From an optimization exercise on the open Yosys and OpenROAD flow, aimed at small area and a short achievable clock period; shortcuts taken in it are not production practice.
RTL that was checked went through simulation tests only; none was proved equivalent to the original.
The series may have gaps, and a smaller design here may also do less where the tests do not look.
Only the layout flow was run in runs 2 to 7; the RTL was not checked for function there.

File: config.mk
export PLATFORM = sky130hd
export DESIGN_NAME = conv2d
export DESIGN_NICKNAME = conv2d
export VERILOG_FILES = /design/flow/design.v
export SDC_FILE = /design/flow/constraint.sdc
export NUM_CORES = 8
export LEC_CHECK = 0
export CAP_MARGIN = 20
export CORE_MARGIN = 2
export CORE_UTILIZATION = 35
export PLACE_DENSITY = 0.45
export SLEW_MARGIN = 20
File: constraint.sdc
create_clock -name core_clock -period 11.0 [get_ports {clk}]
set_input_delay 2.2000 -clock core_clock [delete_from_list [all_inputs] [get_ports {clk}]]
set_output_delay 2.2000 -clock core_clock [all_outputs]
set_load 0.01 [all_outputs]
File: design.v
module dff_define (Q, clk, D, rstn, en);
  parameter WIDTH=32;
   output reg [WIDTH-1:0] Q;
   input  clk;
   input [WIDTH-1:0]  D;
	input rstn;
	input en;
	always @(posedge clk) begin
	if(~rstn ==1'b1) begin
		Q<=0;
		end
	else if (en) Q<=D;
end
endmodule
module line	#(parameter size_buffer = 32)(clk,reset,en,datain,dataout);
input clk,reset,en;
input [31:0]datain;
output [31:0]dataout;
wire [31:0] Q1 [size_buffer-1:0];
dff_define d0(.Q(Q1[0]), .clk(clk), .D(datain),.rstn(reset),.en(en));
genvar g;
generate
	for (g = 1; g < size_buffer; g = g + 1) begin : stage
		dff_define d(.Q(Q1[g]), .clk(clk), .D(Q1[g-1]),.rstn(reset),.en(en));
	end
endgenerate
assign dataout = Q1[size_buffer-1];
endmodule
module counter #(parameter time_counter =10'd67)
						(clk,reset, lf_done,enable,fire);
input clk, enable, reset;
output reg lf_done;
output reg fire;
reg [9:0] i;
always @(posedge clk) begin
		if(~reset) begin
			i<=10'd0;
			lf_done<=0;
			fire<=0;
		end
		else begin
			fire <= enable & (i == (time_counter-1));
			if (i < (time_counter-1)& enable) begin
				i<=i+10'd1;
				lf_done<=0;
				end
			else if (i==(time_counter-1) & enable) begin
				lf_done<=1;
			end
		end
end
endmodule
module double_linebuffer (clk,enable, reset,in, w1,w2,w3,w4,w5,w6,w7,w8,w9,lf_done,win_valid);
parameter DATA_WIDTH = 32;
input clk, enable,reset;
input [DATA_WIDTH-1:0] in;
output [DATA_WIDTH-1:0] w1,w2,w3,w4,w5,w6,w7,w8,w9;
output lf_done;
output win_valid;
counter counter1(.clk(clk),.reset(reset), .lf_done(lf_done), .enable(enable), .fire(win_valid));
dff_define dff9(.Q(w9),
					 .clk(clk),
					 .D(in),
					 .rstn(reset),
					 .en(enable));
line lf1(	.clk(clk),
				.reset(reset),
				.en(enable),
				.datain(w9),
				.dataout(w6));
line lf2(	.clk(clk),
				.reset(reset),
				.en(enable),
				.datain(w6),
				.dataout(w3));
dff_define dff1(.Q(w8),
					 .clk(clk),
					 .D(w9),
					 .rstn(reset),
					 .en(enable)
					 );
dff_define dff2(.Q(w7),
					 .clk(clk),
					 .D(w8),
					 .rstn(reset),
					 .en(enable));
dff_define dff3(.Q(w5),
					 .clk(clk),
					 .D(w6),
					 .rstn(reset),
					 .en(enable));
dff_define dff4(.Q(w4),
					 .clk(clk),
					 .D(w5),
					 .rstn(reset),
					 .en(enable));
dff_define dff5(.Q(w2),
					 .clk(clk),
					 .D(w3),
					 .rstn(reset),
					 .en(enable));
dff_define dff6(.Q(w1),
					 .clk(clk),
					 .D(w2),
					 .rstn(reset),
					 .en(enable));
endmodule
module kernel (clk, kernel_in, load_kernel_done, reset,k1,k2,k3,k4,k5,k6,k7,k8,k9);
input clk, reset;
input [31:0] kernel_in;
output reg load_kernel_done;
output [31:0] k1,k2,k3,k4,k5,k6,k7,k8,k9;
reg [31:0] in [8:0];
reg [3:0] i;
always @(posedge clk) begin
	if(~reset) begin
		i<=0;
		load_kernel_done<=0;
	end
	else if (i<4'd9) begin
		in[i]<=kernel_in;
		load_kernel_done<=(i==4'd8);
		i<=i+4'd1;
	end
end
		assign k1=in[0];
		assign k2=in[1];
		assign k3=in[2];
		assign k4=in[3];
		assign k5=in[4];
		assign k6=in[5];
		assign k7=in[6];
		assign k8=in[7];
		assign k9=in[8];
endmodule
module fp_mul (A,B,C,enable,clk);
input [31:0] A,B;
input enable,clk;
output reg [31:0] C;
 reg [47:0] C1;
 reg [23:0] manA,manB;
 reg [31:0] R;
always @* begin
		R = 32'd0;
		C1 = 48'd0;
		manA = 24'd0;
		manB = 24'd0;
		if(A[30:0]==31'd0 || B[30:0]==31'd0) begin
		R=32'd0;
		end
		else begin
		R[31] = (A[31]-B[31]==0)?1'b0:1'b1;   
		R[30:23] = A[30:23] + B[30:23] - 8'd127;  
		manA= {1'd1,A[22:0]};				 
		manB={1'd1,B[22:0]};
		C1 = manA * manB;
					if (C1[47]==1'b1)begin		 
						R[30:23]=R[30:23]+8'd1;
						R[22:0] =C1[46:24];
						end
					else begin
					R[22:0] = C1[45:23];
						end
			end
end
always @(posedge clk) begin
	if (enable) C <= R;
end
endmodule
module fp_add (A,B,C,enable, clk);
input clk;
input [31:0] A,B;
input enable;
output reg [31:0] C;
reg [23:0] ManA, ManB;
reg[7:0] expTemp;
reg [24:0] ManC;
reg [7:0] ea, eb;
reg [31:0] R;
always @* begin
	R = 32'b0;
	ManA = 24'b0;
	ManB = 24'b0;
	ManC = 25'b0;
	ea = 8'b0;
	eb = 8'b0;
	expTemp = 8'b0;
if (A==32'b0 && B==32'b0) begin
	R=32'b0;
end
else begin
			ManA = {1'd1,A[22:0]};
			ManB= {1'd1,B[22:0]};
			ea= A[30:23];
			eb=B[30:23];
if (ea< eb) begin     		 
		expTemp = eb - ea;
		ea = eb;
		ManA = ManA >> expTemp;
end
else begin 											 
		expTemp= ea - eb;
		eb = ea;
		ManB = ManB >> expTemp;
end
if (A[31]==B[31]) begin
	ManC=ManB + ManA;
   R[31] = A[31];
end
else 	if(ManA > ManB) begin 			    
				ManC= ManA-ManB;
				R[31]=A[31];
			end
else if (ManA < ManB) begin			 
				ManC=ManB - ManA;
				R[31]=B[31];
				end
else begin			 
					ManC = ManA-ManB;
					R[31] = 1'd0;
				end
if (ManC[24]==1) begin
				R[22:0]=ManC[23:1];
				R[30:23]=ea+8'd1;
		end
		else if(ManC[23]==1) begin
				R[22:0]=ManC[22:0];
				R[30:23]=ea;
		end
		else if (ManC[22]==1) begin
					R[22:0]={ManC[21:0],1'd0};
					R[30:23]=ea-8'd1;
				end
		else if (ManC[21]==1) begin
					R[22:0]={ManC[20:0],2'd0};
					R[30:23]=ea-8'd2;
				end
		else if (ManC[20]==1) begin
					R[22:0]={ManC[19:0],3'd0};
					R[30:23]=ea-8'd3;
				end
		else if (ManC[19]==1) begin
					R[22:0]={ManC[18:0],4'd0};
					R[30:23]=ea-8'd4;
				end
		else if (ManC[18]==1) begin
					R[22:0]={ManC[17:0],5'd0};
					R[30:23]=ea-8'd5;
				end
		else if (ManC[17]==1) begin
					R[22:0]={ManC[16:0],6'd0};
					R[30:23]=ea-8'd6;
				end
		else if (ManC[16]==1) begin
					R[22:0]={ManC[15:0],7'd0};
					R[30:23]=ea-8'd7;
				end
		else if (ManC[15]==1) begin
					R[22:0]={ManC[14:0],8'd0};
					R[30:23]=ea-8'd8;
				end
		else if (ManC[14]==1) begin
					R[22:0]={ManC[13:0],9'd0};
					R[30:23]=ea-8'd9;
				end
		else if (ManC[13]==1) begin
					R[22:0]={ManC[12:0],10'd0};
					R[30:23]=ea-8'd10;
				end
		else if (ManC[12]==1) begin
					R[22:0]={ManC[11:0],11'd0};
					R[30:23]=ea-8'd11;
				end
		else if (ManC[11]==1) begin
					R[22:0]={ManC[10:0],12'd0};
					R[30:23]=ea-8'd12;
				end
		else if (ManC[10]==1) begin
					R[22:0]={ManC[9:0],13'd0};
					R[30:23]=ea-8'd13;
				end
		else if (ManC[9]==1) begin
					R[22:0]={ManC[8:0],14'd0};
					R[30:23]=ea-8'd14;
				end
		else if (ManC[8]==1) begin
					R[22:0]={ManC[7:0],15'd0};
					R[30:23]=ea-8'd15;
				end
		else if (ManC[7]==1) begin
					R[22:0]={ManC[6:0],16'd0};
					R[30:23]=ea-8'd16;
				end
		else if (ManC[6]==1) begin
					R[22:0]={ManC[5:0],17'd0};
					R[30:23]=ea-8'd17;
				end
		else if (ManC[5]==1) begin
					R[22:0]={ManC[4:0],18'd0};
					R[30:23]=ea-8'd18;
				end
		else if (ManC[4]==1) begin
					R[22:0]={ManC[3:0],19'd0};
					R[30:23]=ea-8'd19;
				end
		else if (ManC[3]==1) begin
					R[22:0]={ManC[2:0],20'd0};
					R[30:23]=ea-8'd20;
				end
		else if (ManC[2]==1) begin
					R[22:0]={ManC[1:0],21'd0};
					R[30:23]=ea-8'd21;
				end
		else if (ManC[1]==1) begin
					R[22:0]={ManC[0],22'd0};
					R[30:23]=ea-8'd22;
				end
		else if (ManC[0]==1) begin
					R[22:0]={23'd0};
					R[30:23]=ea-8'd23;
				end
		else R[30:0]=31'b0;
end
end
always @(posedge clk) begin
	if (!enable) C <= 32'b0;
	else C <= R;
end
endmodule
module alu (clk,reset,enable,w1,w2,w3,w4,w5,w6,w7,w8,w9,k1,k2,k3,k4,k5,k6,k7,k8,k9,out,valid_out);
input [31:0] w1,w2,w3,w4,w5,w6,w7,w8,w9,k1,k2,k3,k4,k5,k6,k7,k8,k9;
input clk, enable,reset;
output [31:0] out;
output valid_out;
wire [31:0] p1,p2,p3,p4,p5,p6,p7,p8,p9;
wire [31:0] a1,a2,a3,a4,a5,x1,x2,x3,x4,x5;
reg [4:0] v;
always @(posedge clk) begin
	if (~reset) v <= 5'b0;
	else v <= {v[3:0], enable};
end
assign valid_out = v[4];
fp_mul mul1(.A(k1),
				.B(w1),
				.C(p1),
				.enable(enable),
				.clk(clk)
				);
fp_mul mul2(.A(k2),
				.B(w2),
				.C(p2),
				.enable(enable),
				.clk(clk)
				);
fp_mul mul3(.A(k3),
				.B(w3),
				.C(p3),
				.enable(enable),
				.clk(clk)
				);
fp_mul mul4(.A(k4),
				.B(w4),
				.C(p4),
				.enable(enable),
				.clk(clk)
				);
fp_mul mul5(.A(k5),
				.B(w5),
				.C(p5),
				.enable(enable),
				.clk(clk)
				);
fp_mul mul6(.A(k6),
				.B(w6),
				.C(p6),
				.enable(enable),
				.clk(clk)
				);
fp_mul mul7(.A(k7),
				.B(w7),
				.C(p7),
				.enable(enable),
				.clk(clk)
				);
fp_mul mul8(.A(k8),
				.B(w8),
				.C(p8),
				.enable(enable),
				.clk(clk)
				);
fp_mul mul9(.A(k9),
				.B(w9),
				.C(p9),
				.enable(enable),
				.clk(clk)
				);
fp_add add1(.A(p1),.B(p2),.C(a1),.enable(v[0]), .clk(clk));
fp_add add2(.A(p3),.B(p4),.C(a2),.enable(v[0]), .clk(clk));
fp_add add3(.A(p5),.B(p6),.C(a3),.enable(v[0]), .clk(clk));
fp_add add4(.A(p7),.B(p8),.C(a4),.enable(v[0]), .clk(clk));
fp_add add5(.A(p9),.B(32'b0),.C(a5),.enable(v[0]), .clk(clk));
fp_add add6(.A(a1),.B(a2),.C(x1),.enable(v[1]), .clk(clk));
fp_add add7(.A(a3),.B(a4),.C(x2),.enable(v[1]), .clk(clk));
fp_add add8(.A(a5),.B(32'b0),.C(x3),.enable(v[1]), .clk(clk));
fp_add add9(.A(x1),.B(x2),.C(x4),.enable(v[2]), .clk(clk));
fp_add add10(.A(x3),.B(32'b0),.C(x5),.enable(v[2]), .clk(clk));
fp_add add11(.A(x4),.B(x5),.C(out),.enable(v[3]), .clk(clk));
endmodule
module relu (in, out );
input [31:0] in;
output reg [31:0] out;
always @* begin
	if(in[31]) out=32'b0;
	else out=in;
end
endmodule
module conv2d (clk,reset,valid_in,data_in,kernel_in,load_kernel_done,data_out,valid_out,lf_done);
input clk, reset, valid_in;
input [31:0] data_in,kernel_in;
output load_kernel_done,valid_out;
output [31:0] data_out;
output lf_done;
wire [31:0] w1,w2,w3,w4,w5,w6,w7,w8,w9,k1,k2,k3,k4,k5,k6,k7,k8,k9;
wire [31:0] alu_out;
wire win_valid;
double_linebuffer dblb(.clk(clk),
						 .enable(valid_in),
						 .reset(reset),
						 .in(data_in),
						 .w1(w1),
						 .w2(w2),
						 .w3(w3),
						 .w4(w4),
						 .w5(w5),
						 .w6(w6),
						 .w7(w7),
						 .w8(w8),
						 .w9(w9),
						 .lf_done(lf_done),
						 .win_valid(win_valid)
						 );
kernel ker1(.clk(clk),
				.kernel_in(kernel_in),
		  .load_kernel_done(load_kernel_done),
		  .reset(reset),
		  .k1(k1),
		  .k2(k2),
		  .k3(k3),
		  .k4(k4),
		  .k5(k5),
		  .k6(k6),
		  .k7(k7),
		  .k8(k8),
		  .k9(k9)
		  );
alu alu1(.clk(clk),
	  .reset(reset),
	  .enable(win_valid),
	  .w1(w1),
	  .w2(w2),
	  .w3(w3),
	  .w4(w4),
	  .w5(w5),
	  .w6(w6),
	  .w7(w7),
	  .w8(w8),
	  .w9(w9),
	  .k1(k1),
	  .k2(k2),
	  .k3(k3),
	  .k4(k4),
	  .k5(k5),
	  .k6(k6),
	  .k7(k7),
	  .k8(k8),
	  .k9(k9),
	  .out(alu_out),
	  .valid_out(valid_out)
	  );
relu rl(.in(alu_out), .out(data_out));
	  endmodule
File: run.sh
#!/bin/bash
# synth_recipe.tcl (not shown) runs the flow's synth.tcl, then flattens the netlist and writes it again
# the make line also repeats each setting of config.mk as NAME=value (left out here)
make -C /OpenROAD-flow-scripts/flow DESIGN_CONFIG=/design/flow/config.mk WORK_HOME=/design/flow/orfs CLKGATE_MAP_FILE= SYNTH_SCRIPT=/design/flow/synth_recipe.tcl finish
run_1/flops_by_reg.png
Other sequential cells in the stronger grey, the rest of the logic in the fainter grey.
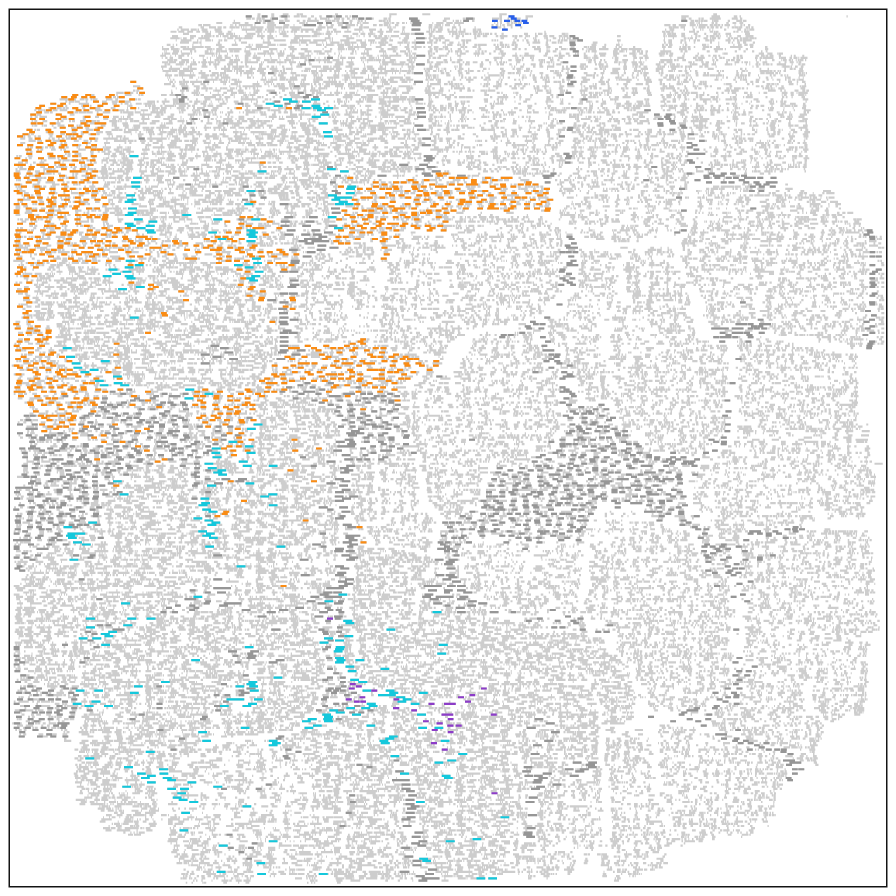
name in the netlist	colour	flops
dblb.counter1.i	blue	10
dblb.lf1.stage.d.Q	orange	992
ker1.in	cyan	288
dblb.dff5.Q	purple	32
not coloured	1772
Seq/total area: 14.9%
sequential cell area: 67700 um^2
Final Core Density: 38.5%

run_1/metal_density.png
27 x 27 tiles, from dark purple (low) to yellow (high), scaled to the fullest tile. Values are wire area over tile area, all layers added.
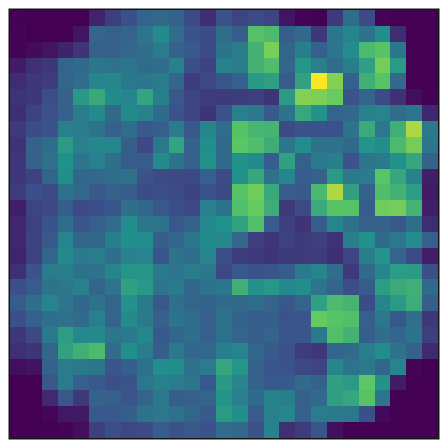
tiles over half the peak	15%
fullest tile	0.68
nearly empty tiles	7.1%
mean over tiles	0.23
via count: 371000
DR WL/cell: 26.0 um
total wire length: 1700000 um

run_1/placement_by_type.png
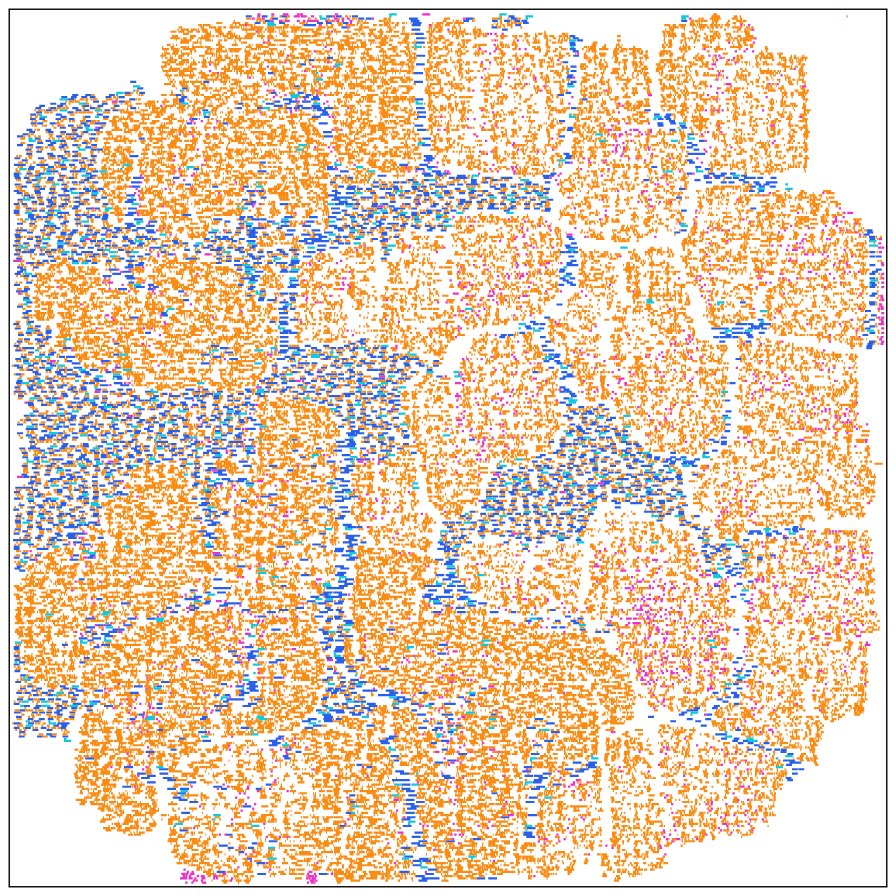
class	colour	cells	share of their area
clock drivers and dummy loads	cyan	739	3.2%
combinational and other logic	orange	43445	77%
flops	blue	3094	16%
other buffers and delay cells	magenta	2163	4.0%
cell area after layout: 454000 um^2
Core Rows: 399

==> impl_metrics.csv, run 1 <==
group,metric,value,unit
status,outcome,"complete, no violations",
drt,routed-wl-met2,759000,um
finish,comb.multi_input.count,37400,
synthesis,synthTopCellsByArea,"fa_1, dfxtp_1, ha_1, mux2i_1, inv_1",
drt,wl_met1,754000,um
critical_path,worstPathRequired,12.00,ns
hold_path,whs_path_depth,2,
clock_tree,tritoncts,"done",
critical_path,path_depth,28,
critical_path,crit_slowest_cell,"dfxtp_1",
sta,fmax,95.5,MHz
critical_path,crit_buf_inv,5,
sta,whs,0.437,ns
critical_path,cp_max_fo,18,
critical_path,r2r_start,"dblb.dff6.Q[2]$_SDFFE_PN0P_",
drt,drt_iter0_markers,35600,
floorplan,boundaryPins,102,
critical_path,reg2regPathDepth,28,
global_route,grt_start_max_net_pins,296,
synthesis,yosysWarnings,8,
sta,fin_crit,10.48,ns
synthesis,syn_avg_cell_area,8.24,um^2
synthesis,synth.largest_area_cell,"fa_1",
global_route,top_usage_layer,"met2",
finish,nNonClkBuffers,2163,
drt,post-route-drc-count,0,
synthesis,synth_xor_area_share,2.62,%
synthesis,synth.most_common_cell,"inv_1",
finish,area_growth_syn_to_layout,9.62,%
drt,wl_met3,120000,um
finish,multi_input_area_share,68.9,%
place,pre_cts_ws,0.428,ns
finish,antenna_cells,148,
place,port_buffers,100,
finish,clkbuf_count,514,
hold_path,hold_path_startpoint,"dblb.lf1.stage[17].d.Q[6]$_SDFFE_PN0P_",
finish,final_common_cell,"inv_1",
finish,n_fill_cell,121000,
finish,final-instance-count-excl-fill,65200,
finish,top_regs,"dblb.lf1.stage.d.Q: 992 flops, dblb.lf2.stage.d.Q: 992 flops, ker1.in: 288 flops",
critical_path,critPathMaxStageDelay,0.83,ns
clock_tree,clk_pin_slew,0.07,ns
clock_tree,cts_resized,0,
clock_tree,cts_max_level,5,
critical_path,crit_path_start_kind,"flop",
floorplan,core_area,1180000,um^2
clock_tree,root_buffer,"clkbuf_16",
critical_path,crit_path_end,"alu1.mul1.C[12]$_SDFFCE_PP0P_",
clock_tree,cts_made_buffers,402,
sta,maxSlewViolCount,0,
finish,nNonClkInverters,6034,
synthesis,yosysTopAreaCellShare,21.2,%
drt,ant_nets,0,
finish,largest_class,"multi-input combinational cells",
synthesis,yosys.area_share.simple,18.7,%
critical_path,r2r_slack,0.52,ns
sta,fin_ws,0.524,ns
sta,skew,0.149,ns
finish,drive_gt1_share,7.37,%
synthesis,synth_compound_area_share,16.6,%
global_route,grt_pass1_vias,373000,
synthesis,synth_top_family_by_area,"adder cells",
critical_path,critical_path_arrival,11.47,ns
global_route,grt_pass1_wl,2520000,um
place,dpl_cell_area,440000,um^2
sta,hold_viol,0,
critical_path,startpoint,"dblb.dff6.Q[2]$_SDFFE_PN0P_",
critical_path,endpoint_kind,"flop",
synthesis,synthMuxAreaShare,7.11,%
floorplan,start_util,35.1,%
global_route,grt_usage,27.5,%
synthesis,synthCells,50300,
finish,multi_input_area,313000,um^2
drt,dr.pass1.iters,9,
place,placedCellCount,64300,
global_route,grtUsageMet1,38.3,%
sta,maxSlewHeadroom,13.3,%
synthesis,synth_flop_cell,"dfxtp_1",
clock_tree,clockBufferDepth,5,
finish,buf_share,3.81,%
hold_path,hp-class,"flop to flop",
floorplan,fp.dieH,1090,um
drt,routed_via_density,5.69,
synthesis,synth_edf_count,576,
synthesis,synthArstFlopShare,0,%
drt,highest_layer,"met5",
sta,setup-tns-final,0,ns
synthesis,synthAdderAreaFrac,29.7,%
sta,rsz0062_at_grt,"no",
synthesis,ys_seq_elements,3094,
place,place_congestion,0.949,
floorplan,die_w,1090,um
sta,setup_viol,0,
synthesis,synth_nets,57600,
global_route,met2_usage,43.5,%
clock_tree,postCtsSetupRepairBufs,0,
synthesis,ys_seq_area_share,16.3,%
global_route,gr-total-overflow,0,
critical_path,crit_path_frequent_cell,"fa_1",
finish,nets,56400,
critical_path,worstReg2RegEnd,"alu1.mul1.C[12]$_SDFFCE_PP0P_",
finish,clk_share,3.05,%
global_route,antenna_found_initial,91,
hold_path,min_to,"dblb.lf1.stage[18].d.Q[6]$_SDFFE_PN0P_",
sta,worst_pin_slew,1.30,ns
critical_path,cp_top_family,"compound AO/OA/AOI/OAI gates",
sta,finalCritPeriodShare,95.2,%
job,drv_cap,0,
finish,mostFrequentLayoutCells,"inv_1, nand2_1, fa_1",
global_route,grt_use_met3,4.02,%
clock_tree,ctsHoldBuffers,0,
synthesis,synth_common_cells,"inv_1, nand2_1, fa_1",
synthesis,netlist_area,414000,um^2
critical_path,critical_path_class,"flop to flop",
floorplan,num_tap_cells,15600,
floorplan,dieArea,1190000,um^2
clock_tree,worstSkewPairLatency,1.20,ns
clock_tree,clock-sinks,3094,
place,dp_hpwl,1280000,um
synthesis,ys_types,122,
finish,flops_and_latches,3094,
## Run 2: large edit since run 1, in outline
design.v: 481 -> 1524 lines; modules unchanged: 0
  dff_define: edited, 14 -> 9 lines
  line: edited, 14 -> 12 lines
  counter: edited, 24 -> 17 lines
  double_linebuffer: edited, 55 -> 22 lines
  kernel: edited, 28 -> 27 lines
  fp_mul: edited, 34 -> 1323 lines
  fp_add: edited, 160 -> 44 lines
  alu: edited, 79 -> 36 lines
  relu: edited, 8 -> 5 lines
  conv2d: edited, 65 -> 29 lines
==> module relu as of run 2 <==
module relu (in, out);
input [31:0] in;
output [31:0] out;
assign out = in[31] ? 32'd0 : in;
endmodule
==> module line as of run 2 <==
module line #(parameter size_buffer = 32) (clk, en, datain, q);
input clk, en;
input [31:0] datain;
output [32*size_buffer-1:0] q;
dff_define d0(.Q(q[31:0]), .clk(clk), .D(datain), .en(en));
genvar g;
generate
	for (g = 1; g < size_buffer; g = g + 1) begin : stage
		dff_define d(.Q(q[32*g+31:32*g]), .clk(clk), .D(q[32*g-1:32*(g-1)]), .en(en));
	end
endgenerate
endmodule
==> module kernel as of run 2 <==
module kernel (clk, reset, kernel_in, load_kernel_done, k);
input clk, reset;
input [31:0] kernel_in;
output reg load_kernel_done;
output [32*9-1:0] k;
reg [3:0] i;
reg [31:0] kin;
reg kld;
always @(posedge clk) begin
	kin <= kernel_in;
	kld <= reset & (i != 4'd9);
	if (~reset) begin
		i <= 4'd0;
		load_kernel_done <= 1'b0;
	end else if (i != 4'd9) begin
		i <= i + 4'd1;
		load_kernel_done <= (i == 4'd8);
	end
end
dff_define kw8(.Q(k[32*8+31:32*8]), .clk(clk), .D(kin), .en(kld));
genvar g;
generate
	for (g = 0; g < 8; g = g + 1) begin : kw
		dff_define d(.Q(k[32*g+31:32*g]), .clk(clk), .D(k[32*g+63:32*g+32]), .en(kld));
	end
endgenerate
endmodule
==> module dff_define as of run 2 <==
module dff_define (Q, clk, D, en);
parameter WIDTH = 32;
output reg [WIDTH-1:0] Q;
input clk;
input [WIDTH-1:0] D;
input en;
always @(posedge clk)
	if (en) Q <= D;
endmodule
==> module counter as of run 2 <==
module counter (clk, reset, acc, lf_done, win);
input clk, reset, acc;
output reg lf_done;
output win;
reg [6:0] i;
wire full = (i == 7'd66);
assign win = acc & full;
always @(posedge clk) begin
	if (~reset) begin
		i <= 7'd0;
		lf_done <= 1'b0;
	end else if (acc) begin
		if (!full) i <= i + 7'd1;
		if (full) lf_done <= 1'b1;
	end
end
endmodule
==> module conv2d as of run 2 <==
module conv2d (clk, reset, valid_in, data_in, kernel_in, load_kernel_done, data_out, valid_out, lf_done);
input clk, reset, valid_in;
input [31:0] data_in, kernel_in;
output load_kernel_done, valid_out;
output [31:0] data_out;
output lf_done;
wire [31:0] w1, w2, w3, w4, w5, w6, w7, w8, w9;
wire [32*9-1:0] k;
wire [31:0] alu_out, relu_out;
wire win;
reg win_q;
reg [31:0] out_q;
reg vout_q;
counter cnt(.clk(clk), .reset(reset), .acc(valid_in), .lf_done(lf_done), .win(win));
always @(posedge clk) win_q <= reset & win;
double_linebuffer dblb(.clk(clk), .reset(reset), .valid_in(valid_in), .in(data_in),
	.w1(w1), .w2(w2), .w3(w3), .w4(w4), .w5(w5), .w6(w6), .w7(w7), .w8(w8), .w9(w9));
kernel ker1(.clk(clk), .reset(reset), .kernel_in(kernel_in), .load_kernel_done(load_kernel_done), .k(k));
wire alu_valid;
alu alu1(.clk(clk), .reset(reset), .enable(win_q), .w1(w1), .w2(w2), .w3(w3), .w4(w4), .w5(w5),
	.w6(w6), .w7(w7), .w8(w8), .w9(w9), .k(k), .out(alu_out), .valid_out(alu_valid));
relu rl(.in(alu_out), .out(relu_out));
always @(posedge clk) begin
	out_q <= relu_out;
	vout_q <= reset & alu_valid;
end
assign data_out = out_q;
assign valid_out = vout_q;
endmodule
==> module alu as of run 2 <==
module alu (clk, reset, enable, w1, w2, w3, w4, w5, w6, w7, w8, w9, k, out, valid_out);
input clk, reset, enable;
input [31:0] w1, w2, w3, w4, w5, w6, w7, w8, w9;
input [32*9-1:0] k;
output [31:0] out;
output valid_out;
localparam LAT = 10;
reg [LAT-1:0] v;
always @(posedge clk) begin
	if (~reset) v <= {LAT{1'b0}};
	else v <= {v[LAT-2:0], enable};
end
assign valid_out = v[LAT-1];
wire [31:0] p1, p2, p3, p4, p5, p6, p7, p8, p9;
wire [31:0] a1, a2, a3, a4, a5, x1, x2, x3, x4, x5;
fp_mul mul1(.clk(clk), .k(k[32*0+31:32*0]), .w(w1), .p(p1));
fp_mul mul2(.clk(clk), .k(k[32*1+31:32*1]), .w(w2), .p(p2));
fp_mul mul3(.clk(clk), .k(k[32*2+31:32*2]), .w(w3), .p(p3));
fp_mul mul4(.clk(clk), .k(k[32*3+31:32*3]), .w(w4), .p(p4));
fp_mul mul5(.clk(clk), .k(k[32*4+31:32*4]), .w(w5), .p(p5));
fp_mul mul6(.clk(clk), .k(k[32*5+31:32*5]), .w(w6), .p(p6));
fp_mul mul7(.clk(clk), .k(k[32*6+31:32*6]), .w(w7), .p(p7));
fp_mul mul8(.clk(clk), .k(k[32*7+31:32*7]), .w(w8), .p(p8));
fp_mul mul9(.clk(clk), .k(k[32*8+31:32*8]), .w(w9), .p(p9));
fp_add add1(.clk(clk), .A(p1), .B(p2), .C(a1));
fp_add add2(.clk(clk), .A(p3), .B(p4), .C(a2));
fp_add add3(.clk(clk), .A(p5), .B(p6), .C(a3));
fp_add add4(.clk(clk), .A(p7), .B(p8), .C(a4));
fp_add add5(.clk(clk), .A(p9), .B(32'd0), .C(a5));
fp_add add6(.clk(clk), .A(a1), .B(a2), .C(x1));
fp_add add7(.clk(clk), .A(a3), .B(a4), .C(x2));
fp_add add8(.clk(clk), .A(a5), .B(32'd0), .C(x3));
fp_add add9(.clk(clk), .A(x1), .B(x2), .C(x4));
fp_add add10(.clk(clk), .A(x3), .B(32'd0), .C(x5));
fp_add add11(.clk(clk), .A(x4), .B(x5), .C(out));
endmodule
==> module double_linebuffer as of run 2 <==
module double_linebuffer (clk, reset, valid_in, in, w1, w2, w3, w4, w5, w6, w7, w8, w9);
input clk, reset, valid_in;
input [31:0] in;
output [31:0] w1, w2, w3, w4, w5, w6, w7, w8, w9;
reg [31:0] in_q;
reg in_v;
always @(posedge clk) begin
	in_q <= in;
	in_v <= reset & valid_in;
end
wire [32*66-1:0] q;
line #(.size_buffer(66)) lb(.clk(clk), .en(in_v), .datain(in_q), .q(q));
assign w9 = in_q;              
assign w8 = q[32*0+31:32*0];   
assign w7 = q[32*1+31:32*1];   
assign w6 = q[32*31+31:32*31];   
assign w5 = q[32*32+31:32*32];   
assign w4 = q[32*33+31:32*33];   
assign w3 = q[32*63+31:32*63];   
assign w2 = q[32*64+31:32*64];   
assign w1 = q[32*65+31:32*65];   
endmodule
==> module fp_add as of run 2 <==
module fp_add (clk, A, B, C);
input clk;
input [31:0] A, B;
output reg [31:0] C;
wire bz = ~|A & ~|B;
wire [7:0] ea = A[30:23], eb = B[30:23];
wire ege = ea >= eb;
wire eeq = ea == eb;
wire mge = A[22:0] >= B[22:0];
wire agb = eeq ? mge : ege;             
wire [7:0] dab = ea - eb;
wire [7:0] dba = eb - ea;
wire [7:0] d = ege ? dab : dba;
wire [22:0] mL = agb ? A[22:0] : B[22:0];
wire [22:0] mS = agb ? B[22:0] : A[22:0];
wire [7:0] eL = ege ? ea : eb;
wire sL = agb ? A[31] : B[31];
wire [23:0] al = (d > 8'd23) ? 24'd0 : ({1'b1, mS} >> d[4:0]);
reg [22:0] r_mL;
reg [23:0] r_al;
reg [7:0] r_e;
reg r_s, r_sub, r_bz;
always @(posedge clk) begin
	r_mL <= mL;
	r_al <= al;
	r_e <= eL;
	r_s <= sL;
	r_sub <= A[31] ^ B[31];
	r_bz <= bz;
end
wire [24:0] m = r_sub ? ({2'b01, r_mL} - {1'b0, r_al}) : ({2'b01, r_mL} + {1'b0, r_al});
reg [4:0] lz;
integer i;
always @* begin
	lz = 5'd0;
	for (i = 0; i < 24; i = i + 1)
		if (m[i]) lz = 5'd23 - i[4:0];
end
wire [23:0] ms = m[23:0] << lz;
wire [31:0] R = (r_bz || m == 25'd0) ? 32'd0 :
                m[24] ? {r_s, r_e + 8'd1, m[23:1]} :
                {r_s, r_e - {3'd0, lz}, ms[22:0]};
always @(posedge clk) C <= R;
endmodule
run_2/flops_by_reg.png
Other sequential cells in the stronger grey, the rest of the logic in the fainter grey.
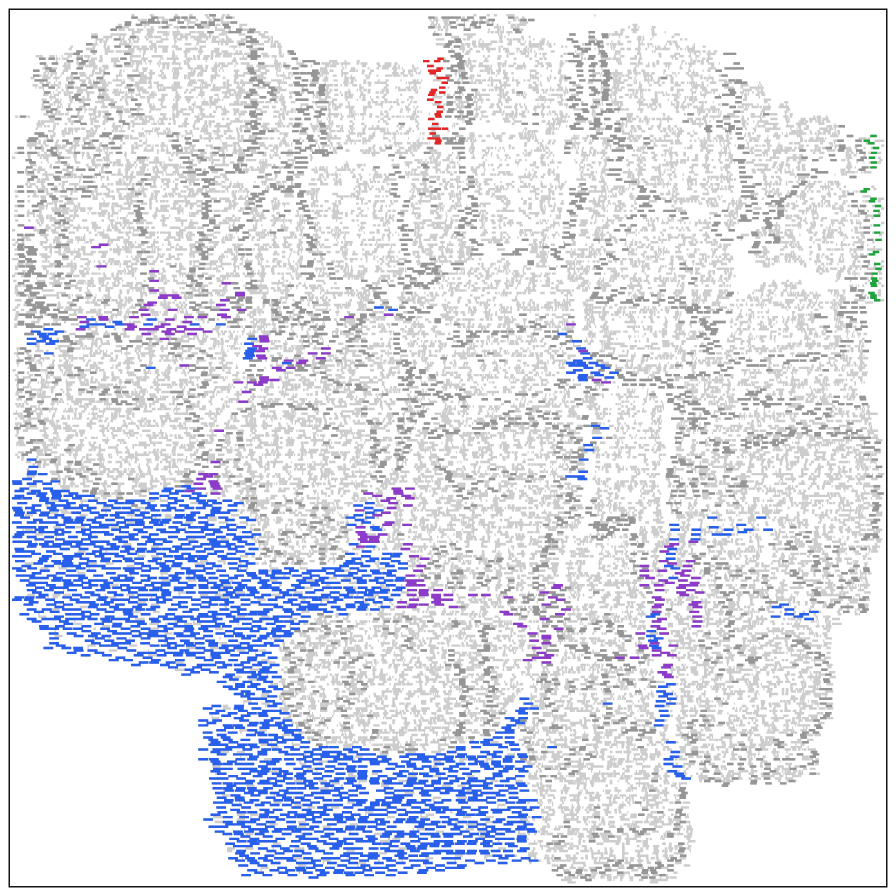
name in the netlist	colour	flops
dblb.lb.stage.d.Q	blue	2080
ker1.kw.d.Q	purple	256
alu1.add5.C	red	32
out_q	green	31
not coloured	3162

run_2/wires.png
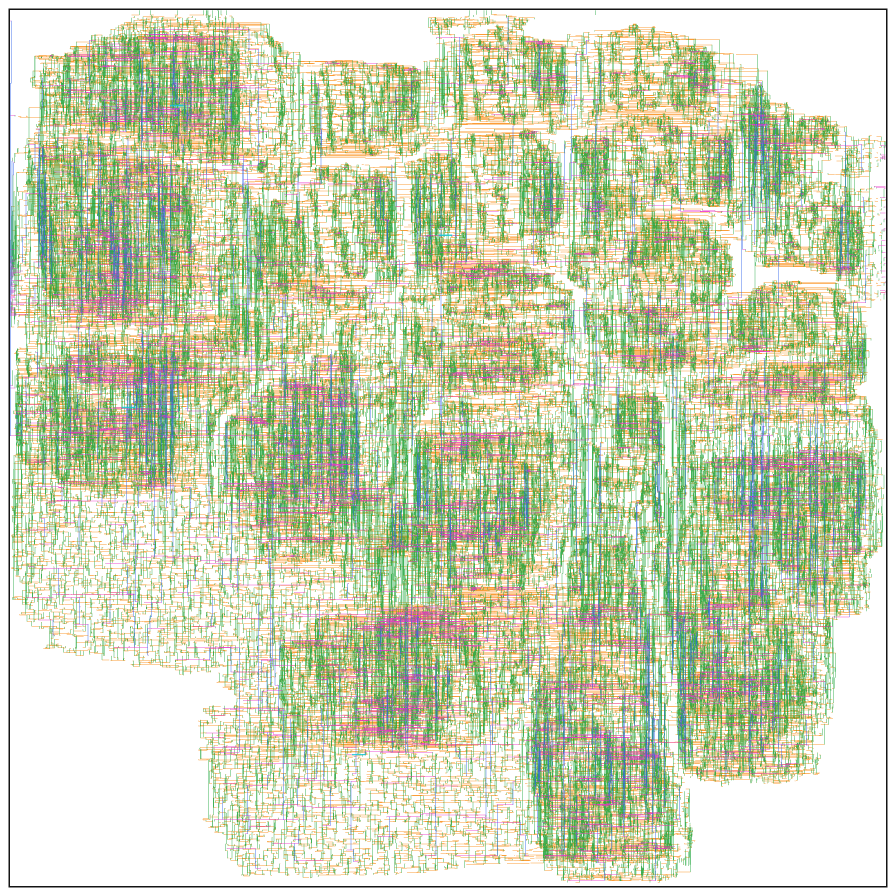
layer	colour	wire length
metal 5	cyan	55.2 um
metal 1	orange	492 mm
metal 4	blue	39.6 mm
metal 3	magenta	70.0 mm
metal 2	green	494 mm
DR WL/cell: 24.8 um
via count: 239000
gr usage total: 22.0%

==> run 2 against run 1 <==
Compared with the run above:
- clock skew shrank 0.048 ns
- largest cell class unchanged
- sequential share of layout area grew 21 points
- maximum frequency grew 25%
- final cell count shrank 32%
- cell area shrank 17%
- highest routed layer unchanged
- flip-flop and latch count grew 2467
- critical path type unchanged
- critical path depth shrank 1
- still clean
==> impl_metrics.csv, run 2 <==
group,metric,value,unit
sta,setup-tns-final,0,ns
critical_path,critPathMaxStageDelay,0.75,ns
critical_path,reg2regPathDepth,27,
finish,nNonClkBuffers,820,
finish,drive_gt1_share,8.11,%
sta,skew,0.102,ns
synthesis,yosys.area_share.simple,8.47,%
finish,n_fill_cell,93200,
critical_path,r2r_slack,2.59,ns
floorplan,die_w,986,um
synthesis,synth_flop_cell,"dfxtp_1",
sta,finalCritPeriodShare,76.5,%
finish,nNonClkInverters,2304,
finish,top_regs,"dblb.lb.stage.d.Q: 2080 flops, ker1.kw.d.Q: 256 flops",
finish,clkbuf_count,844,
finish,flops_and_latches,5561,
synthesis,ys_types,131,
finish,sh_seq_area,36.0,%
drt,routed-wl-met2,494000,um
finish,fin_util,39.1,%
hold_path,hp-class,"flop to flop",
critical_path,crit_path_start_kind,"flop",
place,dp_hpwl,755000,um
critical_path,crit_buf_inv,0,
global_route,antenna_found_initial,55,
clock_tree,cts_resized,0,
finish,comb.multi_input.count,21300,
synthesis,ys_seq_area_share,40.1,%
global_route,gr-total-overflow,0,
floorplan,boundaryPins,102,
clock_tree,ctsHoldBuffers,0,
critical_path,crit_path_frequent_cell,"xnor2_1",
drt,routed_via_density,5.42,
global_route,grt_pass1_vias,244000,
place,placedCellCount,42900,
synthesis,synthAdderAreaFrac,19.9,%
synthesis,synthMuxAreaShare,3.83,%
critical_path,crit_slowest_cell,"nor4_1",
drt,wl_met3,70000,um
floorplan,fp.dieH,986,um
finish,area_growth_syn_to_layout,11.4,%
status,outcome,"complete, no violations",
clock_tree,clock-sinks,5561,
sta,fin_ws,2.59,ns
finish,multi_input_area,187000,um^2
synthesis,synthTopCellsByArea,"edfxtp_1, dfxtp_1, fa_1, xnor2_1, ha_1",
synthesis,netlist_area,338000,um^2
critical_path,startpoint,"alu1.add4.r_al[3]$_SDFF_PP0_",
synthesis,synth_top_family_by_area,"adder cells",
floorplan,start_util,35.1,%
critical_path,r2r_start,"alu1.add4.r_al[3]$_SDFF_PP0_",
global_route,grtUsageMet1,30.6,%
hold_path,whs_path_depth,0,
hold_path,min_to,"alu1.add10.r_mL[0]$_DFF_P_",
finish,final_common_cell,"dfxtp_1",
clock_tree,clockBufferDepth,5,
drt,wl_met1,492000,um
synthesis,yosysTopAreaCellShare,21.3,%
clock_tree,root_buffer,"clkbuf_16",
sta,setup_viol,0,
finish,antenna_cells,26,
synthesis,synth.largest_area_cell,"edfxtp_1",
clock_tree,clk_pin_slew,0.06,ns
job,drv_cap,0,
drt,drt_iter0_markers,20900,
finish,nets,34700,
critical_path,crit_path_end,"alu1.add4.C[30]$_SDFF_PP0_",
synthesis,synthCells,31200,
global_route,grt_use_met3,3.34,%
floorplan,dieArea,973000,um^2
sta,maxSlewHeadroom,20.6,%
clock_tree,postCtsSetupRepairBufs,0,
drt,routed_wl,1100000,um
finish,final_cell_area,376000,um^2
clock_tree,worstSkewPairLatency,1.11,ns
critical_path,cp_top_family,"compound AO/OA/AOI/OAI gates",
critical_path,path_depth,27,
sta,fin_crit,8.41,ns
synthesis,ys_seq_elements,5561,
finish,mostFrequentLayoutCells,"dfxtp_1, xnor2_1, edfxtp_1",
hold_path,hold_path_startpoint,"alu1.add8.C[0]$_SDFF_PP0_",
finish,clk_share,5.86,%
synthesis,yosysWarnings,8,
sta,rsz0062_at_grt,"no",
critical_path,endpoint_kind,"flop",
global_route,grt_pass1_wl,1630000,um
synthesis,syn_avg_cell_area,10.8,um^2
clock_tree,tritoncts,"done",
critical_path,cp_max_fo,28,
finish,buf_share,1.75,%
run_2/placement_by_type.png
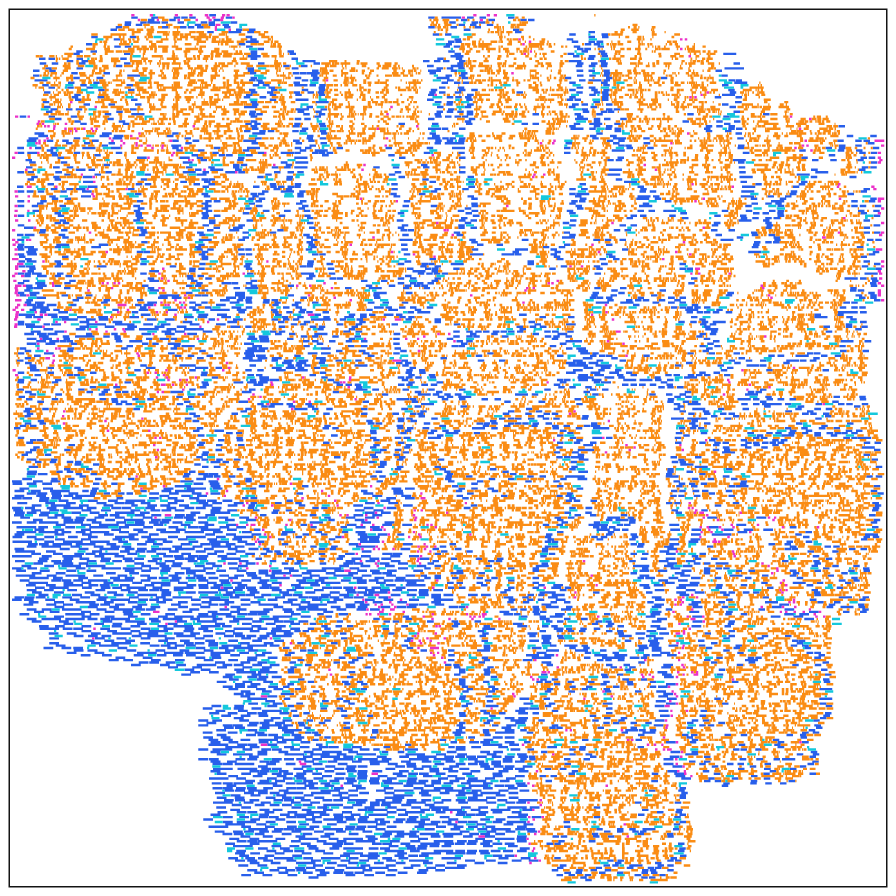
class	colour	cells	share of their area
flops	blue	5561	38%
combinational and other logic	orange	23646	54%
other buffers and delay cells	magenta	820	1.8%
clock drivers and dummy loads	cyan	1175	6.1%

==> run 2 -> run 3 <==
--- a/design.v
+++ b/design.v
@@ -1416,7 +1416,5 @@
 wire [7:0] ea = A[30:23], eb = B[30:23];
 wire ege = ea >= eb;
-wire eeq = ea == eb;
-wire mge = A[22:0] >= B[22:0];
-wire agb = eeq ? mge : ege;             
+wire agb = A[30:0] >= B[30:0];
 wire [7:0] dab = ea - eb;
 wire [7:0] dba = eb - ea;
@@ -1426,29 +1424,310 @@
 wire [7:0] eL = ege ? ea : eb;
 wire sL = agb ? A[31] : B[31];
-wire [23:0] al = (d > 8'd23) ? 24'd0 : ({1'b1, mS} >> d[4:0]);
+wire sub = A[31] ^ B[31];
+wire [23:0] al = ({1'b1, mS} >> d[4:0]) & {24{~(d[7] | d[6] | d[5] | (d[4] & d[3]))}};
 reg [22:0] r_mL;
-reg [23:0] r_al;
-reg [7:0] r_e;
+reg [24:0] r_al;
+reg [7:0] r_e1;
+reg [2:0] r_e1h;
 reg r_s, r_sub, r_bz;
 always @(posedge clk) begin
 	r_mL <= mL;
-	r_al <= al;
-	r_e <= eL;
+	r_al <= {1'b0, al} ^ {25{sub}};
+	r_e1 <= eL + 8'd1;
+	r_e1h <= eL[7:5] + {2'd0, eL[4:0] == 5'd31} - 3'd1;
 	r_s <= sL;
-	r_sub <= A[31] ^ B[31];
+	r_sub <= sub;
 	r_bz <= bz;
 end
-wire [24:0] m = r_sub ? ({2'b01, r_mL} - {1'b0, r_al}) : ({2'b01, r_mL} + {1'b0, r_al});
-reg [4:0] lz;
-integer i;
-always @* begin
-	lz = 5'd0;
-	for (i = 0; i < 24; i = i + 1)
-		if (m[i]) lz = 5'd23 - i[4:0];
+wire [25:0] mc = {2'b01, r_mL, 1'b1} + {r_al, r_sub};
+wire [24:0] m = mc[25:1];
+wire [7:0] e1 = r_e1;
+wire [2:0] e1h = r_e1h;
+wire s = r_s;
+wire z = r_bz;
+wire [31:0] n_lz_x = {m, 7'b1111111};
+wire n_lz_v0_0 = n_lz_x[31] | n_lz_x[30];
+wire n_lz_c0_0 = ~n_lz_x[31];
+wire n_lz_v0_1 = n_lz_x[29] | n_lz_x[28];
+wire n_lz_c0_1 = ~n_lz_x[29];
+wire n_lz_v0_2 = n_lz_x[27] | n_lz_x[26];
+wire n_lz_c0_2 = ~n_lz_x[27];
+wire n_lz_v0_3 = n_lz_x[25] | n_lz_x[24];
+wire n_lz_c0_3 = ~n_lz_x[25];
+wire n_lz_v0_4 = n_lz_x[23] | n_lz_x[22];
+wire n_lz_c0_4 = ~n_lz_x[23];
+wire n_lz_v0_5 = n_lz_x[21] | n_lz_x[20];
+wire n_lz_c0_5 = ~n_lz_x[21];
+wire n_lz_v0_6 = n_lz_x[19] | n_lz_x[18];
+wire n_lz_c0_6 = ~n_lz_x[19];
+wire n_lz_v0_7 = n_lz_x[17] | n_lz_x[16];
+wire n_lz_c0_7 = ~n_lz_x[17];
+wire n_lz_v0_8 = n_lz_x[15] | n_lz_x[14];
+wire n_lz_c0_8 = ~n_lz_x[15];
+wire n_lz_v0_9 = n_lz_x[13] | n_lz_x[12];
+wire n_lz_c0_9 = ~n_lz_x[13];
+wire n_lz_v0_10 = n_lz_x[11] | n_lz_x[10];
+wire n_lz_c0_10 = ~n_lz_x[11];
+wire n_lz_v0_11 = n_lz_x[9] | n_lz_x[8];
+wire n_lz_c0_11 = ~n_lz_x[9];
+wire n_lz_v0_12 = n_lz_x[7] | n_lz_x[6];
+wire n_lz_c0_12 = ~n_lz_x[7];
+wire n_lz_v0_13 = n_lz_x[5] | n_lz_x[4];
+wire n_lz_c0_13 = ~n_lz_x[5];
+wire n_lz_v0_14 = n_lz_x[3] | n_lz_x[2];
+wire n_lz_c0_14 = ~n_lz_x[3];
+wire n_lz_v0_15 = n_lz_x[1] | n_lz_x[0];
+wire n_lz_c0_15 = ~n_lz_x[1];
+wire n_lz_v1_0 = n_lz_v0_0 | n_lz_v0_1;
+wire [1:0] n_lz_c1_0 = n_lz_v0_0 ? {1'b0, n_lz_c0_0} : {1'b1, n_lz_c0_1};
+wire n_lz_v1_1 = n_lz_v0_2 | n_lz_v0_3;
+wire [1:0] n_lz_c1_1 = n_lz_v0_2 ? {1'b0, n_lz_c0_2} : {1'b1, n_lz_c0_3};
+wire n_lz_v1_2 = n_lz_v0_4 | n_lz_v0_5;
+wire [1:0] n_lz_c1_2 = n_lz_v0_4 ? {1'b0, n_lz_c0_4} : {1'b1, n_lz_c0_5};
+wire n_lz_v1_3 = n_lz_v0_6 | n_lz_v0_7;
+wire [1:0] n_lz_c1_3 = n_lz_v0_6 ? {1'b0, n_lz_c0_6} : {1'b1, n_lz_c0_7};
+wire n_lz_v1_4 = n_lz_v0_8 | n_lz_v0_9;
+wire [1:0] n_lz_c1_4 = n_lz_v0_8 ? {1'b0, n_lz_c0_8} : {1'b1, n_lz_c0_9};
+wire n_lz_v1_5 = n_lz_v0_10 | n_lz_v0_11;
+wire [1:0] n_lz_c1_5 = n_lz_v0_10 ? {1'b0, n_lz_c0_10} : {1'b1, n_lz_c0_11};
+wire n_lz_v1_6 = n_lz_v0_12 | n_lz_v0_13;
+wire [1:0] n_lz_c1_6 = n_lz_v0_12 ? {1'b0, n_lz_c0_12} : {1'b1, n_lz_c0_13};
+wire n_lz_v1_7 = n_lz_v0_14 | n_lz_v0_15;
+wire [1:0] n_lz_c1_7 = n_lz_v0_14 ? {1'b0, n_lz_c0_14} : {1'b1, n_lz_c0_15};
+wire n_lz_v2_0 = n_lz_v1_0 | n_lz_v1_1;
+wire [2:0] n_lz_c2_0 = n_lz_v1_0 ? {1'b0, n_lz_c1_0} : {1'b1, n_lz_c1_1};
+wire n_lz_v2_1 = n_lz_v1_2 | n_lz_v1_3;
+wire [2:0] n_lz_c2_1 = n_lz_v1_2 ? {1'b0, n_lz_c1_2} : {1'b1, n_lz_c1_3};
+wire n_lz_v2_2 = n_lz_v1_4 | n_lz_v1_5;
+wire [2:0] n_lz_c2_2 = n_lz_v1_4 ? {1'b0, n_lz_c1_4} : {1'b1, n_lz_c1_5};
+wire n_lz_v2_3 = n_lz_v1_6 | n_lz_v1_7;
+wire [2:0] n_lz_c2_3 = n_lz_v1_6 ? {1'b0, n_lz_c1_6} : {1'b1, n_lz_c1_7};
+wire n_lz_v3_0 = n_lz_v2_0 | n_lz_v2_1;
+wire [3:0] n_lz_c3_0 = n_lz_v2_0 ? {1'b0, n_lz_c2_0} : {1'b1, n_lz_c2_1};
+wire n_lz_v3_1 = n_lz_v2_2 | n_lz_v2_3;
+wire [3:0] n_lz_c3_1 = n_lz_v2_2 ? {1'b0, n_lz_c2_2} : {1'b1, n_lz_c2_3};
+wire n_lz_v4_0 = n_lz_v3_0 | n_lz_v3_1;
+wire [4:0] n_lz_c4_0 = n_lz_v3_0 ? {1'b0, n_lz_c3_0} : {1'b1, n_lz_c3_1};
+wire [4:0] n_lz = n_lz_c4_0;
+wire [24:0] n_sh4 = n_lz[4] ? {m[8:0], 16'd0} : m;
+wire [24:0] n_sh3 = n_lz[3] ? {n_sh4[16:0], 8'd0} : n_sh4;
+wire [24:0] n_sh2 = n_lz[2] ? {n_sh3[20:0], 4'd0} : n_sh3;
+wire [24:0] n_sh1 = n_lz[1] ? {n_sh2[22:0], 2'd0} : n_sh2;
+wire [24:0] n_sh0 = n_lz[0] ? {n_sh1[23:0], 1'd0} : n_sh1;
+wire [5:0] n_El = {1'b0, e1[4:0]} - {1'b0, n_lz};
+wire [7:0] n_E = {n_El[5] ? e1h : e1[7:5], n_El[4:0]};
+wire n_mz = ~|m;
+wire [31:0] R = (z | n_mz) ? 32'd0 : {s, n_E, n_sh0[23:1]};
+always @(posedge clk) C <= R;
+endmodule
+module fp_add_relu (clk, A, B, C);
+input clk;
+input [31:0] A, B;
+output reg [31:0] C;
+wire bz = ~|A & ~|B;
+wire [7:0] ea = A[30:23], eb = B[30:23];
+wire ege = ea >= eb;
+wire agb = A[30:0] >= B[30:0];
+wire [7:0] dab = ea - eb;
+wire [7:0] dba = eb - ea;
+wire [7:0] d = ege ? dab : dba;
+wire [22:0] mL = agb ? A[22:0] : B[22:0];
+wire [22:0] mS = agb ? B[22:0] : A[22:0];
+wire [7:0] eL = ege ? ea : eb;
+wire sL = agb ? A[31] : B[31];
+wire sub = A[31] ^ B[31];
+wire [23:0] al = ({1'b1, mS} >> d[4:0]) & {24{~(d[7] | d[6] | d[5] | (d[4] & d[3]))}};
+reg [22:0] r_mL;
+reg [24:0] r_al;
+reg [7:0] r_e1;
+reg [2:0] r_e1h;
+reg r_s, r_sub, r_bz;
+always @(posedge clk) begin
+	r_mL <= mL;
+	r_al <= {1'b0, al} ^ {25{sub}};
+	r_e1 <= eL + 8'd1;
+	r_e1h <= eL[7:5] + {2'd0, eL[4:0] == 5'd31} - 3'd1;
+	r_s <= sL;
+	r_sub <= sub;
+	r_bz <= bz;
+end
+wire [25:0] mc = {2'b01, r_mL, 1'b1} + {r_al, r_sub};
+wire [24:0] m = mc[25:1];
+wire [7:0] e1 = r_e1;
+wire [2:0] e1h = r_e1h;
+wire s = r_s;
+wire z = r_bz;
+wire [31:0] n_lz_x = {m, 7'b1111111};
+wire n_lz_v0_0 = n_lz_x[31] | n_lz_x[30];
+wire n_lz_c0_0 = ~n_lz_x[31];
+wire n_lz_v0_1 = n_lz_x[29] | n_lz_x[28];
+wire n_lz_c0_1 = ~n_lz_x[29];
+wire n_lz_v0_2 = n_lz_x[27] | n_lz_x[26];
+wire n_lz_c0_2 = ~n_lz_x[27];
+wire n_lz_v0_3 = n_lz_x[25] | n_lz_x[24];
+wire n_lz_c0_3 = ~n_lz_x[25];
+wire n_lz_v0_4 = n_lz_x[23] | n_lz_x[22];
+wire n_lz_c0_4 = ~n_lz_x[23];
+wire n_lz_v0_5 = n_lz_x[21] | n_lz_x[20];
+wire n_lz_c0_5 = ~n_lz_x[21];
+wire n_lz_v0_6 = n_lz_x[19] | n_lz_x[18];
+wire n_lz_c0_6 = ~n_lz_x[19];
+wire n_lz_v0_7 = n_lz_x[17] | n_lz_x[16];
+wire n_lz_c0_7 = ~n_lz_x[17];
+wire n_lz_v0_8 = n_lz_x[15] | n_lz_x[14];
+wire n_lz_c0_8 = ~n_lz_x[15];
+wire n_lz_v0_9 = n_lz_x[13] | n_lz_x[12];
+wire n_lz_c0_9 = ~n_lz_x[13];
+wire n_lz_v0_10 = n_lz_x[11] | n_lz_x[10];
+wire n_lz_c0_10 = ~n_lz_x[11];
+wire n_lz_v0_11 = n_lz_x[9] | n_lz_x[8];
+wire n_lz_c0_11 = ~n_lz_x[9];
+wire n_lz_v0_12 = n_lz_x[7] | n_lz_x[6];
+wire n_lz_c0_12 = ~n_lz_x[7];
+wire n_lz_v0_13 = n_lz_x[5] | n_lz_x[4];
+wire n_lz_c0_13 = ~n_lz_x[5];
+wire n_lz_v0_14 = n_lz_x[3] | n_lz_x[2];
+wire n_lz_c0_14 = ~n_lz_x[3];
+wire n_lz_v0_15 = n_lz_x[1] | n_lz_x[0];
+wire n_lz_c0_15 = ~n_lz_x[1];
+wire n_lz_v1_0 = n_lz_v0_0 | n_lz_v0_1;
+wire [1:0] n_lz_c1_0 = n_lz_v0_0 ? {1'b0, n_lz_c0_0} : {1'b1, n_lz_c0_1};
+wire n_lz_v1_1 = n_lz_v0_2 | n_lz_v0_3;
+wire [1:0] n_lz_c1_1 = n_lz_v0_2 ? {1'b0, n_lz_c0_2} : {1'b1, n_lz_c0_3};
+wire n_lz_v1_2 = n_lz_v0_4 | n_lz_v0_5;
+wire [1:0] n_lz_c1_2 = n_lz_v0_4 ? {1'b0, n_lz_c0_4} : {1'b1, n_lz_c0_5};
+wire n_lz_v1_3 = n_lz_v0_6 | n_lz_v0_7;
+wire [1:0] n_lz_c1_3 = n_lz_v0_6 ? {1'b0, n_lz_c0_6} : {1'b1, n_lz_c0_7};
+wire n_lz_v1_4 = n_lz_v0_8 | n_lz_v0_9;
+wire [1:0] n_lz_c1_4 = n_lz_v0_8 ? {1'b0, n_lz_c0_8} : {1'b1, n_lz_c0_9};
+wire n_lz_v1_5 = n_lz_v0_10 | n_lz_v0_11;
+wire [1:0] n_lz_c1_5 = n_lz_v0_10 ? {1'b0, n_lz_c0_10} : {1'b1, n_lz_c0_11};
+wire n_lz_v1_6 = n_lz_v0_12 | n_lz_v0_13;
+wire [1:0] n_lz_c1_6 = n_lz_v0_12 ? {1'b0, n_lz_c0_12} : {1'b1, n_lz_c0_13};
+wire n_lz_v1_7 = n_lz_v0_14 | n_lz_v0_15;
+wire [1:0] n_lz_c1_7 = n_lz_v0_14 ? {1'b0, n_lz_c0_14} : {1'b1, n_lz_c0_15};
+wire n_lz_v2_0 = n_lz_v1_0 | n_lz_v1_1;
+wire [2:0] n_lz_c2_0 = n_lz_v1_0 ? {1'b0, n_lz_c1_0} : {1'b1, n_lz_c1_1};
+wire n_lz_v2_1 = n_lz_v1_2 | n_lz_v1_3;
+wire [2:0] n_lz_c2_1 = n_lz_v1_2 ? {1'b0, n_lz_c1_2} : {1'b1, n_lz_c1_3};
+wire n_lz_v2_2 = n_lz_v1_4 | n_lz_v1_5;
+wire [2:0] n_lz_c2_2 = n_lz_v1_4 ? {1'b0, n_lz_c1_4} : {1'b1, n_lz_c1_5};
+wire n_lz_v2_3 = n_lz_v1_6 | n_lz_v1_7;
+wire [2:0] n_lz_c2_3 = n_lz_v1_6 ? {1'b0, n_lz_c1_6} : {1'b1, n_lz_c1_7};
+wire n_lz_v3_0 = n_lz_v2_0 | n_lz_v2_1;
+wire [3:0] n_lz_c3_0 = n_lz_v2_0 ? {1'b0, n_lz_c2_0} : {1'b1, n_lz_c2_1};
+wire n_lz_v3_1 = n_lz_v2_2 | n_lz_v2_3;
+wire [3:0] n_lz_c3_1 = n_lz_v2_2 ? {1'b0, n_lz_c2_2} : {1'b1, n_lz_c2_3};
+wire n_lz_v4_0 = n_lz_v3_0 | n_lz_v3_1;
+wire [4:0] n_lz_c4_0 = n_lz_v3_0 ? {1'b0, n_lz_c3_0} : {1'b1, n_lz_c3_1};
+wire [4:0] n_lz = n_lz_c4_0;
+wire [24:0] n_sh4 = n_lz[4] ? {m[8:0], 16'd0} : m;
+wire [24:0] n_sh3 = n_lz[3] ? {n_sh4[16:0], 8'd0} : n_sh4;
+wire [24:0] n_sh2 = n_lz[2] ? {n_sh3[20:0], 4'd0} : n_sh3;
+wire [24:0] n_sh1 = n_lz[1] ? {n_sh2[22:0], 2'd0} : n_sh2;
+wire [24:0] n_sh0 = n_lz[0] ? {n_sh1[23:0], 1'd0} : n_sh1;
+wire [5:0] n_El = {1'b0, e1[4:0]} - {1'b0, n_lz};
+wire [7:0] n_E = {n_El[5] ? e1h : e1[7:5], n_El[4:0]};
+wire n_mz = ~|m;
+wire [31:0] R = (z | n_mz) ? 32'd0 : {s, n_E, n_sh0[23:1]};
+always @(posedge clk) C <= R[31] ? 32'd0 : R;
+endmodule
+module fp_add0 (clk, A, C);
+input clk;
+input [31:0] A;
+output reg [31:0] C;
+wire [7:0] ea = A[30:23];
+wire [23:0] mb = (ea < 8'd24) ? (24'h800000 >> ea[4:0]) : 24'd0;
+wire [25:0] mmc = {2'b01, A[22:0], 1'b1} + {{1'b0, mb} ^ {25{A[31]}}, A[31]};
+wire [24:0] mm = mmc[25:1];
+reg [24:0] r_m;
+reg [7:0] r_e1;
+reg [2:0] r_e1h;
+reg r_s, r_z;
+always @(posedge clk) begin
+	r_m <= mm;
+	r_e1 <= ea + 8'd1;
+	r_e1h <= ea[7:5] + {2'd0, ea[4:0] == 5'd31} - 3'd1;
+	r_s <= A[31];
+	r_z <= ~|A;
 end
-wire [23:0] ms = m[23:0] << lz;
-wire [31:0] R = (r_bz || m == 25'd0) ? 32'd0 :
-                m[24] ? {r_s, r_e + 8'd1, m[23:1]} :
-                {r_s, r_e - {3'd0, lz}, ms[22:0]};
+wire [24:0] m = r_m;
+wire [7:0] e1 = r_e1;
+wire [2:0] e1h = r_e1h;
+wire s = r_s;
+wire z = r_z;
+wire [31:0] n_lz_x = {m, 7'b1111111};
+wire n_lz_v0_0 = n_lz_x[31] | n_lz_x[30];
+wire n_lz_c0_0 = ~n_lz_x[31];
+wire n_lz_v0_1 = n_lz_x[29] | n_lz_x[28];
+wire n_lz_c0_1 = ~n_lz_x[29];
+wire n_lz_v0_2 = n_lz_x[27] | n_lz_x[26];
+wire n_lz_c0_2 = ~n_lz_x[27];
+wire n_lz_v0_3 = n_lz_x[25] | n_lz_x[24];
+wire n_lz_c0_3 = ~n_lz_x[25];
+wire n_lz_v0_4 = n_lz_x[23] | n_lz_x[22];
+wire n_lz_c0_4 = ~n_lz_x[23];
+wire n_lz_v0_5 = n_lz_x[21] | n_lz_x[20];
+wire n_lz_c0_5 = ~n_lz_x[21];
+wire n_lz_v0_6 = n_lz_x[19] | n_lz_x[18];
+wire n_lz_c0_6 = ~n_lz_x[19];
+wire n_lz_v0_7 = n_lz_x[17] | n_lz_x[16];
+wire n_lz_c0_7 = ~n_lz_x[17];
+wire n_lz_v0_8 = n_lz_x[15] | n_lz_x[14];
+wire n_lz_c0_8 = ~n_lz_x[15];
+wire n_lz_v0_9 = n_lz_x[13] | n_lz_x[12];
+wire n_lz_c0_9 = ~n_lz_x[13];
+wire n_lz_v0_10 = n_lz_x[11] | n_lz_x[10];
+wire n_lz_c0_10 = ~n_lz_x[11];
+wire n_lz_v0_11 = n_lz_x[9] | n_lz_x[8];
+wire n_lz_c0_11 = ~n_lz_x[9];
+wire n_lz_v0_12 = n_lz_x[7] | n_lz_x[6];
+wire n_lz_c0_12 = ~n_lz_x[7];
+wire n_lz_v0_13 = n_lz_x[5] | n_lz_x[4];
+wire n_lz_c0_13 = ~n_lz_x[5];
+wire n_lz_v0_14 = n_lz_x[3] | n_lz_x[2];
+wire n_lz_c0_14 = ~n_lz_x[3];
+wire n_lz_v0_15 = n_lz_x[1] | n_lz_x[0];
+wire n_lz_c0_15 = ~n_lz_x[1];
+wire n_lz_v1_0 = n_lz_v0_0 | n_lz_v0_1;
+wire [1:0] n_lz_c1_0 = n_lz_v0_0 ? {1'b0, n_lz_c0_0} : {1'b1, n_lz_c0_1};
+wire n_lz_v1_1 = n_lz_v0_2 | n_lz_v0_3;
+wire [1:0] n_lz_c1_1 = n_lz_v0_2 ? {1'b0, n_lz_c0_2} : {1'b1, n_lz_c0_3};
+wire n_lz_v1_2 = n_lz_v0_4 | n_lz_v0_5;
+wire [1:0] n_lz_c1_2 = n_lz_v0_4 ? {1'b0, n_lz_c0_4} : {1'b1, n_lz_c0_5};
+wire n_lz_v1_3 = n_lz_v0_6 | n_lz_v0_7;
+wire [1:0] n_lz_c1_3 = n_lz_v0_6 ? {1'b0, n_lz_c0_6} : {1'b1, n_lz_c0_7};
+wire n_lz_v1_4 = n_lz_v0_8 | n_lz_v0_9;
+wire [1:0] n_lz_c1_4 = n_lz_v0_8 ? {1'b0, n_lz_c0_8} : {1'b1, n_lz_c0_9};
+wire n_lz_v1_5 = n_lz_v0_10 | n_lz_v0_11;
+wire [1:0] n_lz_c1_5 = n_lz_v0_10 ? {1'b0, n_lz_c0_10} : {1'b1, n_lz_c0_11};
+wire n_lz_v1_6 = n_lz_v0_12 | n_lz_v0_13;
+wire [1:0] n_lz_c1_6 = n_lz_v0_12 ? {1'b0, n_lz_c0_12} : {1'b1, n_lz_c0_13};
+wire n_lz_v1_7 = n_lz_v0_14 | n_lz_v0_15;
+wire [1:0] n_lz_c1_7 = n_lz_v0_14 ? {1'b0, n_lz_c0_14} : {1'b1, n_lz_c0_15};
+wire n_lz_v2_0 = n_lz_v1_0 | n_lz_v1_1;
+wire [2:0] n_lz_c2_0 = n_lz_v1_0 ? {1'b0, n_lz_c1_0} : {1'b1, n_lz_c1_1};
+wire n_lz_v2_1 = n_lz_v1_2 | n_lz_v1_3;
+wire [2:0] n_lz_c2_1 = n_lz_v1_2 ? {1'b0, n_lz_c1_2} : {1'b1, n_lz_c1_3};
+wire n_lz_v2_2 = n_lz_v1_4 | n_lz_v1_5;
+wire [2:0] n_lz_c2_2 = n_lz_v1_4 ? {1'b0, n_lz_c1_4} : {1'b1, n_lz_c1_5};
+wire n_lz_v2_3 = n_lz_v1_6 | n_lz_v1_7;
+wire [2:0] n_lz_c2_3 = n_lz_v1_6 ? {1'b0, n_lz_c1_6} : {1'b1, n_lz_c1_7};
+wire n_lz_v3_0 = n_lz_v2_0 | n_lz_v2_1;
+wire [3:0] n_lz_c3_0 = n_lz_v2_0 ? {1'b0, n_lz_c2_0} : {1'b1, n_lz_c2_1};
+wire n_lz_v3_1 = n_lz_v2_2 | n_lz_v2_3;
+wire [3:0] n_lz_c3_1 = n_lz_v2_2 ? {1'b0, n_lz_c2_2} : {1'b1, n_lz_c2_3};
+wire n_lz_v4_0 = n_lz_v3_0 | n_lz_v3_1;
+wire [4:0] n_lz_c4_0 = n_lz_v3_0 ? {1'b0, n_lz_c3_0} : {1'b1, n_lz_c3_1};
+wire [4:0] n_lz = n_lz_c4_0;
+wire [24:0] n_sh4 = n_lz[4] ? {m[8:0], 16'd0} : m;
+wire [24:0] n_sh3 = n_lz[3] ? {n_sh4[16:0], 8'd0} : n_sh4;
+wire [24:0] n_sh2 = n_lz[2] ? {n_sh3[20:0], 4'd0} : n_sh3;
+wire [24:0] n_sh1 = n_lz[1] ? {n_sh2[22:0], 2'd0} : n_sh2;
+wire [24:0] n_sh0 = n_lz[0] ? {n_sh1[23:0], 1'd0} : n_sh1;
+wire [5:0] n_El = {1'b0, e1[4:0]} - {1'b0, n_lz};
+wire [7:0] n_E = {n_El[5] ? e1h : e1[7:5], n_El[4:0]};
+wire n_mz = ~|m;
+wire [31:0] R = (z | n_mz) ? 32'd0 : {s, n_E, n_sh0[23:1]};
 always @(posedge clk) C <= R;
 endmodule
@@ -1481,16 +1760,11 @@
 fp_add add3(.clk(clk), .A(p5), .B(p6), .C(a3));
 fp_add add4(.clk(clk), .A(p7), .B(p8), .C(a4));
-fp_add add5(.clk(clk), .A(p9), .B(32'd0), .C(a5));
+fp_add0 add5(.clk(clk), .A(p9), .C(a5));
 fp_add add6(.clk(clk), .A(a1), .B(a2), .C(x1));
 fp_add add7(.clk(clk), .A(a3), .B(a4), .C(x2));
-fp_add add8(.clk(clk), .A(a5), .B(32'd0), .C(x3));
+fp_add0 add8(.clk(clk), .A(a5), .C(x3));
 fp_add add9(.clk(clk), .A(x1), .B(x2), .C(x4));
-fp_add add10(.clk(clk), .A(x3), .B(32'd0), .C(x5));
-fp_add add11(.clk(clk), .A(x4), .B(x5), .C(out));
-endmodule
-module relu (in, out);
-input [31:0] in;
-output [31:0] out;
-assign out = in[31] ? 32'd0 : in;
+fp_add0 add10(.clk(clk), .A(x3), .C(x5));
+fp_add_relu add11(.clk(clk), .A(x4), .B(x5), .C(out));
 endmodule
 module conv2d (clk, reset, valid_in, data_in, kernel_in, load_kernel_done, data_out, valid_out, lf_done);
@@ -1502,9 +1776,7 @@
 wire [31:0] w1, w2, w3, w4, w5, w6, w7, w8, w9;
 wire [32*9-1:0] k;
-wire [31:0] alu_out, relu_out;
+wire [31:0] alu_out;
 wire win;
 reg win_q;
-reg [31:0] out_q;
-reg vout_q;
 counter cnt(.clk(clk), .reset(reset), .acc(valid_in), .lf_done(lf_done), .win(win));
 always @(posedge clk) win_q <= reset & win;
@@ -1512,13 +1784,5 @@
 	.w1(w1), .w2(w2), .w3(w3), .w4(w4), .w5(w5), .w6(w6), .w7(w7), .w8(w8), .w9(w9));
 kernel ker1(.clk(clk), .reset(reset), .kernel_in(kernel_in), .load_kernel_done(load_kernel_done), .k(k));
-wire alu_valid;
 alu alu1(.clk(clk), .reset(reset), .enable(win_q), .w1(w1), .w2(w2), .w3(w3), .w4(w4), .w5(w5),
-	.w6(w6), .w7(w7), .w8(w8), .w9(w9), .k(k), .out(alu_out), .valid_out(alu_valid));
-relu rl(.in(alu_out), .out(relu_out));
-always @(posedge clk) begin
-	out_q <= relu_out;
-	vout_q <= reset & alu_valid;
-end
-assign data_out = out_q;
-assign valid_out = vout_q;
+	.w6(w6), .w7(w7), .w8(w8), .w9(w9), .k(k), .out(data_out), .valid_out(valid_out));
 endmodule
--- a/config.mk
+++ b/config.mk
@@ -6,7 +6,9 @@
 export NUM_CORES = 8
 export LEC_CHECK = 0
+export ABC_CLOCK_PERIOD_IN_PS = 3500
 export CAP_MARGIN = 20
 export CORE_MARGIN = 2
-export CORE_UTILIZATION = 35
-export PLACE_DENSITY = 0.45
+export CORE_UTILIZATION = 50
+export PLACE_DENSITY = 0.62
+export SETUP_SLACK_MARGIN = 5
 export SLEW_MARGIN = 20
run_3/placement_by_type.png
Scale: 1 px per um.
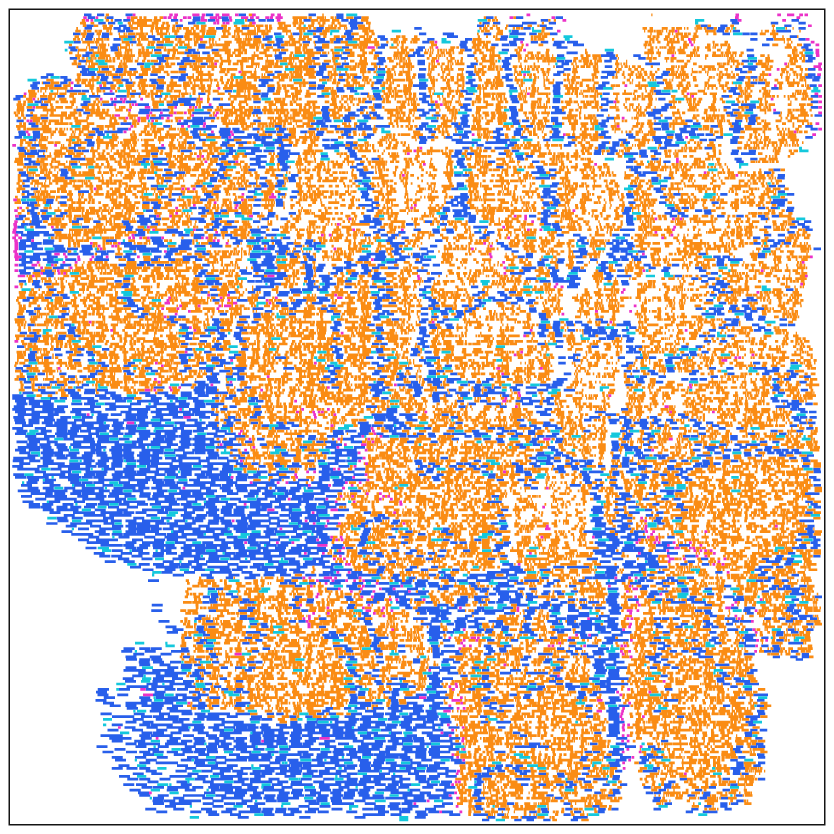
class	colour	cells	share of their area
combinational and other logic	orange	22581	54%
other buffers and delay cells	magenta	781	1.8%
flops	blue	5495	38%
clock drivers and dummy loads	cyan	1099	5.9%
Seq/total area: 37.3%
Final Core Density: 55.0%

run_3/metal_density.png
Scale: 0.5 px per um. 20 x 20 tiles, from dark purple (low) to yellow (high), scaled to the fullest tile. Values are wire area over tile area, all layers added.
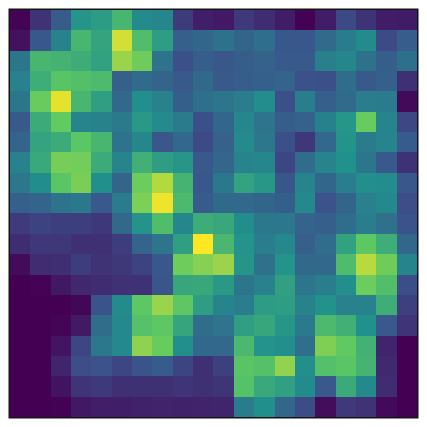
mean over tiles	0.24
emptiest ninth of the die	south-west
tiles over half the peak	27%
nearly empty tiles	6.0%
total wire length: 957000 um
DR WL/cell: 24.8 um
gr usage total: 28.3%

==> run 3 against run 2 <==
Compared with the run above:
- clock skew shrank 0.027 ns
- setup slack improved by 2.6 ns
- cell area is 4.4% lower
- sequential share of layout area is 1.3 points higher
- hold slack better by 0.036 ns
- synthesized cell count decreased by 3.9%
- global-route usage rose by 6.3 points
- first-iteration DRC count increased by 18%
- maximum frequency rose by 45%
- via count down 3.7%
- critical path type unchanged
- highest routed layer unchanged
==> impl_metrics.csv, run 3 <==
group,metric,value,unit
status,outcome,"complete, no violations",
global_route,met2_usage,43.3,%
global_route,grt_start_max_net_pins,206,
clock_tree,tritoncts,"done",
finish,buf_share,1.77,%
finish,final-instance-count-excl-fill,38600,
drt,wl_met3,92900,um
global_route,top_usage_layer,"met2",
finish,top_regs,"dblb.lb.stage.d.Q: 2080 flops, ker1.kw.d.Q: 256 flops",
synthesis,synth_flop_cell,"dfxtp_1",
finish,mostFrequentLayoutCells,"dfxtp_1, xnor2_1, inv_1",
floorplan,start_util,50.2,%
place,place_congestion,0.933,
finish,final_cell_area,360000,um^2
synthesis,yosysTopAreaCellShare,22.0,%
sta,hold_viol,0,
drt,routed-wl-met2,417000,um
synthesis,synthAdderAreaFrac,20.5,%
synthesis,synthArstFlopShare,0,%
sta,skew,0.0747,ns
sta,finalCritPeriodShare,52.7,%
clock_tree,worstSkewPairLatency,1.15,ns
sta,whs,0.379,ns
hold_path,min_to,"dblb.lb.stage[10].d.Q[24]$_DFFE_PP_",
place,pre_cts_ws,4.35,ns
hold_path,whs_path_depth,0,
critical_path,startpoint,"alu1.mul7.c14_47$_DFF_P_",
finish,flops_and_latches,5495,
sta,fin_crit,5.79,ns
clock_tree,root_buffer,"clkbuf_16",
sta,worst_pin_slew,1.28,ns
critical_path,worstPathRequired,11.98,ns
synthesis,synth.most_common_cell,"dfxtp_1",
global_route,grt_use_met3,6.32,%
finish,seq_area,134000,um^2
clock_tree,clock-sinks,5495,
critical_path,r2r_slack,5.21,ns
sta,setup-tns-final,0,ns
sta,fin_ws,5.21,ns
global_route,gr-total-overflow,0,
clock_tree,postCtsSetupRepairBufs,0,
critical_path,crit_slowest_cell,"fa_1",
finish,multi_input_area_share,49.3,%
global_route,grtUsageMet1,38.9,%
critical_path,critical_path_arrival,6.77,ns
finish,comb.multi_input.count,19800,
floorplan,dieArea,663000,um^2
hold_path,hp-class,"flop to flop",
clock_tree,clockBufferDepth,4,
sta,fmax,173,MHz
drt,dr.pass1.iters,7,
synthesis,synthCells,30000,
critical_path,crit_path_end,"alu1.mul7.p[13]$_SDFF_PP0_",
synthesis,synth_top_family_by_area,"adder cells",
critical_path,worstReg2RegEnd,"alu1.mul7.p[13]$_SDFF_PP0_",
critical_path,path_depth,22,
finish,n_fill_cell,55900,
synthesis,synth_xor_area_share,9.31,%
floorplan,rows,297,
critical_path,endpoint_kind,"flop",
synthesis,synth_edf_count,2400,
synthesis,netlist_area,328000,um^2
sta,rsz0062_at_grt,"yes",
critical_path,critical_path_class,"flop to flop",
finish,clk_share,5.70,%
floorplan,fp.dieH,814,um
drt,post-route-drc-count,0,
place,dpl_cell_area,338000,um^2
critical_path,reg2regPathDepth,22,
clock_tree,clk_pin_slew,0.06,ns
place,dp_hpwl,651000,um
floorplan,boundaryPins,102,
finish,area_growth_syn_to_layout,9.63,%
synthesis,syn_avg_cell_area,10.9,um^2
global_route,grt_pass1_wl,1450000,um
synthesis,synthTopCellsByArea,"edfxtp_1, dfxtp_1, fa_1, xnor2_1, ha_1",
global_route,grt_pass1_vias,232000,
sta,maxSlewViolCount,0,
global_route,antenna_found_initial,27,
synthesis,ys_seq_area_share,40.8,%
critical_path,cp_top_family,"compound AO/OA/AOI/OAI gates",
finish,nets,33500,
critical_path,crit_path_frequent_cell,"a21o_1",
clock_tree,cts_made_buffers,602,
finish,clkbuf_count,804,
sta,setup_viol,0,
run_3/flops_by_reg.png
Scale: 1 px per um. Other sequential cells in the stronger grey, the rest of the logic in the fainter grey.
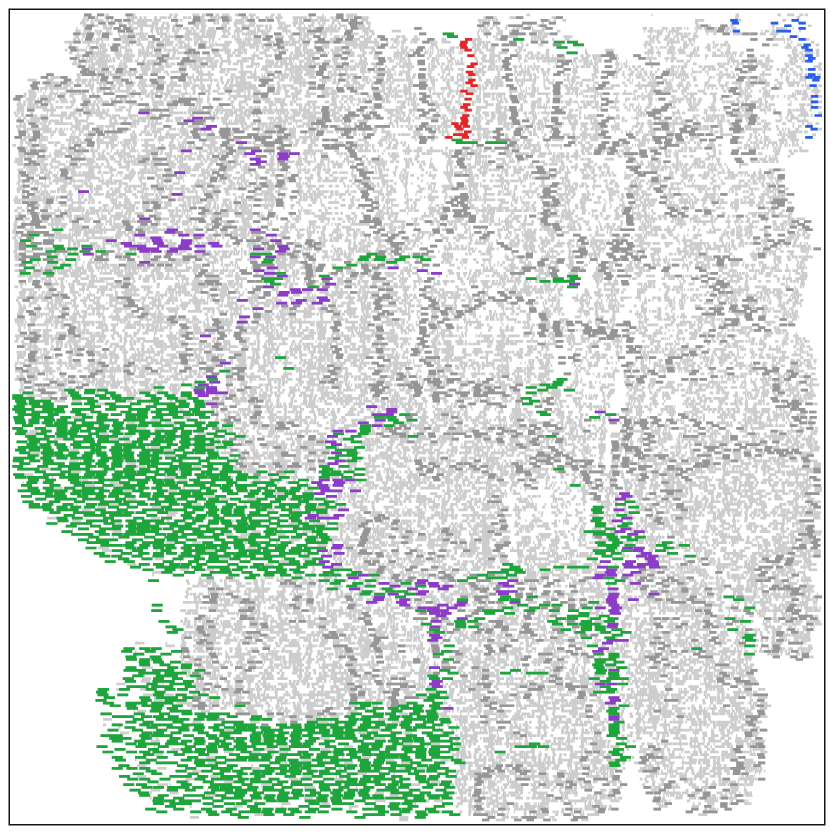
name in the netlist	colour	flops
dblb.lb.stage.d.Q	green	2080
ker1.kw.d.Q	purple	256
alu1.add5.C	red	32
alu1.add11.C	blue	31
not coloured	3096

==> run 3 -> run 4 <==
==> flow/run.sh (new file) <==
#!/bin/bash
# Own layout flow: the standard flow (standard.sh) on all steps, with timing
# repair allowed to resize cells across footprints and aimed at a tighter setup
# target than the 11 ns clock needs, so the achieved period is optimised.
# Each step's full log stays in orfs/logs/; make's own output goes to make.log.
set -euo pipefail
bash standard.sh MATCH_CELL_FOOTPRINT=0 SETUP_SLACK_MARGIN=7.4 finish > make.log 2>&1
==> standard.sh (new file) <==
#!/bin/bash
# synth_recipe.tcl (not shown) runs the flow's synth.tcl, then flattens the netlist and writes it again
# the make line also repeats each setting of config.mk as NAME=value (left out here)
make -C /OpenROAD-flow-scripts/flow DESIGN_CONFIG=/design/flow/config.mk WORK_HOME=/design/flow/orfs CLKGATE_MAP_FILE= SYNTH_SCRIPT=/design/flow/synth_recipe.tcl "${@:-finish}"
removed: run.sh
run_4/wires.png
Scale: 1 px per um.
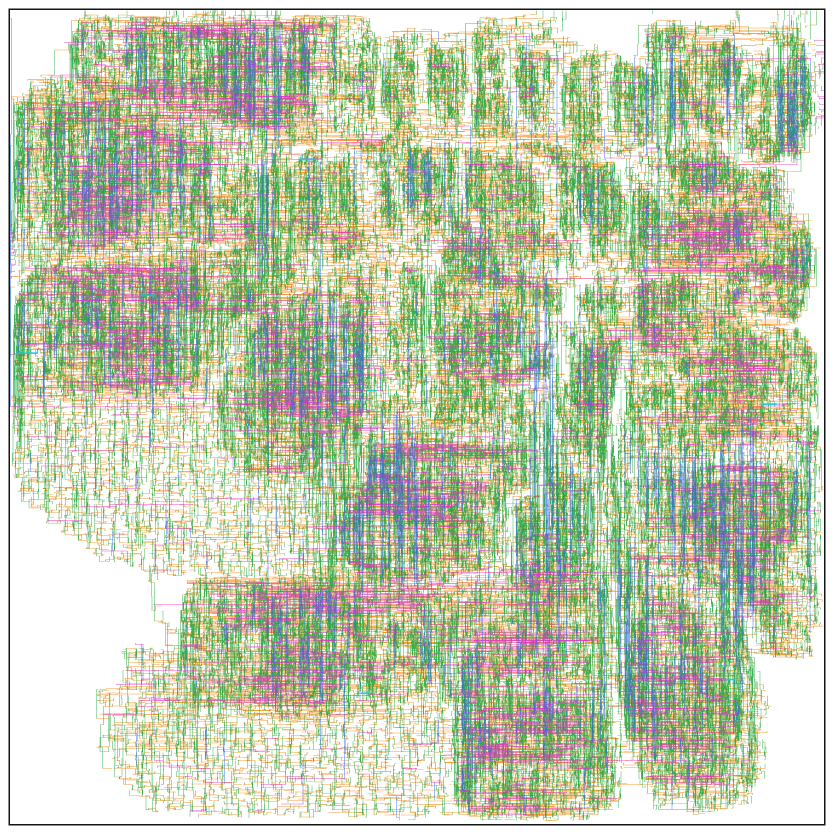
layer	colour	wire length
metal 5	cyan	121 um
metal 1	orange	413 mm
metal 4	blue	56.3 mm
metal 3	magenta	104 mm
metal 2	green	451 mm

run_4/placement_by_type.png
Scale: 1 px per um.
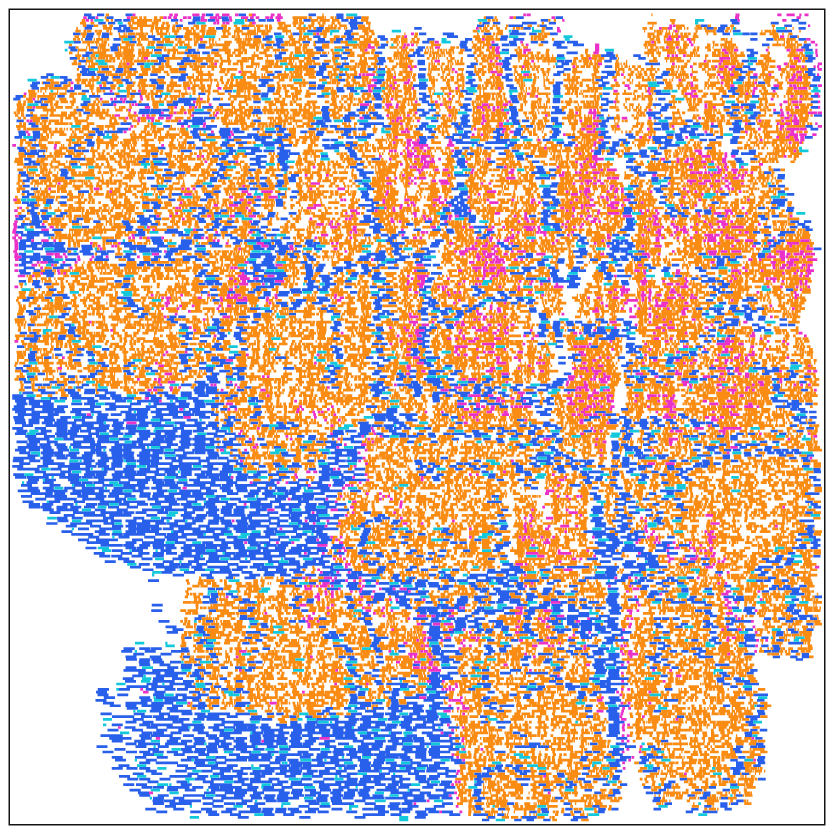
class	colour	cells	share of their area
flops	blue	5495	35%
clock drivers and dummy loads	cyan	1099	5.3%
combinational and other logic	orange	22617	54%
other buffers and delay cells	magenta	2466	6.2%
Seq/total area: 34.0%
Final Core Density: 60.5%
Core Rows: 297
cell area after layout: 396000 um^2
core area: 654000 um^2

==> run 4 against run 3 <==
Compared with the run above:
- still clean on timing, DRC and antenna
- via count rose by 5.6%
- critical endpoint is now alu1.mul8.p[5]$_SDFF_PP0_
- first-iteration DRC count is 6.9% higher
- global-route usage is 1.5 points higher
- non-clock buffer count is 1685 higher
- synthesized area is the same
- clock skew fell by 0.011 ns
- hold slack hardly changed
- critical path depth grew 1
- die area unchanged
==> impl_metrics.csv, run 4 <==
group,metric,value,unit
critical_path,cp_max_fo,5,
global_route,top_usage_layer,"met2",
finish,nets,35200,
critical_path,crit_buf_inv,5,
synthesis,synth_edf_count,2400,
critical_path,critical_path_arrival,6.27,ns
critical_path,r2r_slack,5.73,ns
synthesis,synthTopCellsByArea,"edfxtp_1, dfxtp_1, fa_1, xnor2_1, ha_1",
hold_path,whs_path_depth,0,
sta,worst_pin_slew,1.30,ns
sta,whs,0.379,ns
finish,n_fill_cell,52000,
place,pre_cts_ws,4.35,ns
global_route,grt_pass1_wl,1520000,um
finish,nNonClkBuffers,2466,
sta,rsz0062_at_grt,"yes",
finish,largest_class,"multi-input combinational cells",
finish,top_regs,"dblb.lb.stage.d.Q: 2080 flops, ker1.kw.d.Q: 256 flops",
global_route,gr-total-overflow,0,
synthesis,ys_seq_elements,5495,
clock_tree,worstSkewPairLatency,1.16,ns
critical_path,path_depth,23,
place,dpl_cell_area,338000,um^2
finish,antenna_cells,13,
sta,maxSlewViolCount,0,
synthesis,synth_flop_cell,"dfxtp_1",
finish,final_common_cell,"xnor2_1",
floorplan,die_w,814,um
synthesis,synthCells,30000,
clock_tree,postCtsSetupRepairBufs,1026,
place,placedCellCount,37500,
synthesis,synth_xor_area_share,9.31,%
critical_path,crit_path_end,"alu1.mul8.p[5]$_SDFF_PP0_",
synthesis,yosysTopAreaCellShare,22.0,%
critical_path,r2r_start,"alu1.mul8.c14_49$_DFF_P_",
synthesis,synthArstFlopShare,0,%
finish,mostFrequentLayoutCells,"xnor2_1, dfxtp_1, inv_1",
global_route,grt_use_met3,6.86,%
clock_tree,ctsHoldBuffers,0,
finish,final-instance-count-excl-fill,40400,
sta,fin_ws,5.73,ns
synthesis,yosysWarnings,10,
sta,fin_crit,5.27,ns
critical_path,endpoint_kind,"flop",
critical_path,critical_path_class,"flop to flop",
global_route,grtUsageMet1,40.3,%
critical_path,critPathMaxStageDelay,0.55,ns
synthesis,netlist_area,328000,um^2
status,outcome,"complete, no violations",
synthesis,synth_common_cells,"dfxtp_1, xnor2_1, inv_1",
clock_tree,clock-sinks,5495,
global_route,met2_usage,45.8,%
clock_tree,cts_made_buffers,602,
sta,setup_viol,0,
finish,comb.multi_input.count,19800,
drt,routed-wl-met2,451000,um
sta,finalCritPeriodShare,47.9,%
drt,post-route-drc-count,0,
drt,post_drt_wl_per_cell,25.4,um
synthesis,synth_nets,34000,
finish,multi_input_area_share,49.3,%
clock_tree,clockBufferDepth,4,
synthesis,ys_seq_area_share,40.8,%
finish,clkbuf_count,804,
hold_path,hold_path_startpoint,"dblb.lb.stage[47].d.Q[4]$_DFFE_PP_",
sta,hold_viol,0,
clock_tree,cts_resized,3558,
hold_path,min_to,"dblb.lb.stage[48].d.Q[4]$_DFFE_PP_",
finish,area_growth_syn_to_layout,20.7,%
finish,drive_gt1_share,21.8,%
synthesis,synth_compound_area_share,13.0,%
critical_path,startpoint,"alu1.mul8.c14_49$_DFF_P_",
finish,buf_share,6.00,%
critical_path,cp_top_family,"compound AO/OA/AOI/OAI gates",
synthesis,ys_types,144,
finish,flops_and_latches,5495,
drt,routed_wl,1020000,um
sta,skew,0.0636,ns
drt,highest_layer,"met5",
clock_tree,cts_max_level,6,
drt,ant_nets,0,
drt,routed_via_density,6.02,
finish,nNonClkInverters,2771,
critical_path,worstReg2RegEnd,"alu1.mul8.p[5]$_SDFF_PP0_",
clock_tree,root_buffer,"clkbuf_16",
synthesis,synthMuxAreaShare,3.41,%
drt,drt_iter0_markers,26400,
global_route,grt_usage,29.8,%
clock_tree,clk_pin_slew,0.06,ns
synthesis,synth_top_family_by_area,"adder cells",
place,port_buffers,100,
drt,via_count,243000,
floorplan,start_util,50.2,%
critical_path,crit_slowest_cell,"fa_1",
floorplan,num_tap_cells,8671,
clock_tree,tritoncts,"done",
global_route,antenna_found_initial,31,
global_route,grt_pass1_vias,244000,
drt,dr.pass1.iters,7,
synthesis,synth.most_common_cell,"dfxtp_1",
drt,wl_met3,104000,um
hold_path,hp-class,"flop to flop",
critical_path,worstPathRequired,12.00,ns
place,dp_hpwl,651000,um
sta,setup-tns-final,0,ns
critical_path,reg2regPathDepth,23,
sta,fmax,190,MHz
sta,maxSlewHeadroom,12.8,%
run_4/layout.png
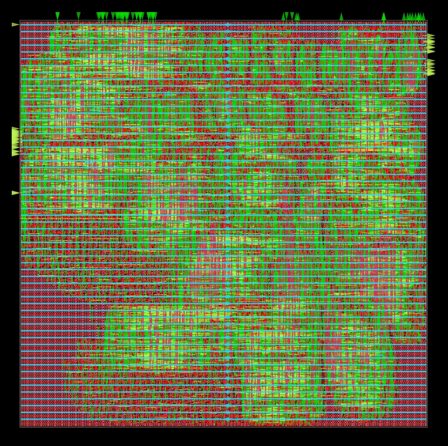
Die Area: 663000 um^2
die extent in y: 814 um

==> run 5: too many edits to list; what changed since run 4 <==
design.v: 1788 -> 2023 lines; modules unchanged: 6
  fp_mul: edited, 1323 -> 1322 lines
  fp_add_p: new, 125 lines
  fp_add: edited, 112 -> 121 lines
  fp_add_relu: edited, 112 -> 121 lines
  fp_add0_p: new, 97 lines
  fp_add0: edited, 99 -> 95 lines
  alu: edited, 36 -> 36 lines
==> module fp_add_relu as of run 5 <==
module fp_add_relu (clk, A, B, C);
input clk;
input [31:0] A, B;
output reg [31:0] C;
wire [31:0] a = A;
wire [31:0] b = B;
wire bz = ~|a & ~|b;
wire [7:0] ea = a[30:23], eb = b[30:23];
wire ege = ea >= eb;
wire agb = a[30:0] >= b[30:0];
wire [7:0] dab = ea - eb;
wire [7:0] dba = eb - ea;
wire [7:0] d = ege ? dab : dba;
wire [22:0] mL = agb ? a[22:0] : b[22:0];
wire [22:0] mS = agb ? b[22:0] : a[22:0];
wire [7:0] eL = ege ? ea : eb;
wire sL = agb ? a[31] : b[31];
wire big = d[7] | d[6] | d[5] | (d[4] & d[3]);
wire [23:0] s16 = d[4] ? {16'd0, 1'b1, mS[22:16]} : {1'b1, mS};
wire [23:0] s8 = big ? 24'd0 : d[3] ? {8'd0, s16[23:8]} : s16;
reg [22:0] r_mL;
reg [23:0] r_s8;
reg [2:0] r_d;
reg [7:0] r_e;
reg r_s, r_sub, r_bz;
always @(posedge clk) begin
	r_mL <= mL;
	r_s8 <= s8;
	r_d <= d[2:0];
	r_e <= eL;
	r_s <= sL;
	r_sub <= a[31] ^ b[31];
	r_bz <= bz;
end
wire [23:0] al = r_s8 >> r_d;
wire [25:0] mc = {2'b01, r_mL, 1'b1} + {{1'b0, al} ^ {25{r_sub}}, r_sub};
reg [24:0] r_m;
reg [7:0] r_e1;
reg r_s2, r_z2;
always @(posedge clk) begin
	r_m <= mc[25:1];
	r_e1 <= r_e + 8'd1;
	r_s2 <= r_s;
	r_z2 <= r_bz;
end
wire [31:0] n_lz_x = {r_m, 7'b1111111};
wire n_lz_v0_0 = n_lz_x[31] | n_lz_x[30];
wire n_lz_c0_0 = ~n_lz_x[31];
wire n_lz_v0_1 = n_lz_x[29] | n_lz_x[28];
wire n_lz_c0_1 = ~n_lz_x[29];
wire n_lz_v0_2 = n_lz_x[27] | n_lz_x[26];
wire n_lz_c0_2 = ~n_lz_x[27];
wire n_lz_v0_3 = n_lz_x[25] | n_lz_x[24];
wire n_lz_c0_3 = ~n_lz_x[25];
wire n_lz_v0_4 = n_lz_x[23] | n_lz_x[22];
wire n_lz_c0_4 = ~n_lz_x[23];
wire n_lz_v0_5 = n_lz_x[21] | n_lz_x[20];
wire n_lz_c0_5 = ~n_lz_x[21];
wire n_lz_v0_6 = n_lz_x[19] | n_lz_x[18];
wire n_lz_c0_6 = ~n_lz_x[19];
wire n_lz_v0_7 = n_lz_x[17] | n_lz_x[16];
wire n_lz_c0_7 = ~n_lz_x[17];
wire n_lz_v0_8 = n_lz_x[15] | n_lz_x[14];
wire n_lz_c0_8 = ~n_lz_x[15];
wire n_lz_v0_9 = n_lz_x[13] | n_lz_x[12];
wire n_lz_c0_9 = ~n_lz_x[13];
wire n_lz_v0_10 = n_lz_x[11] | n_lz_x[10];
wire n_lz_c0_10 = ~n_lz_x[11];
wire n_lz_v0_11 = n_lz_x[9] | n_lz_x[8];
wire n_lz_c0_11 = ~n_lz_x[9];
wire n_lz_v0_12 = n_lz_x[7] | n_lz_x[6];
wire n_lz_c0_12 = ~n_lz_x[7];
wire n_lz_v0_13 = n_lz_x[5] | n_lz_x[4];
wire n_lz_c0_13 = ~n_lz_x[5];
wire n_lz_v0_14 = n_lz_x[3] | n_lz_x[2];
wire n_lz_c0_14 = ~n_lz_x[3];
wire n_lz_v0_15 = n_lz_x[1] | n_lz_x[0];
wire n_lz_c0_15 = ~n_lz_x[1];
wire n_lz_v1_0 = n_lz_v0_0 | n_lz_v0_1;
wire [1:0] n_lz_c1_0 = n_lz_v0_0 ? {1'b0, n_lz_c0_0} : {1'b1, n_lz_c0_1};
wire n_lz_v1_1 = n_lz_v0_2 | n_lz_v0_3;
wire [1:0] n_lz_c1_1 = n_lz_v0_2 ? {1'b0, n_lz_c0_2} : {1'b1, n_lz_c0_3};
wire n_lz_v1_2 = n_lz_v0_4 | n_lz_v0_5;
wire [1:0] n_lz_c1_2 = n_lz_v0_4 ? {1'b0, n_lz_c0_4} : {1'b1, n_lz_c0_5};
wire n_lz_v1_3 = n_lz_v0_6 | n_lz_v0_7;
wire [1:0] n_lz_c1_3 = n_lz_v0_6 ? {1'b0, n_lz_c0_6} : {1'b1, n_lz_c0_7};
wire n_lz_v1_4 = n_lz_v0_8 | n_lz_v0_9;
wire [1:0] n_lz_c1_4 = n_lz_v0_8 ? {1'b0, n_lz_c0_8} : {1'b1, n_lz_c0_9};
wire n_lz_v1_5 = n_lz_v0_10 | n_lz_v0_11;
wire [1:0] n_lz_c1_5 = n_lz_v0_10 ? {1'b0, n_lz_c0_10} : {1'b1, n_lz_c0_11};
wire n_lz_v1_6 = n_lz_v0_12 | n_lz_v0_13;
wire [1:0] n_lz_c1_6 = n_lz_v0_12 ? {1'b0, n_lz_c0_12} : {1'b1, n_lz_c0_13};
wire n_lz_v1_7 = n_lz_v0_14 | n_lz_v0_15;
wire [1:0] n_lz_c1_7 = n_lz_v0_14 ? {1'b0, n_lz_c0_14} : {1'b1, n_lz_c0_15};
wire n_lz_v2_0 = n_lz_v1_0 | n_lz_v1_1;
wire [2:0] n_lz_c2_0 = n_lz_v1_0 ? {1'b0, n_lz_c1_0} : {1'b1, n_lz_c1_1};
wire n_lz_v2_1 = n_lz_v1_2 | n_lz_v1_3;
wire [2:0] n_lz_c2_1 = n_lz_v1_2 ? {1'b0, n_lz_c1_2} : {1'b1, n_lz_c1_3};
wire n_lz_v2_2 = n_lz_v1_4 | n_lz_v1_5;
wire [2:0] n_lz_c2_2 = n_lz_v1_4 ? {1'b0, n_lz_c1_4} : {1'b1, n_lz_c1_5};
wire n_lz_v2_3 = n_lz_v1_6 | n_lz_v1_7;
wire [2:0] n_lz_c2_3 = n_lz_v1_6 ? {1'b0, n_lz_c1_6} : {1'b1, n_lz_c1_7};
wire n_lz_v3_0 = n_lz_v2_0 | n_lz_v2_1;
wire [3:0] n_lz_c3_0 = n_lz_v2_0 ? {1'b0, n_lz_c2_0} : {1'b1, n_lz_c2_1};
wire n_lz_v3_1 = n_lz_v2_2 | n_lz_v2_3;
wire [3:0] n_lz_c3_1 = n_lz_v2_2 ? {1'b0, n_lz_c2_2} : {1'b1, n_lz_c2_3};
wire n_lz_v4_0 = n_lz_v3_0 | n_lz_v3_1;
wire [4:0] n_lz_c4_0 = n_lz_v3_0 ? {1'b0, n_lz_c3_0} : {1'b1, n_lz_c3_1};
wire [4:0] n_lz = n_lz_c4_0;
wire [24:0] n_sh4 = n_lz[4] ? {r_m[8:0], 16'd0} : r_m;
wire [24:0] n_sh3 = n_lz[3] ? {n_sh4[16:0], 8'd0} : n_sh4;
wire [24:0] n_sh2 = n_lz[2] ? {n_sh3[20:0], 4'd0} : n_sh3;
wire [24:0] n_sh1 = n_lz[1] ? {n_sh2[22:0], 2'd0} : n_sh2;
wire [24:0] n_sh0 = n_lz[0] ? {n_sh1[23:0], 1'd0} : n_sh1;
wire [5:0] n_El = {1'b0, r_e1[4:0]} - {1'b0, n_lz};
wire [2:0] n_Eh = r_e1[7:5] - 3'd1;
wire [7:0] n_E = {n_El[5] ? n_Eh : r_e1[7:5], n_El[4:0]};
wire n_mz = ~|r_m;
wire [31:0] R = (r_z2 | n_mz) ? 32'd0 : {r_s2, n_E, n_sh0[23:1]};
always @(posedge clk) C <= R[31] ? 32'd0 : R;
endmodule
==> module alu as of run 5 <==
module alu (clk, reset, enable, w1, w2, w3, w4, w5, w6, w7, w8, w9, k, out, valid_out);
input clk, reset, enable;
input [31:0] w1, w2, w3, w4, w5, w6, w7, w8, w9;
input [32*9-1:0] k;
output [31:0] out;
output valid_out;
localparam LAT = 14;
reg [LAT-1:0] v;
always @(posedge clk) begin
	if (~reset) v <= {LAT{1'b0}};
	else v <= {v[LAT-2:0], enable};
end
assign valid_out = v[LAT-1];
wire [33:0] p1, p2, p3, p4, p5, p6, p7, p8, p9;
wire [31:0] a1, a2, a3, a4, a5, x1, x2, x3, x4, x5;
fp_mul mul1(.clk(clk), .k(k[32*0+31:32*0]), .w(w1), .p(p1));
fp_mul mul2(.clk(clk), .k(k[32*1+31:32*1]), .w(w2), .p(p2));
fp_mul mul3(.clk(clk), .k(k[32*2+31:32*2]), .w(w3), .p(p3));
fp_mul mul4(.clk(clk), .k(k[32*3+31:32*3]), .w(w4), .p(p4));
fp_mul mul5(.clk(clk), .k(k[32*4+31:32*4]), .w(w5), .p(p5));
fp_mul mul6(.clk(clk), .k(k[32*5+31:32*5]), .w(w6), .p(p6));
fp_mul mul7(.clk(clk), .k(k[32*6+31:32*6]), .w(w7), .p(p7));
fp_mul mul8(.clk(clk), .k(k[32*7+31:32*7]), .w(w8), .p(p8));
fp_mul mul9(.clk(clk), .k(k[32*8+31:32*8]), .w(w9), .p(p9));
fp_add_p add1(.clk(clk), .A(p1), .B(p2), .C(a1));
fp_add_p add2(.clk(clk), .A(p3), .B(p4), .C(a2));
fp_add_p add3(.clk(clk), .A(p5), .B(p6), .C(a3));
fp_add_p add4(.clk(clk), .A(p7), .B(p8), .C(a4));
fp_add0_p add5(.clk(clk), .A(p9), .C(a5));
fp_add add6(.clk(clk), .A(a1), .B(a2), .C(x1));
fp_add add7(.clk(clk), .A(a3), .B(a4), .C(x2));
fp_add0 add8(.clk(clk), .A(a5), .C(x3));
fp_add add9(.clk(clk), .A(x1), .B(x2), .C(x4));
fp_add0 add10(.clk(clk), .A(x3), .C(x5));
fp_add_relu add11(.clk(clk), .A(x4), .B(x5), .C(out));
endmodule
==> run.sh (new file) <==
#!/bin/bash
# synth_recipe.tcl (not shown) runs the flow's synth.tcl, then flattens the netlist and writes it again
# the make line also repeats each setting of config.mk as NAME=value (left out here)
make -C /OpenROAD-flow-scripts/flow DESIGN_CONFIG=/design/flow/config.mk WORK_HOME=/design/flow/orfs CLKGATE_MAP_FILE= SYNTH_SCRIPT=/design/flow/synth_recipe.tcl finish
--- a/config.mk
+++ b/config.mk
@@ -6,5 +6,5 @@
 export NUM_CORES = 8
 export LEC_CHECK = 0
-export ABC_CLOCK_PERIOD_IN_PS = 3500
+export ABC_AREA = 1
 export CAP_MARGIN = 20
 export CORE_MARGIN = 2
removed: flow/run.sh
removed: standard.sh
run_5/placement_by_type.png
Scale: 1 px per um.
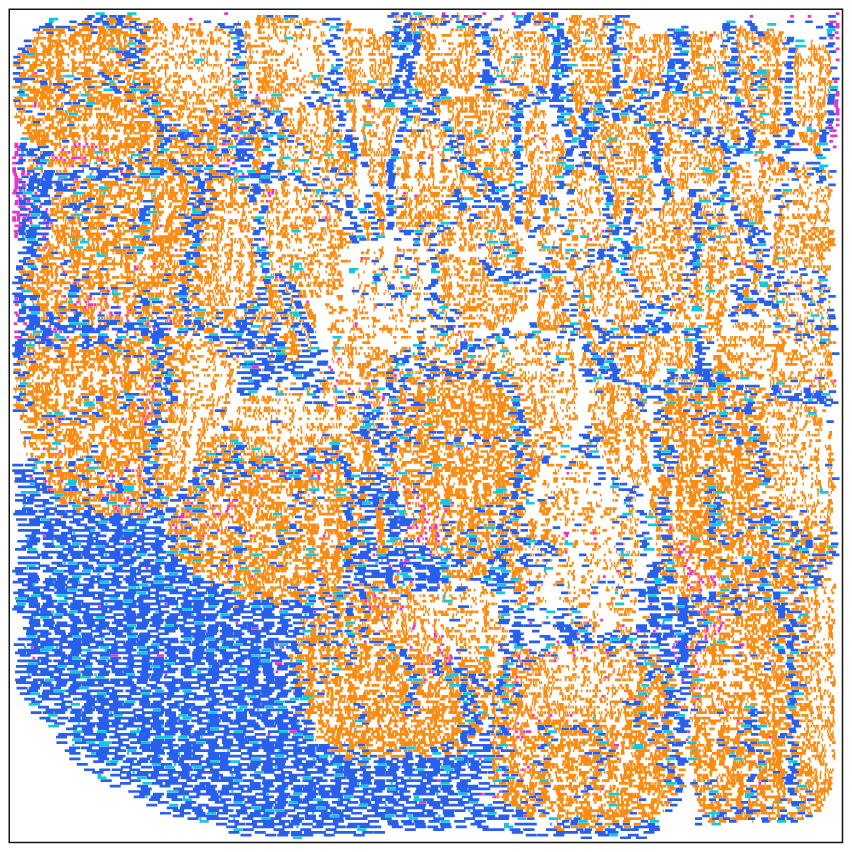
class	colour	cells	share of their area
other buffers and delay cells	magenta	571	1.3%
combinational and other logic	orange	28732	54%
flops	blue	5812	39%
clock drivers and dummy loads	cyan	1170	6.0%

run_5/flops_by_reg.png
Scale: 1 px per um. Other sequential cells in the stronger grey, the rest of the logic in the fainter grey.
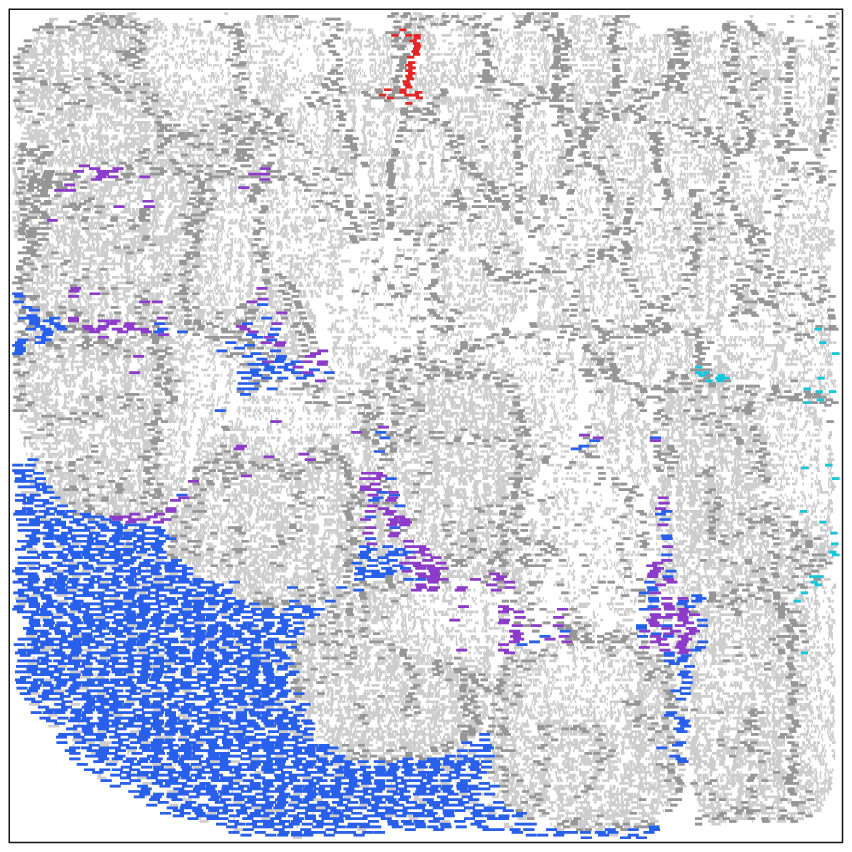
name in the netlist	colour	flops
alu1.add5.C	red	32
alu1.mul1.p	cyan	34
dblb.lb.stage.d.Q	blue	2080
ker1.kw.d.Q	purple	256
not coloured	3410
Seq/total area: 37.5%

==> run 5 against run 4 <==
Compared with the run above:
- utilization fell by 5.7 points
- via count rose by 7.2%
- largest cell class unchanged
- highest routed layer unchanged
==> impl_metrics.csv, run 5 <==
group,metric,value,unit
place,dp_hpwl,797000,um
place,pre_cts_ws,6.10,ns
drt,post_drt_wl_per_cell,24.0,um
synthesis,synth.most_common_cell,"nand2_1",
critical_path,worstPathRequired,12.00,ns
hold_path,hp-class,"flop to flop",
global_route,grt_usage,30.8,%
drt,via_count,260000,
critical_path,reg2regPathDepth,21,
critical_path,r2r_slack,5.92,ns
critical_path,crit_slowest_cell,"nand2_1",
synthesis,ys_seq_area_share,41.0,%
floorplan,core_area,684000,um^2
synthesis,synth_common_cells,"nand2_1, inv_1, dfxtp_1",
synthesis,netlist_area,343000,um^2
critical_path,cp_top_family,"simple AND/OR/NAND/NOR gates",
finish,largest_class,"multi-input combinational cells",
clock_tree,clock-sinks,5812,
finish,flops_and_latches,5812,
floorplan,start_util,50.1,%
critical_path,cp_max_fo,51,
synthesis,synth_top_family_by_area,"adder cells",
sta,setup-tns-final,0,ns
synthesis,synthAdderAreaFrac,19.5,%
critical_path,crit_path_start_kind,"flop",
synthesis,synthCells,36100,
drt,highest_layer,"met5",
global_route,grt_pass1_wl,1630000,um
synthesis,ys_types,74,
place,placedCellCount,44100,
synthesis,synthTopCellsByArea,"edfxtp_1, dfxtp_1, fa_1, xor2_1, ha_1",
finish,area_growth_syn_to_layout,9.39,%
finish,fin_util,54.8,%
floorplan,boundaryPins,102,
finish,seq_area,140000,um^2
hold_path,hold_path_startpoint,"alu1.add8.r_c[15]$_SDFF_PP0_",
global_route,top_usage_layer,"met2",
global_route,gr-total-overflow,0,
finish,multi_input_area_share,47.8,%
global_route,antenna_found_initial,59,
floorplan,die_w,832,um
finish,final_cell_area,375000,um^2
hold_path,whs_path_depth,0,
clock_tree,cts_made_buffers,637,
place,place_congestion,0.967,
clock_tree,root_buffer,"clkbuf_16",
finish,mostFrequentLayoutCells,"nand2_1, inv_1, dfxtp_1",
global_route,grt_start_max_net_pins,210,
synthesis,syn_avg_cell_area,9.50,um^2
clock_tree,cts_resized,0,
critical_path,startpoint,"alu1.mul6.p[24]$_SDFF_PP0_",
synthesis,synth_compound_area_share,11.4,%
critical_path,r2r_start,"alu1.mul6.p[24]$_SDFF_PP0_",
finish,comb.multi_input.count,24100,
synthesis,synth_xor_area_share,8.86,%
finish,clk_share,5.82,%
finish,nNonClkInverters,4617,
hold_path,min_to,"alu1.add8.C[15]$_DFF_P_",
sta,rsz0062_at_grt,"no",
global_route,grt_pass1_vias,262000,
drt,routed_via_density,5.74,
clock_tree,tritoncts,"done",
finish,nNonClkBuffers,571,
sta,skew,0.111,ns
drt,routed_wl,1090000,um
drt,dr.pass1.iters,9,
job,drv_cap,0,
sta,whs,0.319,ns
critical_path,critical_path_arrival,6.08,ns
critical_path,path_depth,21,
critical_path,critical_path_class,"flop to flop",
clock_tree,postCtsSetupRepairBufs,0,
status,outcome,"complete, no violations",
sta,fin_crit,5.08,ns
critical_path,crit_buf_inv,5,
sta,maxSlewViolCount,0,
synthesis,ys_seq_elements,5812,
run_5/layout.png
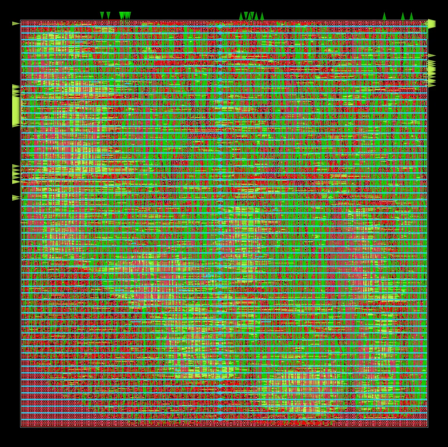
Die Area: 692000 um^2
Core Rows: 304

==> run 5 -> run 6 <==
--- a/config.mk
+++ b/config.mk
@@ -7,8 +7,8 @@
 export LEC_CHECK = 0
 export ABC_AREA = 1
-export CAP_MARGIN = 20
+export CAP_MARGIN = 50
 export CORE_MARGIN = 2
 export CORE_UTILIZATION = 50
 export PLACE_DENSITY = 0.62
 export SETUP_SLACK_MARGIN = 5
-export SLEW_MARGIN = 20
+export SLEW_MARGIN = 65
run_6/wires.png
Scale: 1 px per um.
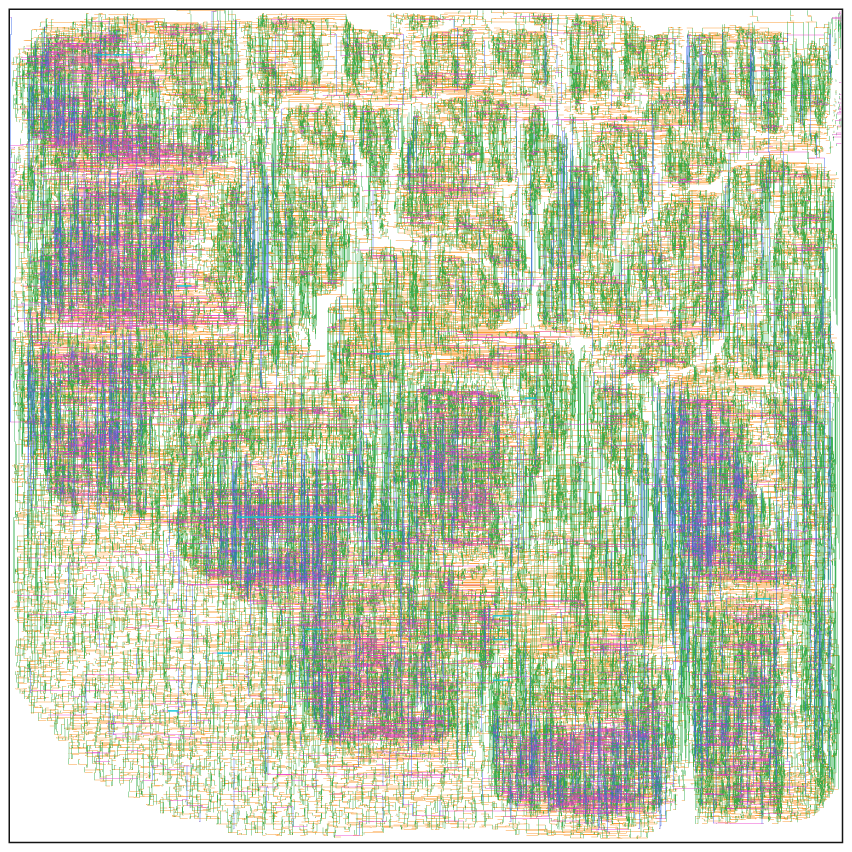
layer	colour	wire length
metal 2	green	486 mm
metal 3	magenta	99.0 mm
metal 1	orange	444 mm
metal 5	cyan	331 um
metal 4	blue	62.0 mm

run_6/placement_by_type.png
Scale: 1 px per um.
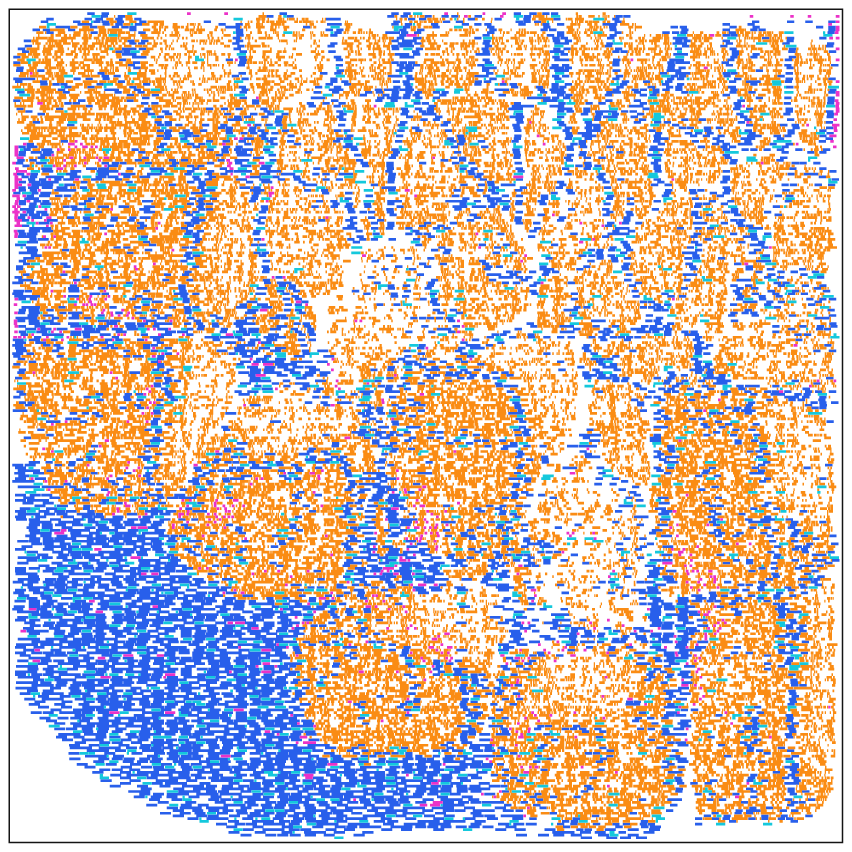
class	colour	cells	share of their area
other buffers and delay cells	magenta	756	1.9%
flops	blue	5812	38%
combinational and other logic	orange	28732	54%
clock drivers and dummy loads	cyan	1166	5.9%
core area: 684000 um^2
Final Core Density: 55.3%
cell area after layout: 379000 um^2
Seq/total area: 37.1%

==> run 6 against run 5 <==
Compared with the run above:
- still clean on timing, DRC and antenna
- global-route usage hardly changed
- first-iteration DRC count is 0.58% higher
- via count is 0.31% higher
- non-clock buffer count is 185 higher
- utilization is 0.54 points higher
- critical path depth is 3 lower
- clock-buffer cell count is 16 lower
- cell area is 0.98% higher
- critical endpoint is now alu1.add2.r_s8[7]$_SDFF_PP0_
==> impl_metrics.csv, run 6 <==
group,metric,value,unit
finish,mostFrequentLayoutCells,"nand2_1, inv_1, dfxtp_1",
sta,fin_ws,6.24,ns
critical_path,path_depth,18,
clock_tree,cts_made_buffers,633,
synthesis,yosys.area_share.simple,12.1,%
clock_tree,worstSkewPairLatency,1.18,ns
synthesis,ys_types,74,
critical_path,crit_path_frequent_cell,"nand2_1",
global_route,grt_pass1_vias,263000,
synthesis,synth_flop_cell,"dfxtp_1",
finish,drive_gt1_share,7.40,%
synthesis,synthCells,36100,
sta,maxSlewViolCount,0,
global_route,grt_pass1_wl,1630000,um
synthesis,yosysWarnings,12,
finish,buf_share,1.82,%
clock_tree,cts_resized,0,
clock_tree,postCtsSetupRepairBufs,0,
synthesis,syn_avg_cell_area,9.50,um^2
drt,wl_met3,99000,um
synthesis,synth_compound_area_share,11.4,%
critical_path,r2r_start,"alu1.mul3.p[24]$_SDFF_PP0_",
finish,nNonClkInverters,4617,
finish,nNonClkBuffers,756,
critical_path,crit_path_end,"alu1.add2.r_s8[7]$_SDFF_PP0_",
finish,final-instance-count-excl-fill,45500,
clock_tree,root_buffer,"clkbuf_16",
clock_tree,tritoncts,"done",
finish,top_regs,"dblb.lb.stage.d.Q: 2080 flops, ker1.kw.d.Q: 256 flops",
hold_path,hold_path_startpoint,"alu1.add8.r_c[31]$_SDFF_PP0_",
critical_path,cp_max_fo,40,
finish,clkbuf_count,802,
sta,fin_crit,4.76,ns
critical_path,startpoint,"alu1.mul3.p[24]$_SDFF_PP0_",
hold_path,hp-class,"flop to flop",
clock_tree,cts_max_level,6,
floorplan,fp.dieH,832,um
sta,setup-tns-final,0,ns
floorplan,rows,304,
place,port_buffers,100,
floorplan,die_w,832,um
global_route,grtUsageMet1,40.2,%
synthesis,synth_top_family_by_area,"adder cells",
critical_path,critPathMaxStageDelay,0.44,ns
synthesis,synthAdderAreaFrac,19.5,%
finish,final_common_cell,"nand2_1",
sta,finalCritPeriodShare,43.2,%
critical_path,reg2regPathDepth,18,
finish,nets,39900,
critical_path,critical_path_class,"flop to flop",
place,placedCellCount,44300,
place,place_congestion,0.967,
sta,rsz0062_at_grt,"no",
synthesis,synthMuxAreaShare,0.286,%
finish,flops_and_latches,5812,
finish,largest_class,"multi-input combinational cells",
clock_tree,clockBufferDepth,4,
synthesis,synth_common_cells,"nand2_1, inv_1, dfxtp_1",
floorplan,boundaryPins,102,
finish,top_register,"dblb.lb.stage.d.Q",
global_route,grt_start_max_net_pins,84,
critical_path,endpoint_kind,"flop",
hold_path,min_to,"alu1.add8.C[31]$_DFF_P_",
finish,multi_input_area,180000,um^2
synthesis,synthTopCellsByArea,"edfxtp_1, dfxtp_1, fa_1, xor2_1, ha_1",
sta,setup_viol,0,
hold_path,whs_path_depth,0,
synthesis,ys_seq_elements,5812,
critical_path,worstPathRequired,12.05,ns
place,dp_hpwl,805000,um
place,pre_cts_ws,6.32,ns
synthesis,synthArstFlopShare,0,%
drt,routed_via_density,5.74,
critical_path,critical_path_arrival,5.81,ns
critical_path,worstReg2RegEnd,"alu1.add2.r_s8[7]$_SDFF_PP0_",
synthesis,synth_nets,40100,
drt,post-route-drc-count,0,
sta,skew,0.110,ns
synthesis,ys_seq_area_share,41.0,%
synthesis,yosysTopAreaCellShare,21.0,%
critical_path,crit_buf_inv,4,
finish,antenna_cells,33,
global_route,antenna_found_initial,46,
drt,wl_met1,444000,um
finish,largest_reg_flops,2080,
critical_path,crit_slowest_cell,"buf_4",
sta,fmax,210,MHz
status,outcome,"complete, no violations",
synthesis,synth.largest_area_cell,"edfxtp_1",
floorplan,start_util,50.1,%
finish,seq_area,140000,um^2
finish,n_fill_cell,60400,
global_route,grt_use_met3,6.90,%
synthesis,synth_xor_area_share,8.86,%
clock_tree,ctsHoldBuffers,0,
job,drv_cap,0,
clock_tree,clk_pin_slew,0.06,ns
critical_path,r2r_slack,6.24,ns
finish,multi_input_area_share,47.6,%
finish,clk_share,5.75,%
drt,dr.pass1.iters,9,
critical_path,crit_chain,"buf_4 -> nand2_1 -> nor3_1 -> nand3_1 -> nor3_1 -> xor2_1 -> ha_1 -> nand4_1 -> inv_1 -> nand2_1 -> nor4_2 -> nand2_1 -> nand3_4 -> buf_4 -> inv_2 -> o21ai_0 -> nand3_1 -> nand2_1",
floorplan,num_tap_cells,9027,
critical_path,crit_path_start_kind,"flop",
synthesis,synth.most_common_cell,"nand2_1",
drt,drt_iter0_markers,26000,
sta,worst_pin_slew,0.594,ns
global_route,met2_usage,48.7,%
global_route,top_usage_layer,"met2",
sta,maxSlewHeadroom,60.4,%
finish,comb.multi_input.count,24100,
drt,highest_layer,"met5",
place,dpl_cell_area,356000,um^2
sta,hold_viol,0,
clock_tree,clock-sinks,5812,
synthesis,netlist_area,343000,um^2
critical_path,cp_top_family,"simple AND/OR/NAND/NOR gates",
floorplan,dieArea,692000,um^2
drt,ant_nets,0,
sta,whs,0.311,ns
synthesis,synth_edf_count,2400,
global_route,gr-total-overflow,0,
drt,routed-wl-met2,486000,um
finish,area_growth_syn_to_layout,10.5,%
run_6/metal_density.png
Scale: 0.5 px per um. 21 x 21 tiles, from dark purple (low) to yellow (high), scaled to the fullest tile. Values are wire area over tile area, all layers added.
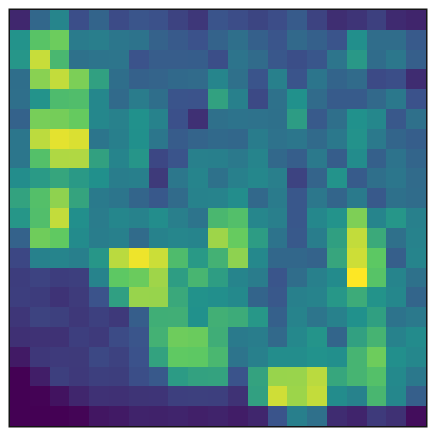
tiles over half the peak	26%
fullest tile	0.65
emptiest ninth of the die	south-west
gr usage total: 30.8%
DR WL/cell: 24.0 um
via count: 261000
total wire length: 1090000 um

==> run 6 -> run 7 <==
==> flow/run.sh (new file) <==
#!/bin/bash
# Own layout flow: the standard flow (standard.sh) on all steps, with
# - port buffers of type buf_4 (the default picks a slow delay cell),
# - timing repair allowed to resize cells across footprints, aimed at a setup
#   target tighter than the 11 ns clock needs, so the achieved period improves.
# Each step's full log stays in orfs/logs/; make's own output goes to make.log.
set -euo pipefail
bash standard.sh MATCH_CELL_FOOTPRINT=0 SETUP_SLACK_MARGIN=6.6 \
  "BUFFER_PORTS_ARGS=-buffer_cell sky130_fd_sc_hd__buf_4" finish > make.log 2>&1
==> standard.sh (new file) <==
#!/bin/bash
# synth_recipe.tcl (not shown) runs the flow's synth.tcl, then flattens the netlist and writes it again
# the make line also repeats each setting of config.mk as NAME=value (left out here)
make -C /OpenROAD-flow-scripts/flow DESIGN_CONFIG=/design/flow/config.mk WORK_HOME=/design/flow/orfs CLKGATE_MAP_FILE= SYNTH_SCRIPT=/design/flow/synth_recipe.tcl "${@:-finish}"
removed: run.sh
run_7/placement_by_type.png
Scale: 1 px per um.
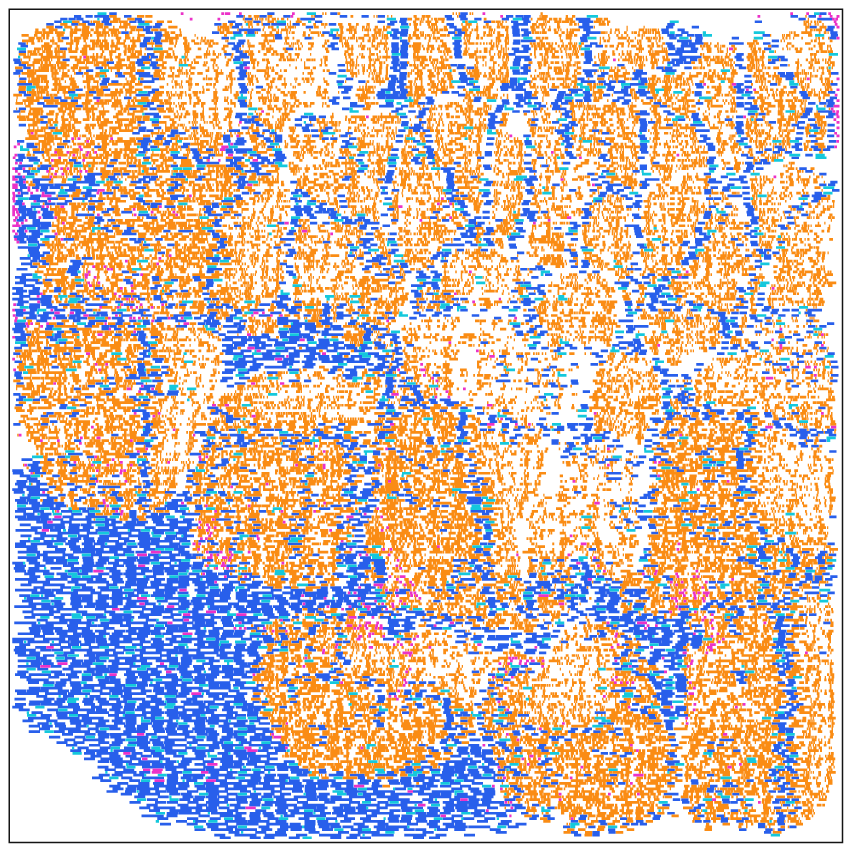
class	colour	cells	share of their area
flops	blue	5812	38%
other buffers and delay cells	magenta	761	1.8%
combinational and other logic	orange	28737	54%
clock drivers and dummy loads	cyan	1152	5.8%
Seq/total area: 37.1%
Final Core Density: 55.3%
cell area after layout: 378000 um^2

run_7/metal_density.png
Scale: 0.5 px per um. 21 x 21 tiles, from dark purple (low) to yellow (high), scaled to the fullest tile. Values are wire area over tile area, all layers added.
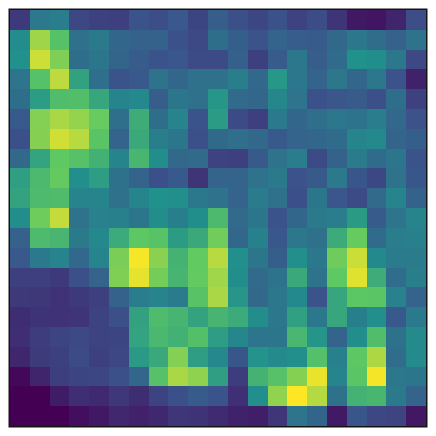
mean over tiles	0.27
fullest tile	0.65
tiles over half the peak	26%
emptiest ninth of the die	south-west
nearly empty tiles	1.1%

==> run 7 against run 6 <==
Compared with the run above:
- still clean on timing, DRC and antenna
- sequential share of layout area about the same
- hold slack got worse by 0.0014 ns
- via count decreased by 0.29%
==> impl_metrics.csv, run 7 <==
group,metric,value,unit
finish,multi_input_area,181000,um^2
sta,skew,0.111,ns
clock_tree,cts_max_level,6,
critical_path,reg2regPathDepth,11,
status,outcome,"complete, no violations",
critical_path,critPathMaxStageDelay,0.56,ns
critical_path,path_depth,11,
global_route,top_usage_layer,"met2",
synthesis,synth_compound_area_share,11.4,%
synthesis,synth_nets,40100,
finish,nNonClkBuffers,761,
sta,rsz0062_at_grt,"no",
place,place_congestion,0.966,
critical_path,worstReg2RegEnd,"alu1.mul8.c25_92$_DFF_P_",
finish,flops_and_latches,5812,
floorplan,dieArea,692000,um^2
clock_tree,cts_made_buffers,628,
drt,wl_met3,98900,um
synthesis,synthTopCellsByArea,"edfxtp_1, dfxtp_1, fa_1, xor2_1, ha_1",
synthesis,synth_xor_area_share,8.86,%
synthesis,synth.most_common_cell,"nand2_1",
synthesis,ys_seq_elements,5812,
synthesis,synth_edf_count,2400,
place,port_buffers,100,
place,dpl_cell_area,356000,um^2
critical_path,r2r_slack,6.83,ns
global_route,grt_pass1_wl,1640000,um
synthesis,synth_flop_cell,"dfxtp_1",
finish,area_growth_syn_to_layout,10.4,%
critical_path,worstPathRequired,11.98,ns
finish,buf_share,1.79,%
drt,routed_via_density,5.72,
job,drv_cap,0,
sta,whs,0.310,ns
finish,antenna_cells,13,
critical_path,crit_path_end,"alu1.mul8.c25_92$_DFF_P_",
clock_tree,clockBufferDepth,4,
floorplan,core_area,684000,um^2
clock_tree,cts_resized,14,
clock_tree,root_buffer,"clkbuf_16",
drt,highest_layer,"met5",
critical_path,endpoint_kind,"flop",
synthesis,synth_common_cells,"nand2_1, inv_1, dfxtp_1",
sta,fin_crit,4.17,ns
finish,top_register,"dblb.lb.stage.d.Q",
clock_tree,worstSkewPairLatency,1.16,ns
sta,fmax,240,MHz
finish,comb.multi_input.count,24100,
place,placedCellCount,44300,
sta,maxSlewViolCount,0,
synthesis,syn_avg_cell_area,9.50,um^2
drt,ant_nets,0,
global_route,gr-total-overflow,0,
synthesis,synthArstFlopShare,0,%
finish,largest_reg_flops,2080,
hold_path,hold_path_startpoint,"alu1.add10.r_c[28]$_SDFF_PP0_",
synthesis,synthCells,36100,
floorplan,rows,304,
floorplan,num_tap_cells,9027,
sta,finalCritPeriodShare,37.9,%
run_7/layout.png
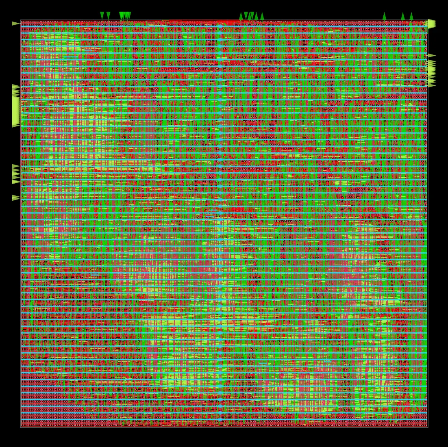
# IOs: 102
total wire length: 1100000 um
Die Span X: 832 um
final cell count without fillers: 45500

-- static timing again, ports no longer ideal --
The results above use ideal ports. As a check the final layouts listed here were re-extracted and re-timed, cells and wires unchanged. Step 1 (the two cells are an assumption about what drives the block):
set clk [get_ports {clk}]
set_driving_cell -lib_cell sky130_fd_sc_hd__clkbuf_16 $clk
set_driving_cell -lib_cell sky130_fd_sc_hd__buf_2 [delete_from_list [all_inputs] $clk]
Step 2 also shifts input and output timing later by t, the mid clock arrival at the registers, as if the neighbouring blocks saw the same clock. a / b / c = ideal ports / drivers / drivers and shift; a / b = the first two.
run | t (ns) | setup slack, ns | slew at the worst register clock pin (ns)
run 1 | 1.270 | 0.524 / 0.524 / 0.524 | 0.08 / 0.08
run 2 | 1.210 | 2.588 / 2.588 / 2.588 | 0.08 / 0.08
run 3 | 1.249 | 5.207 / 5.207 / 5.207 | 0.07 / 0.07
run 4 | 1.263 | 5.730 / 5.730 / 5.730 | 0.07 / 0.07
run 5 | 1.269 | 5.920 / 5.920 / 5.920 | 0.07 / 0.07
run 6 | 1.265 | 6.244 / 6.244 / 6.244 | 0.08 / 0.08
run 7 | 1.247 | 6.831 / 6.831 / 6.831 | 0.08 / 0.08
After both steps setup and hold are still met in every run listed.
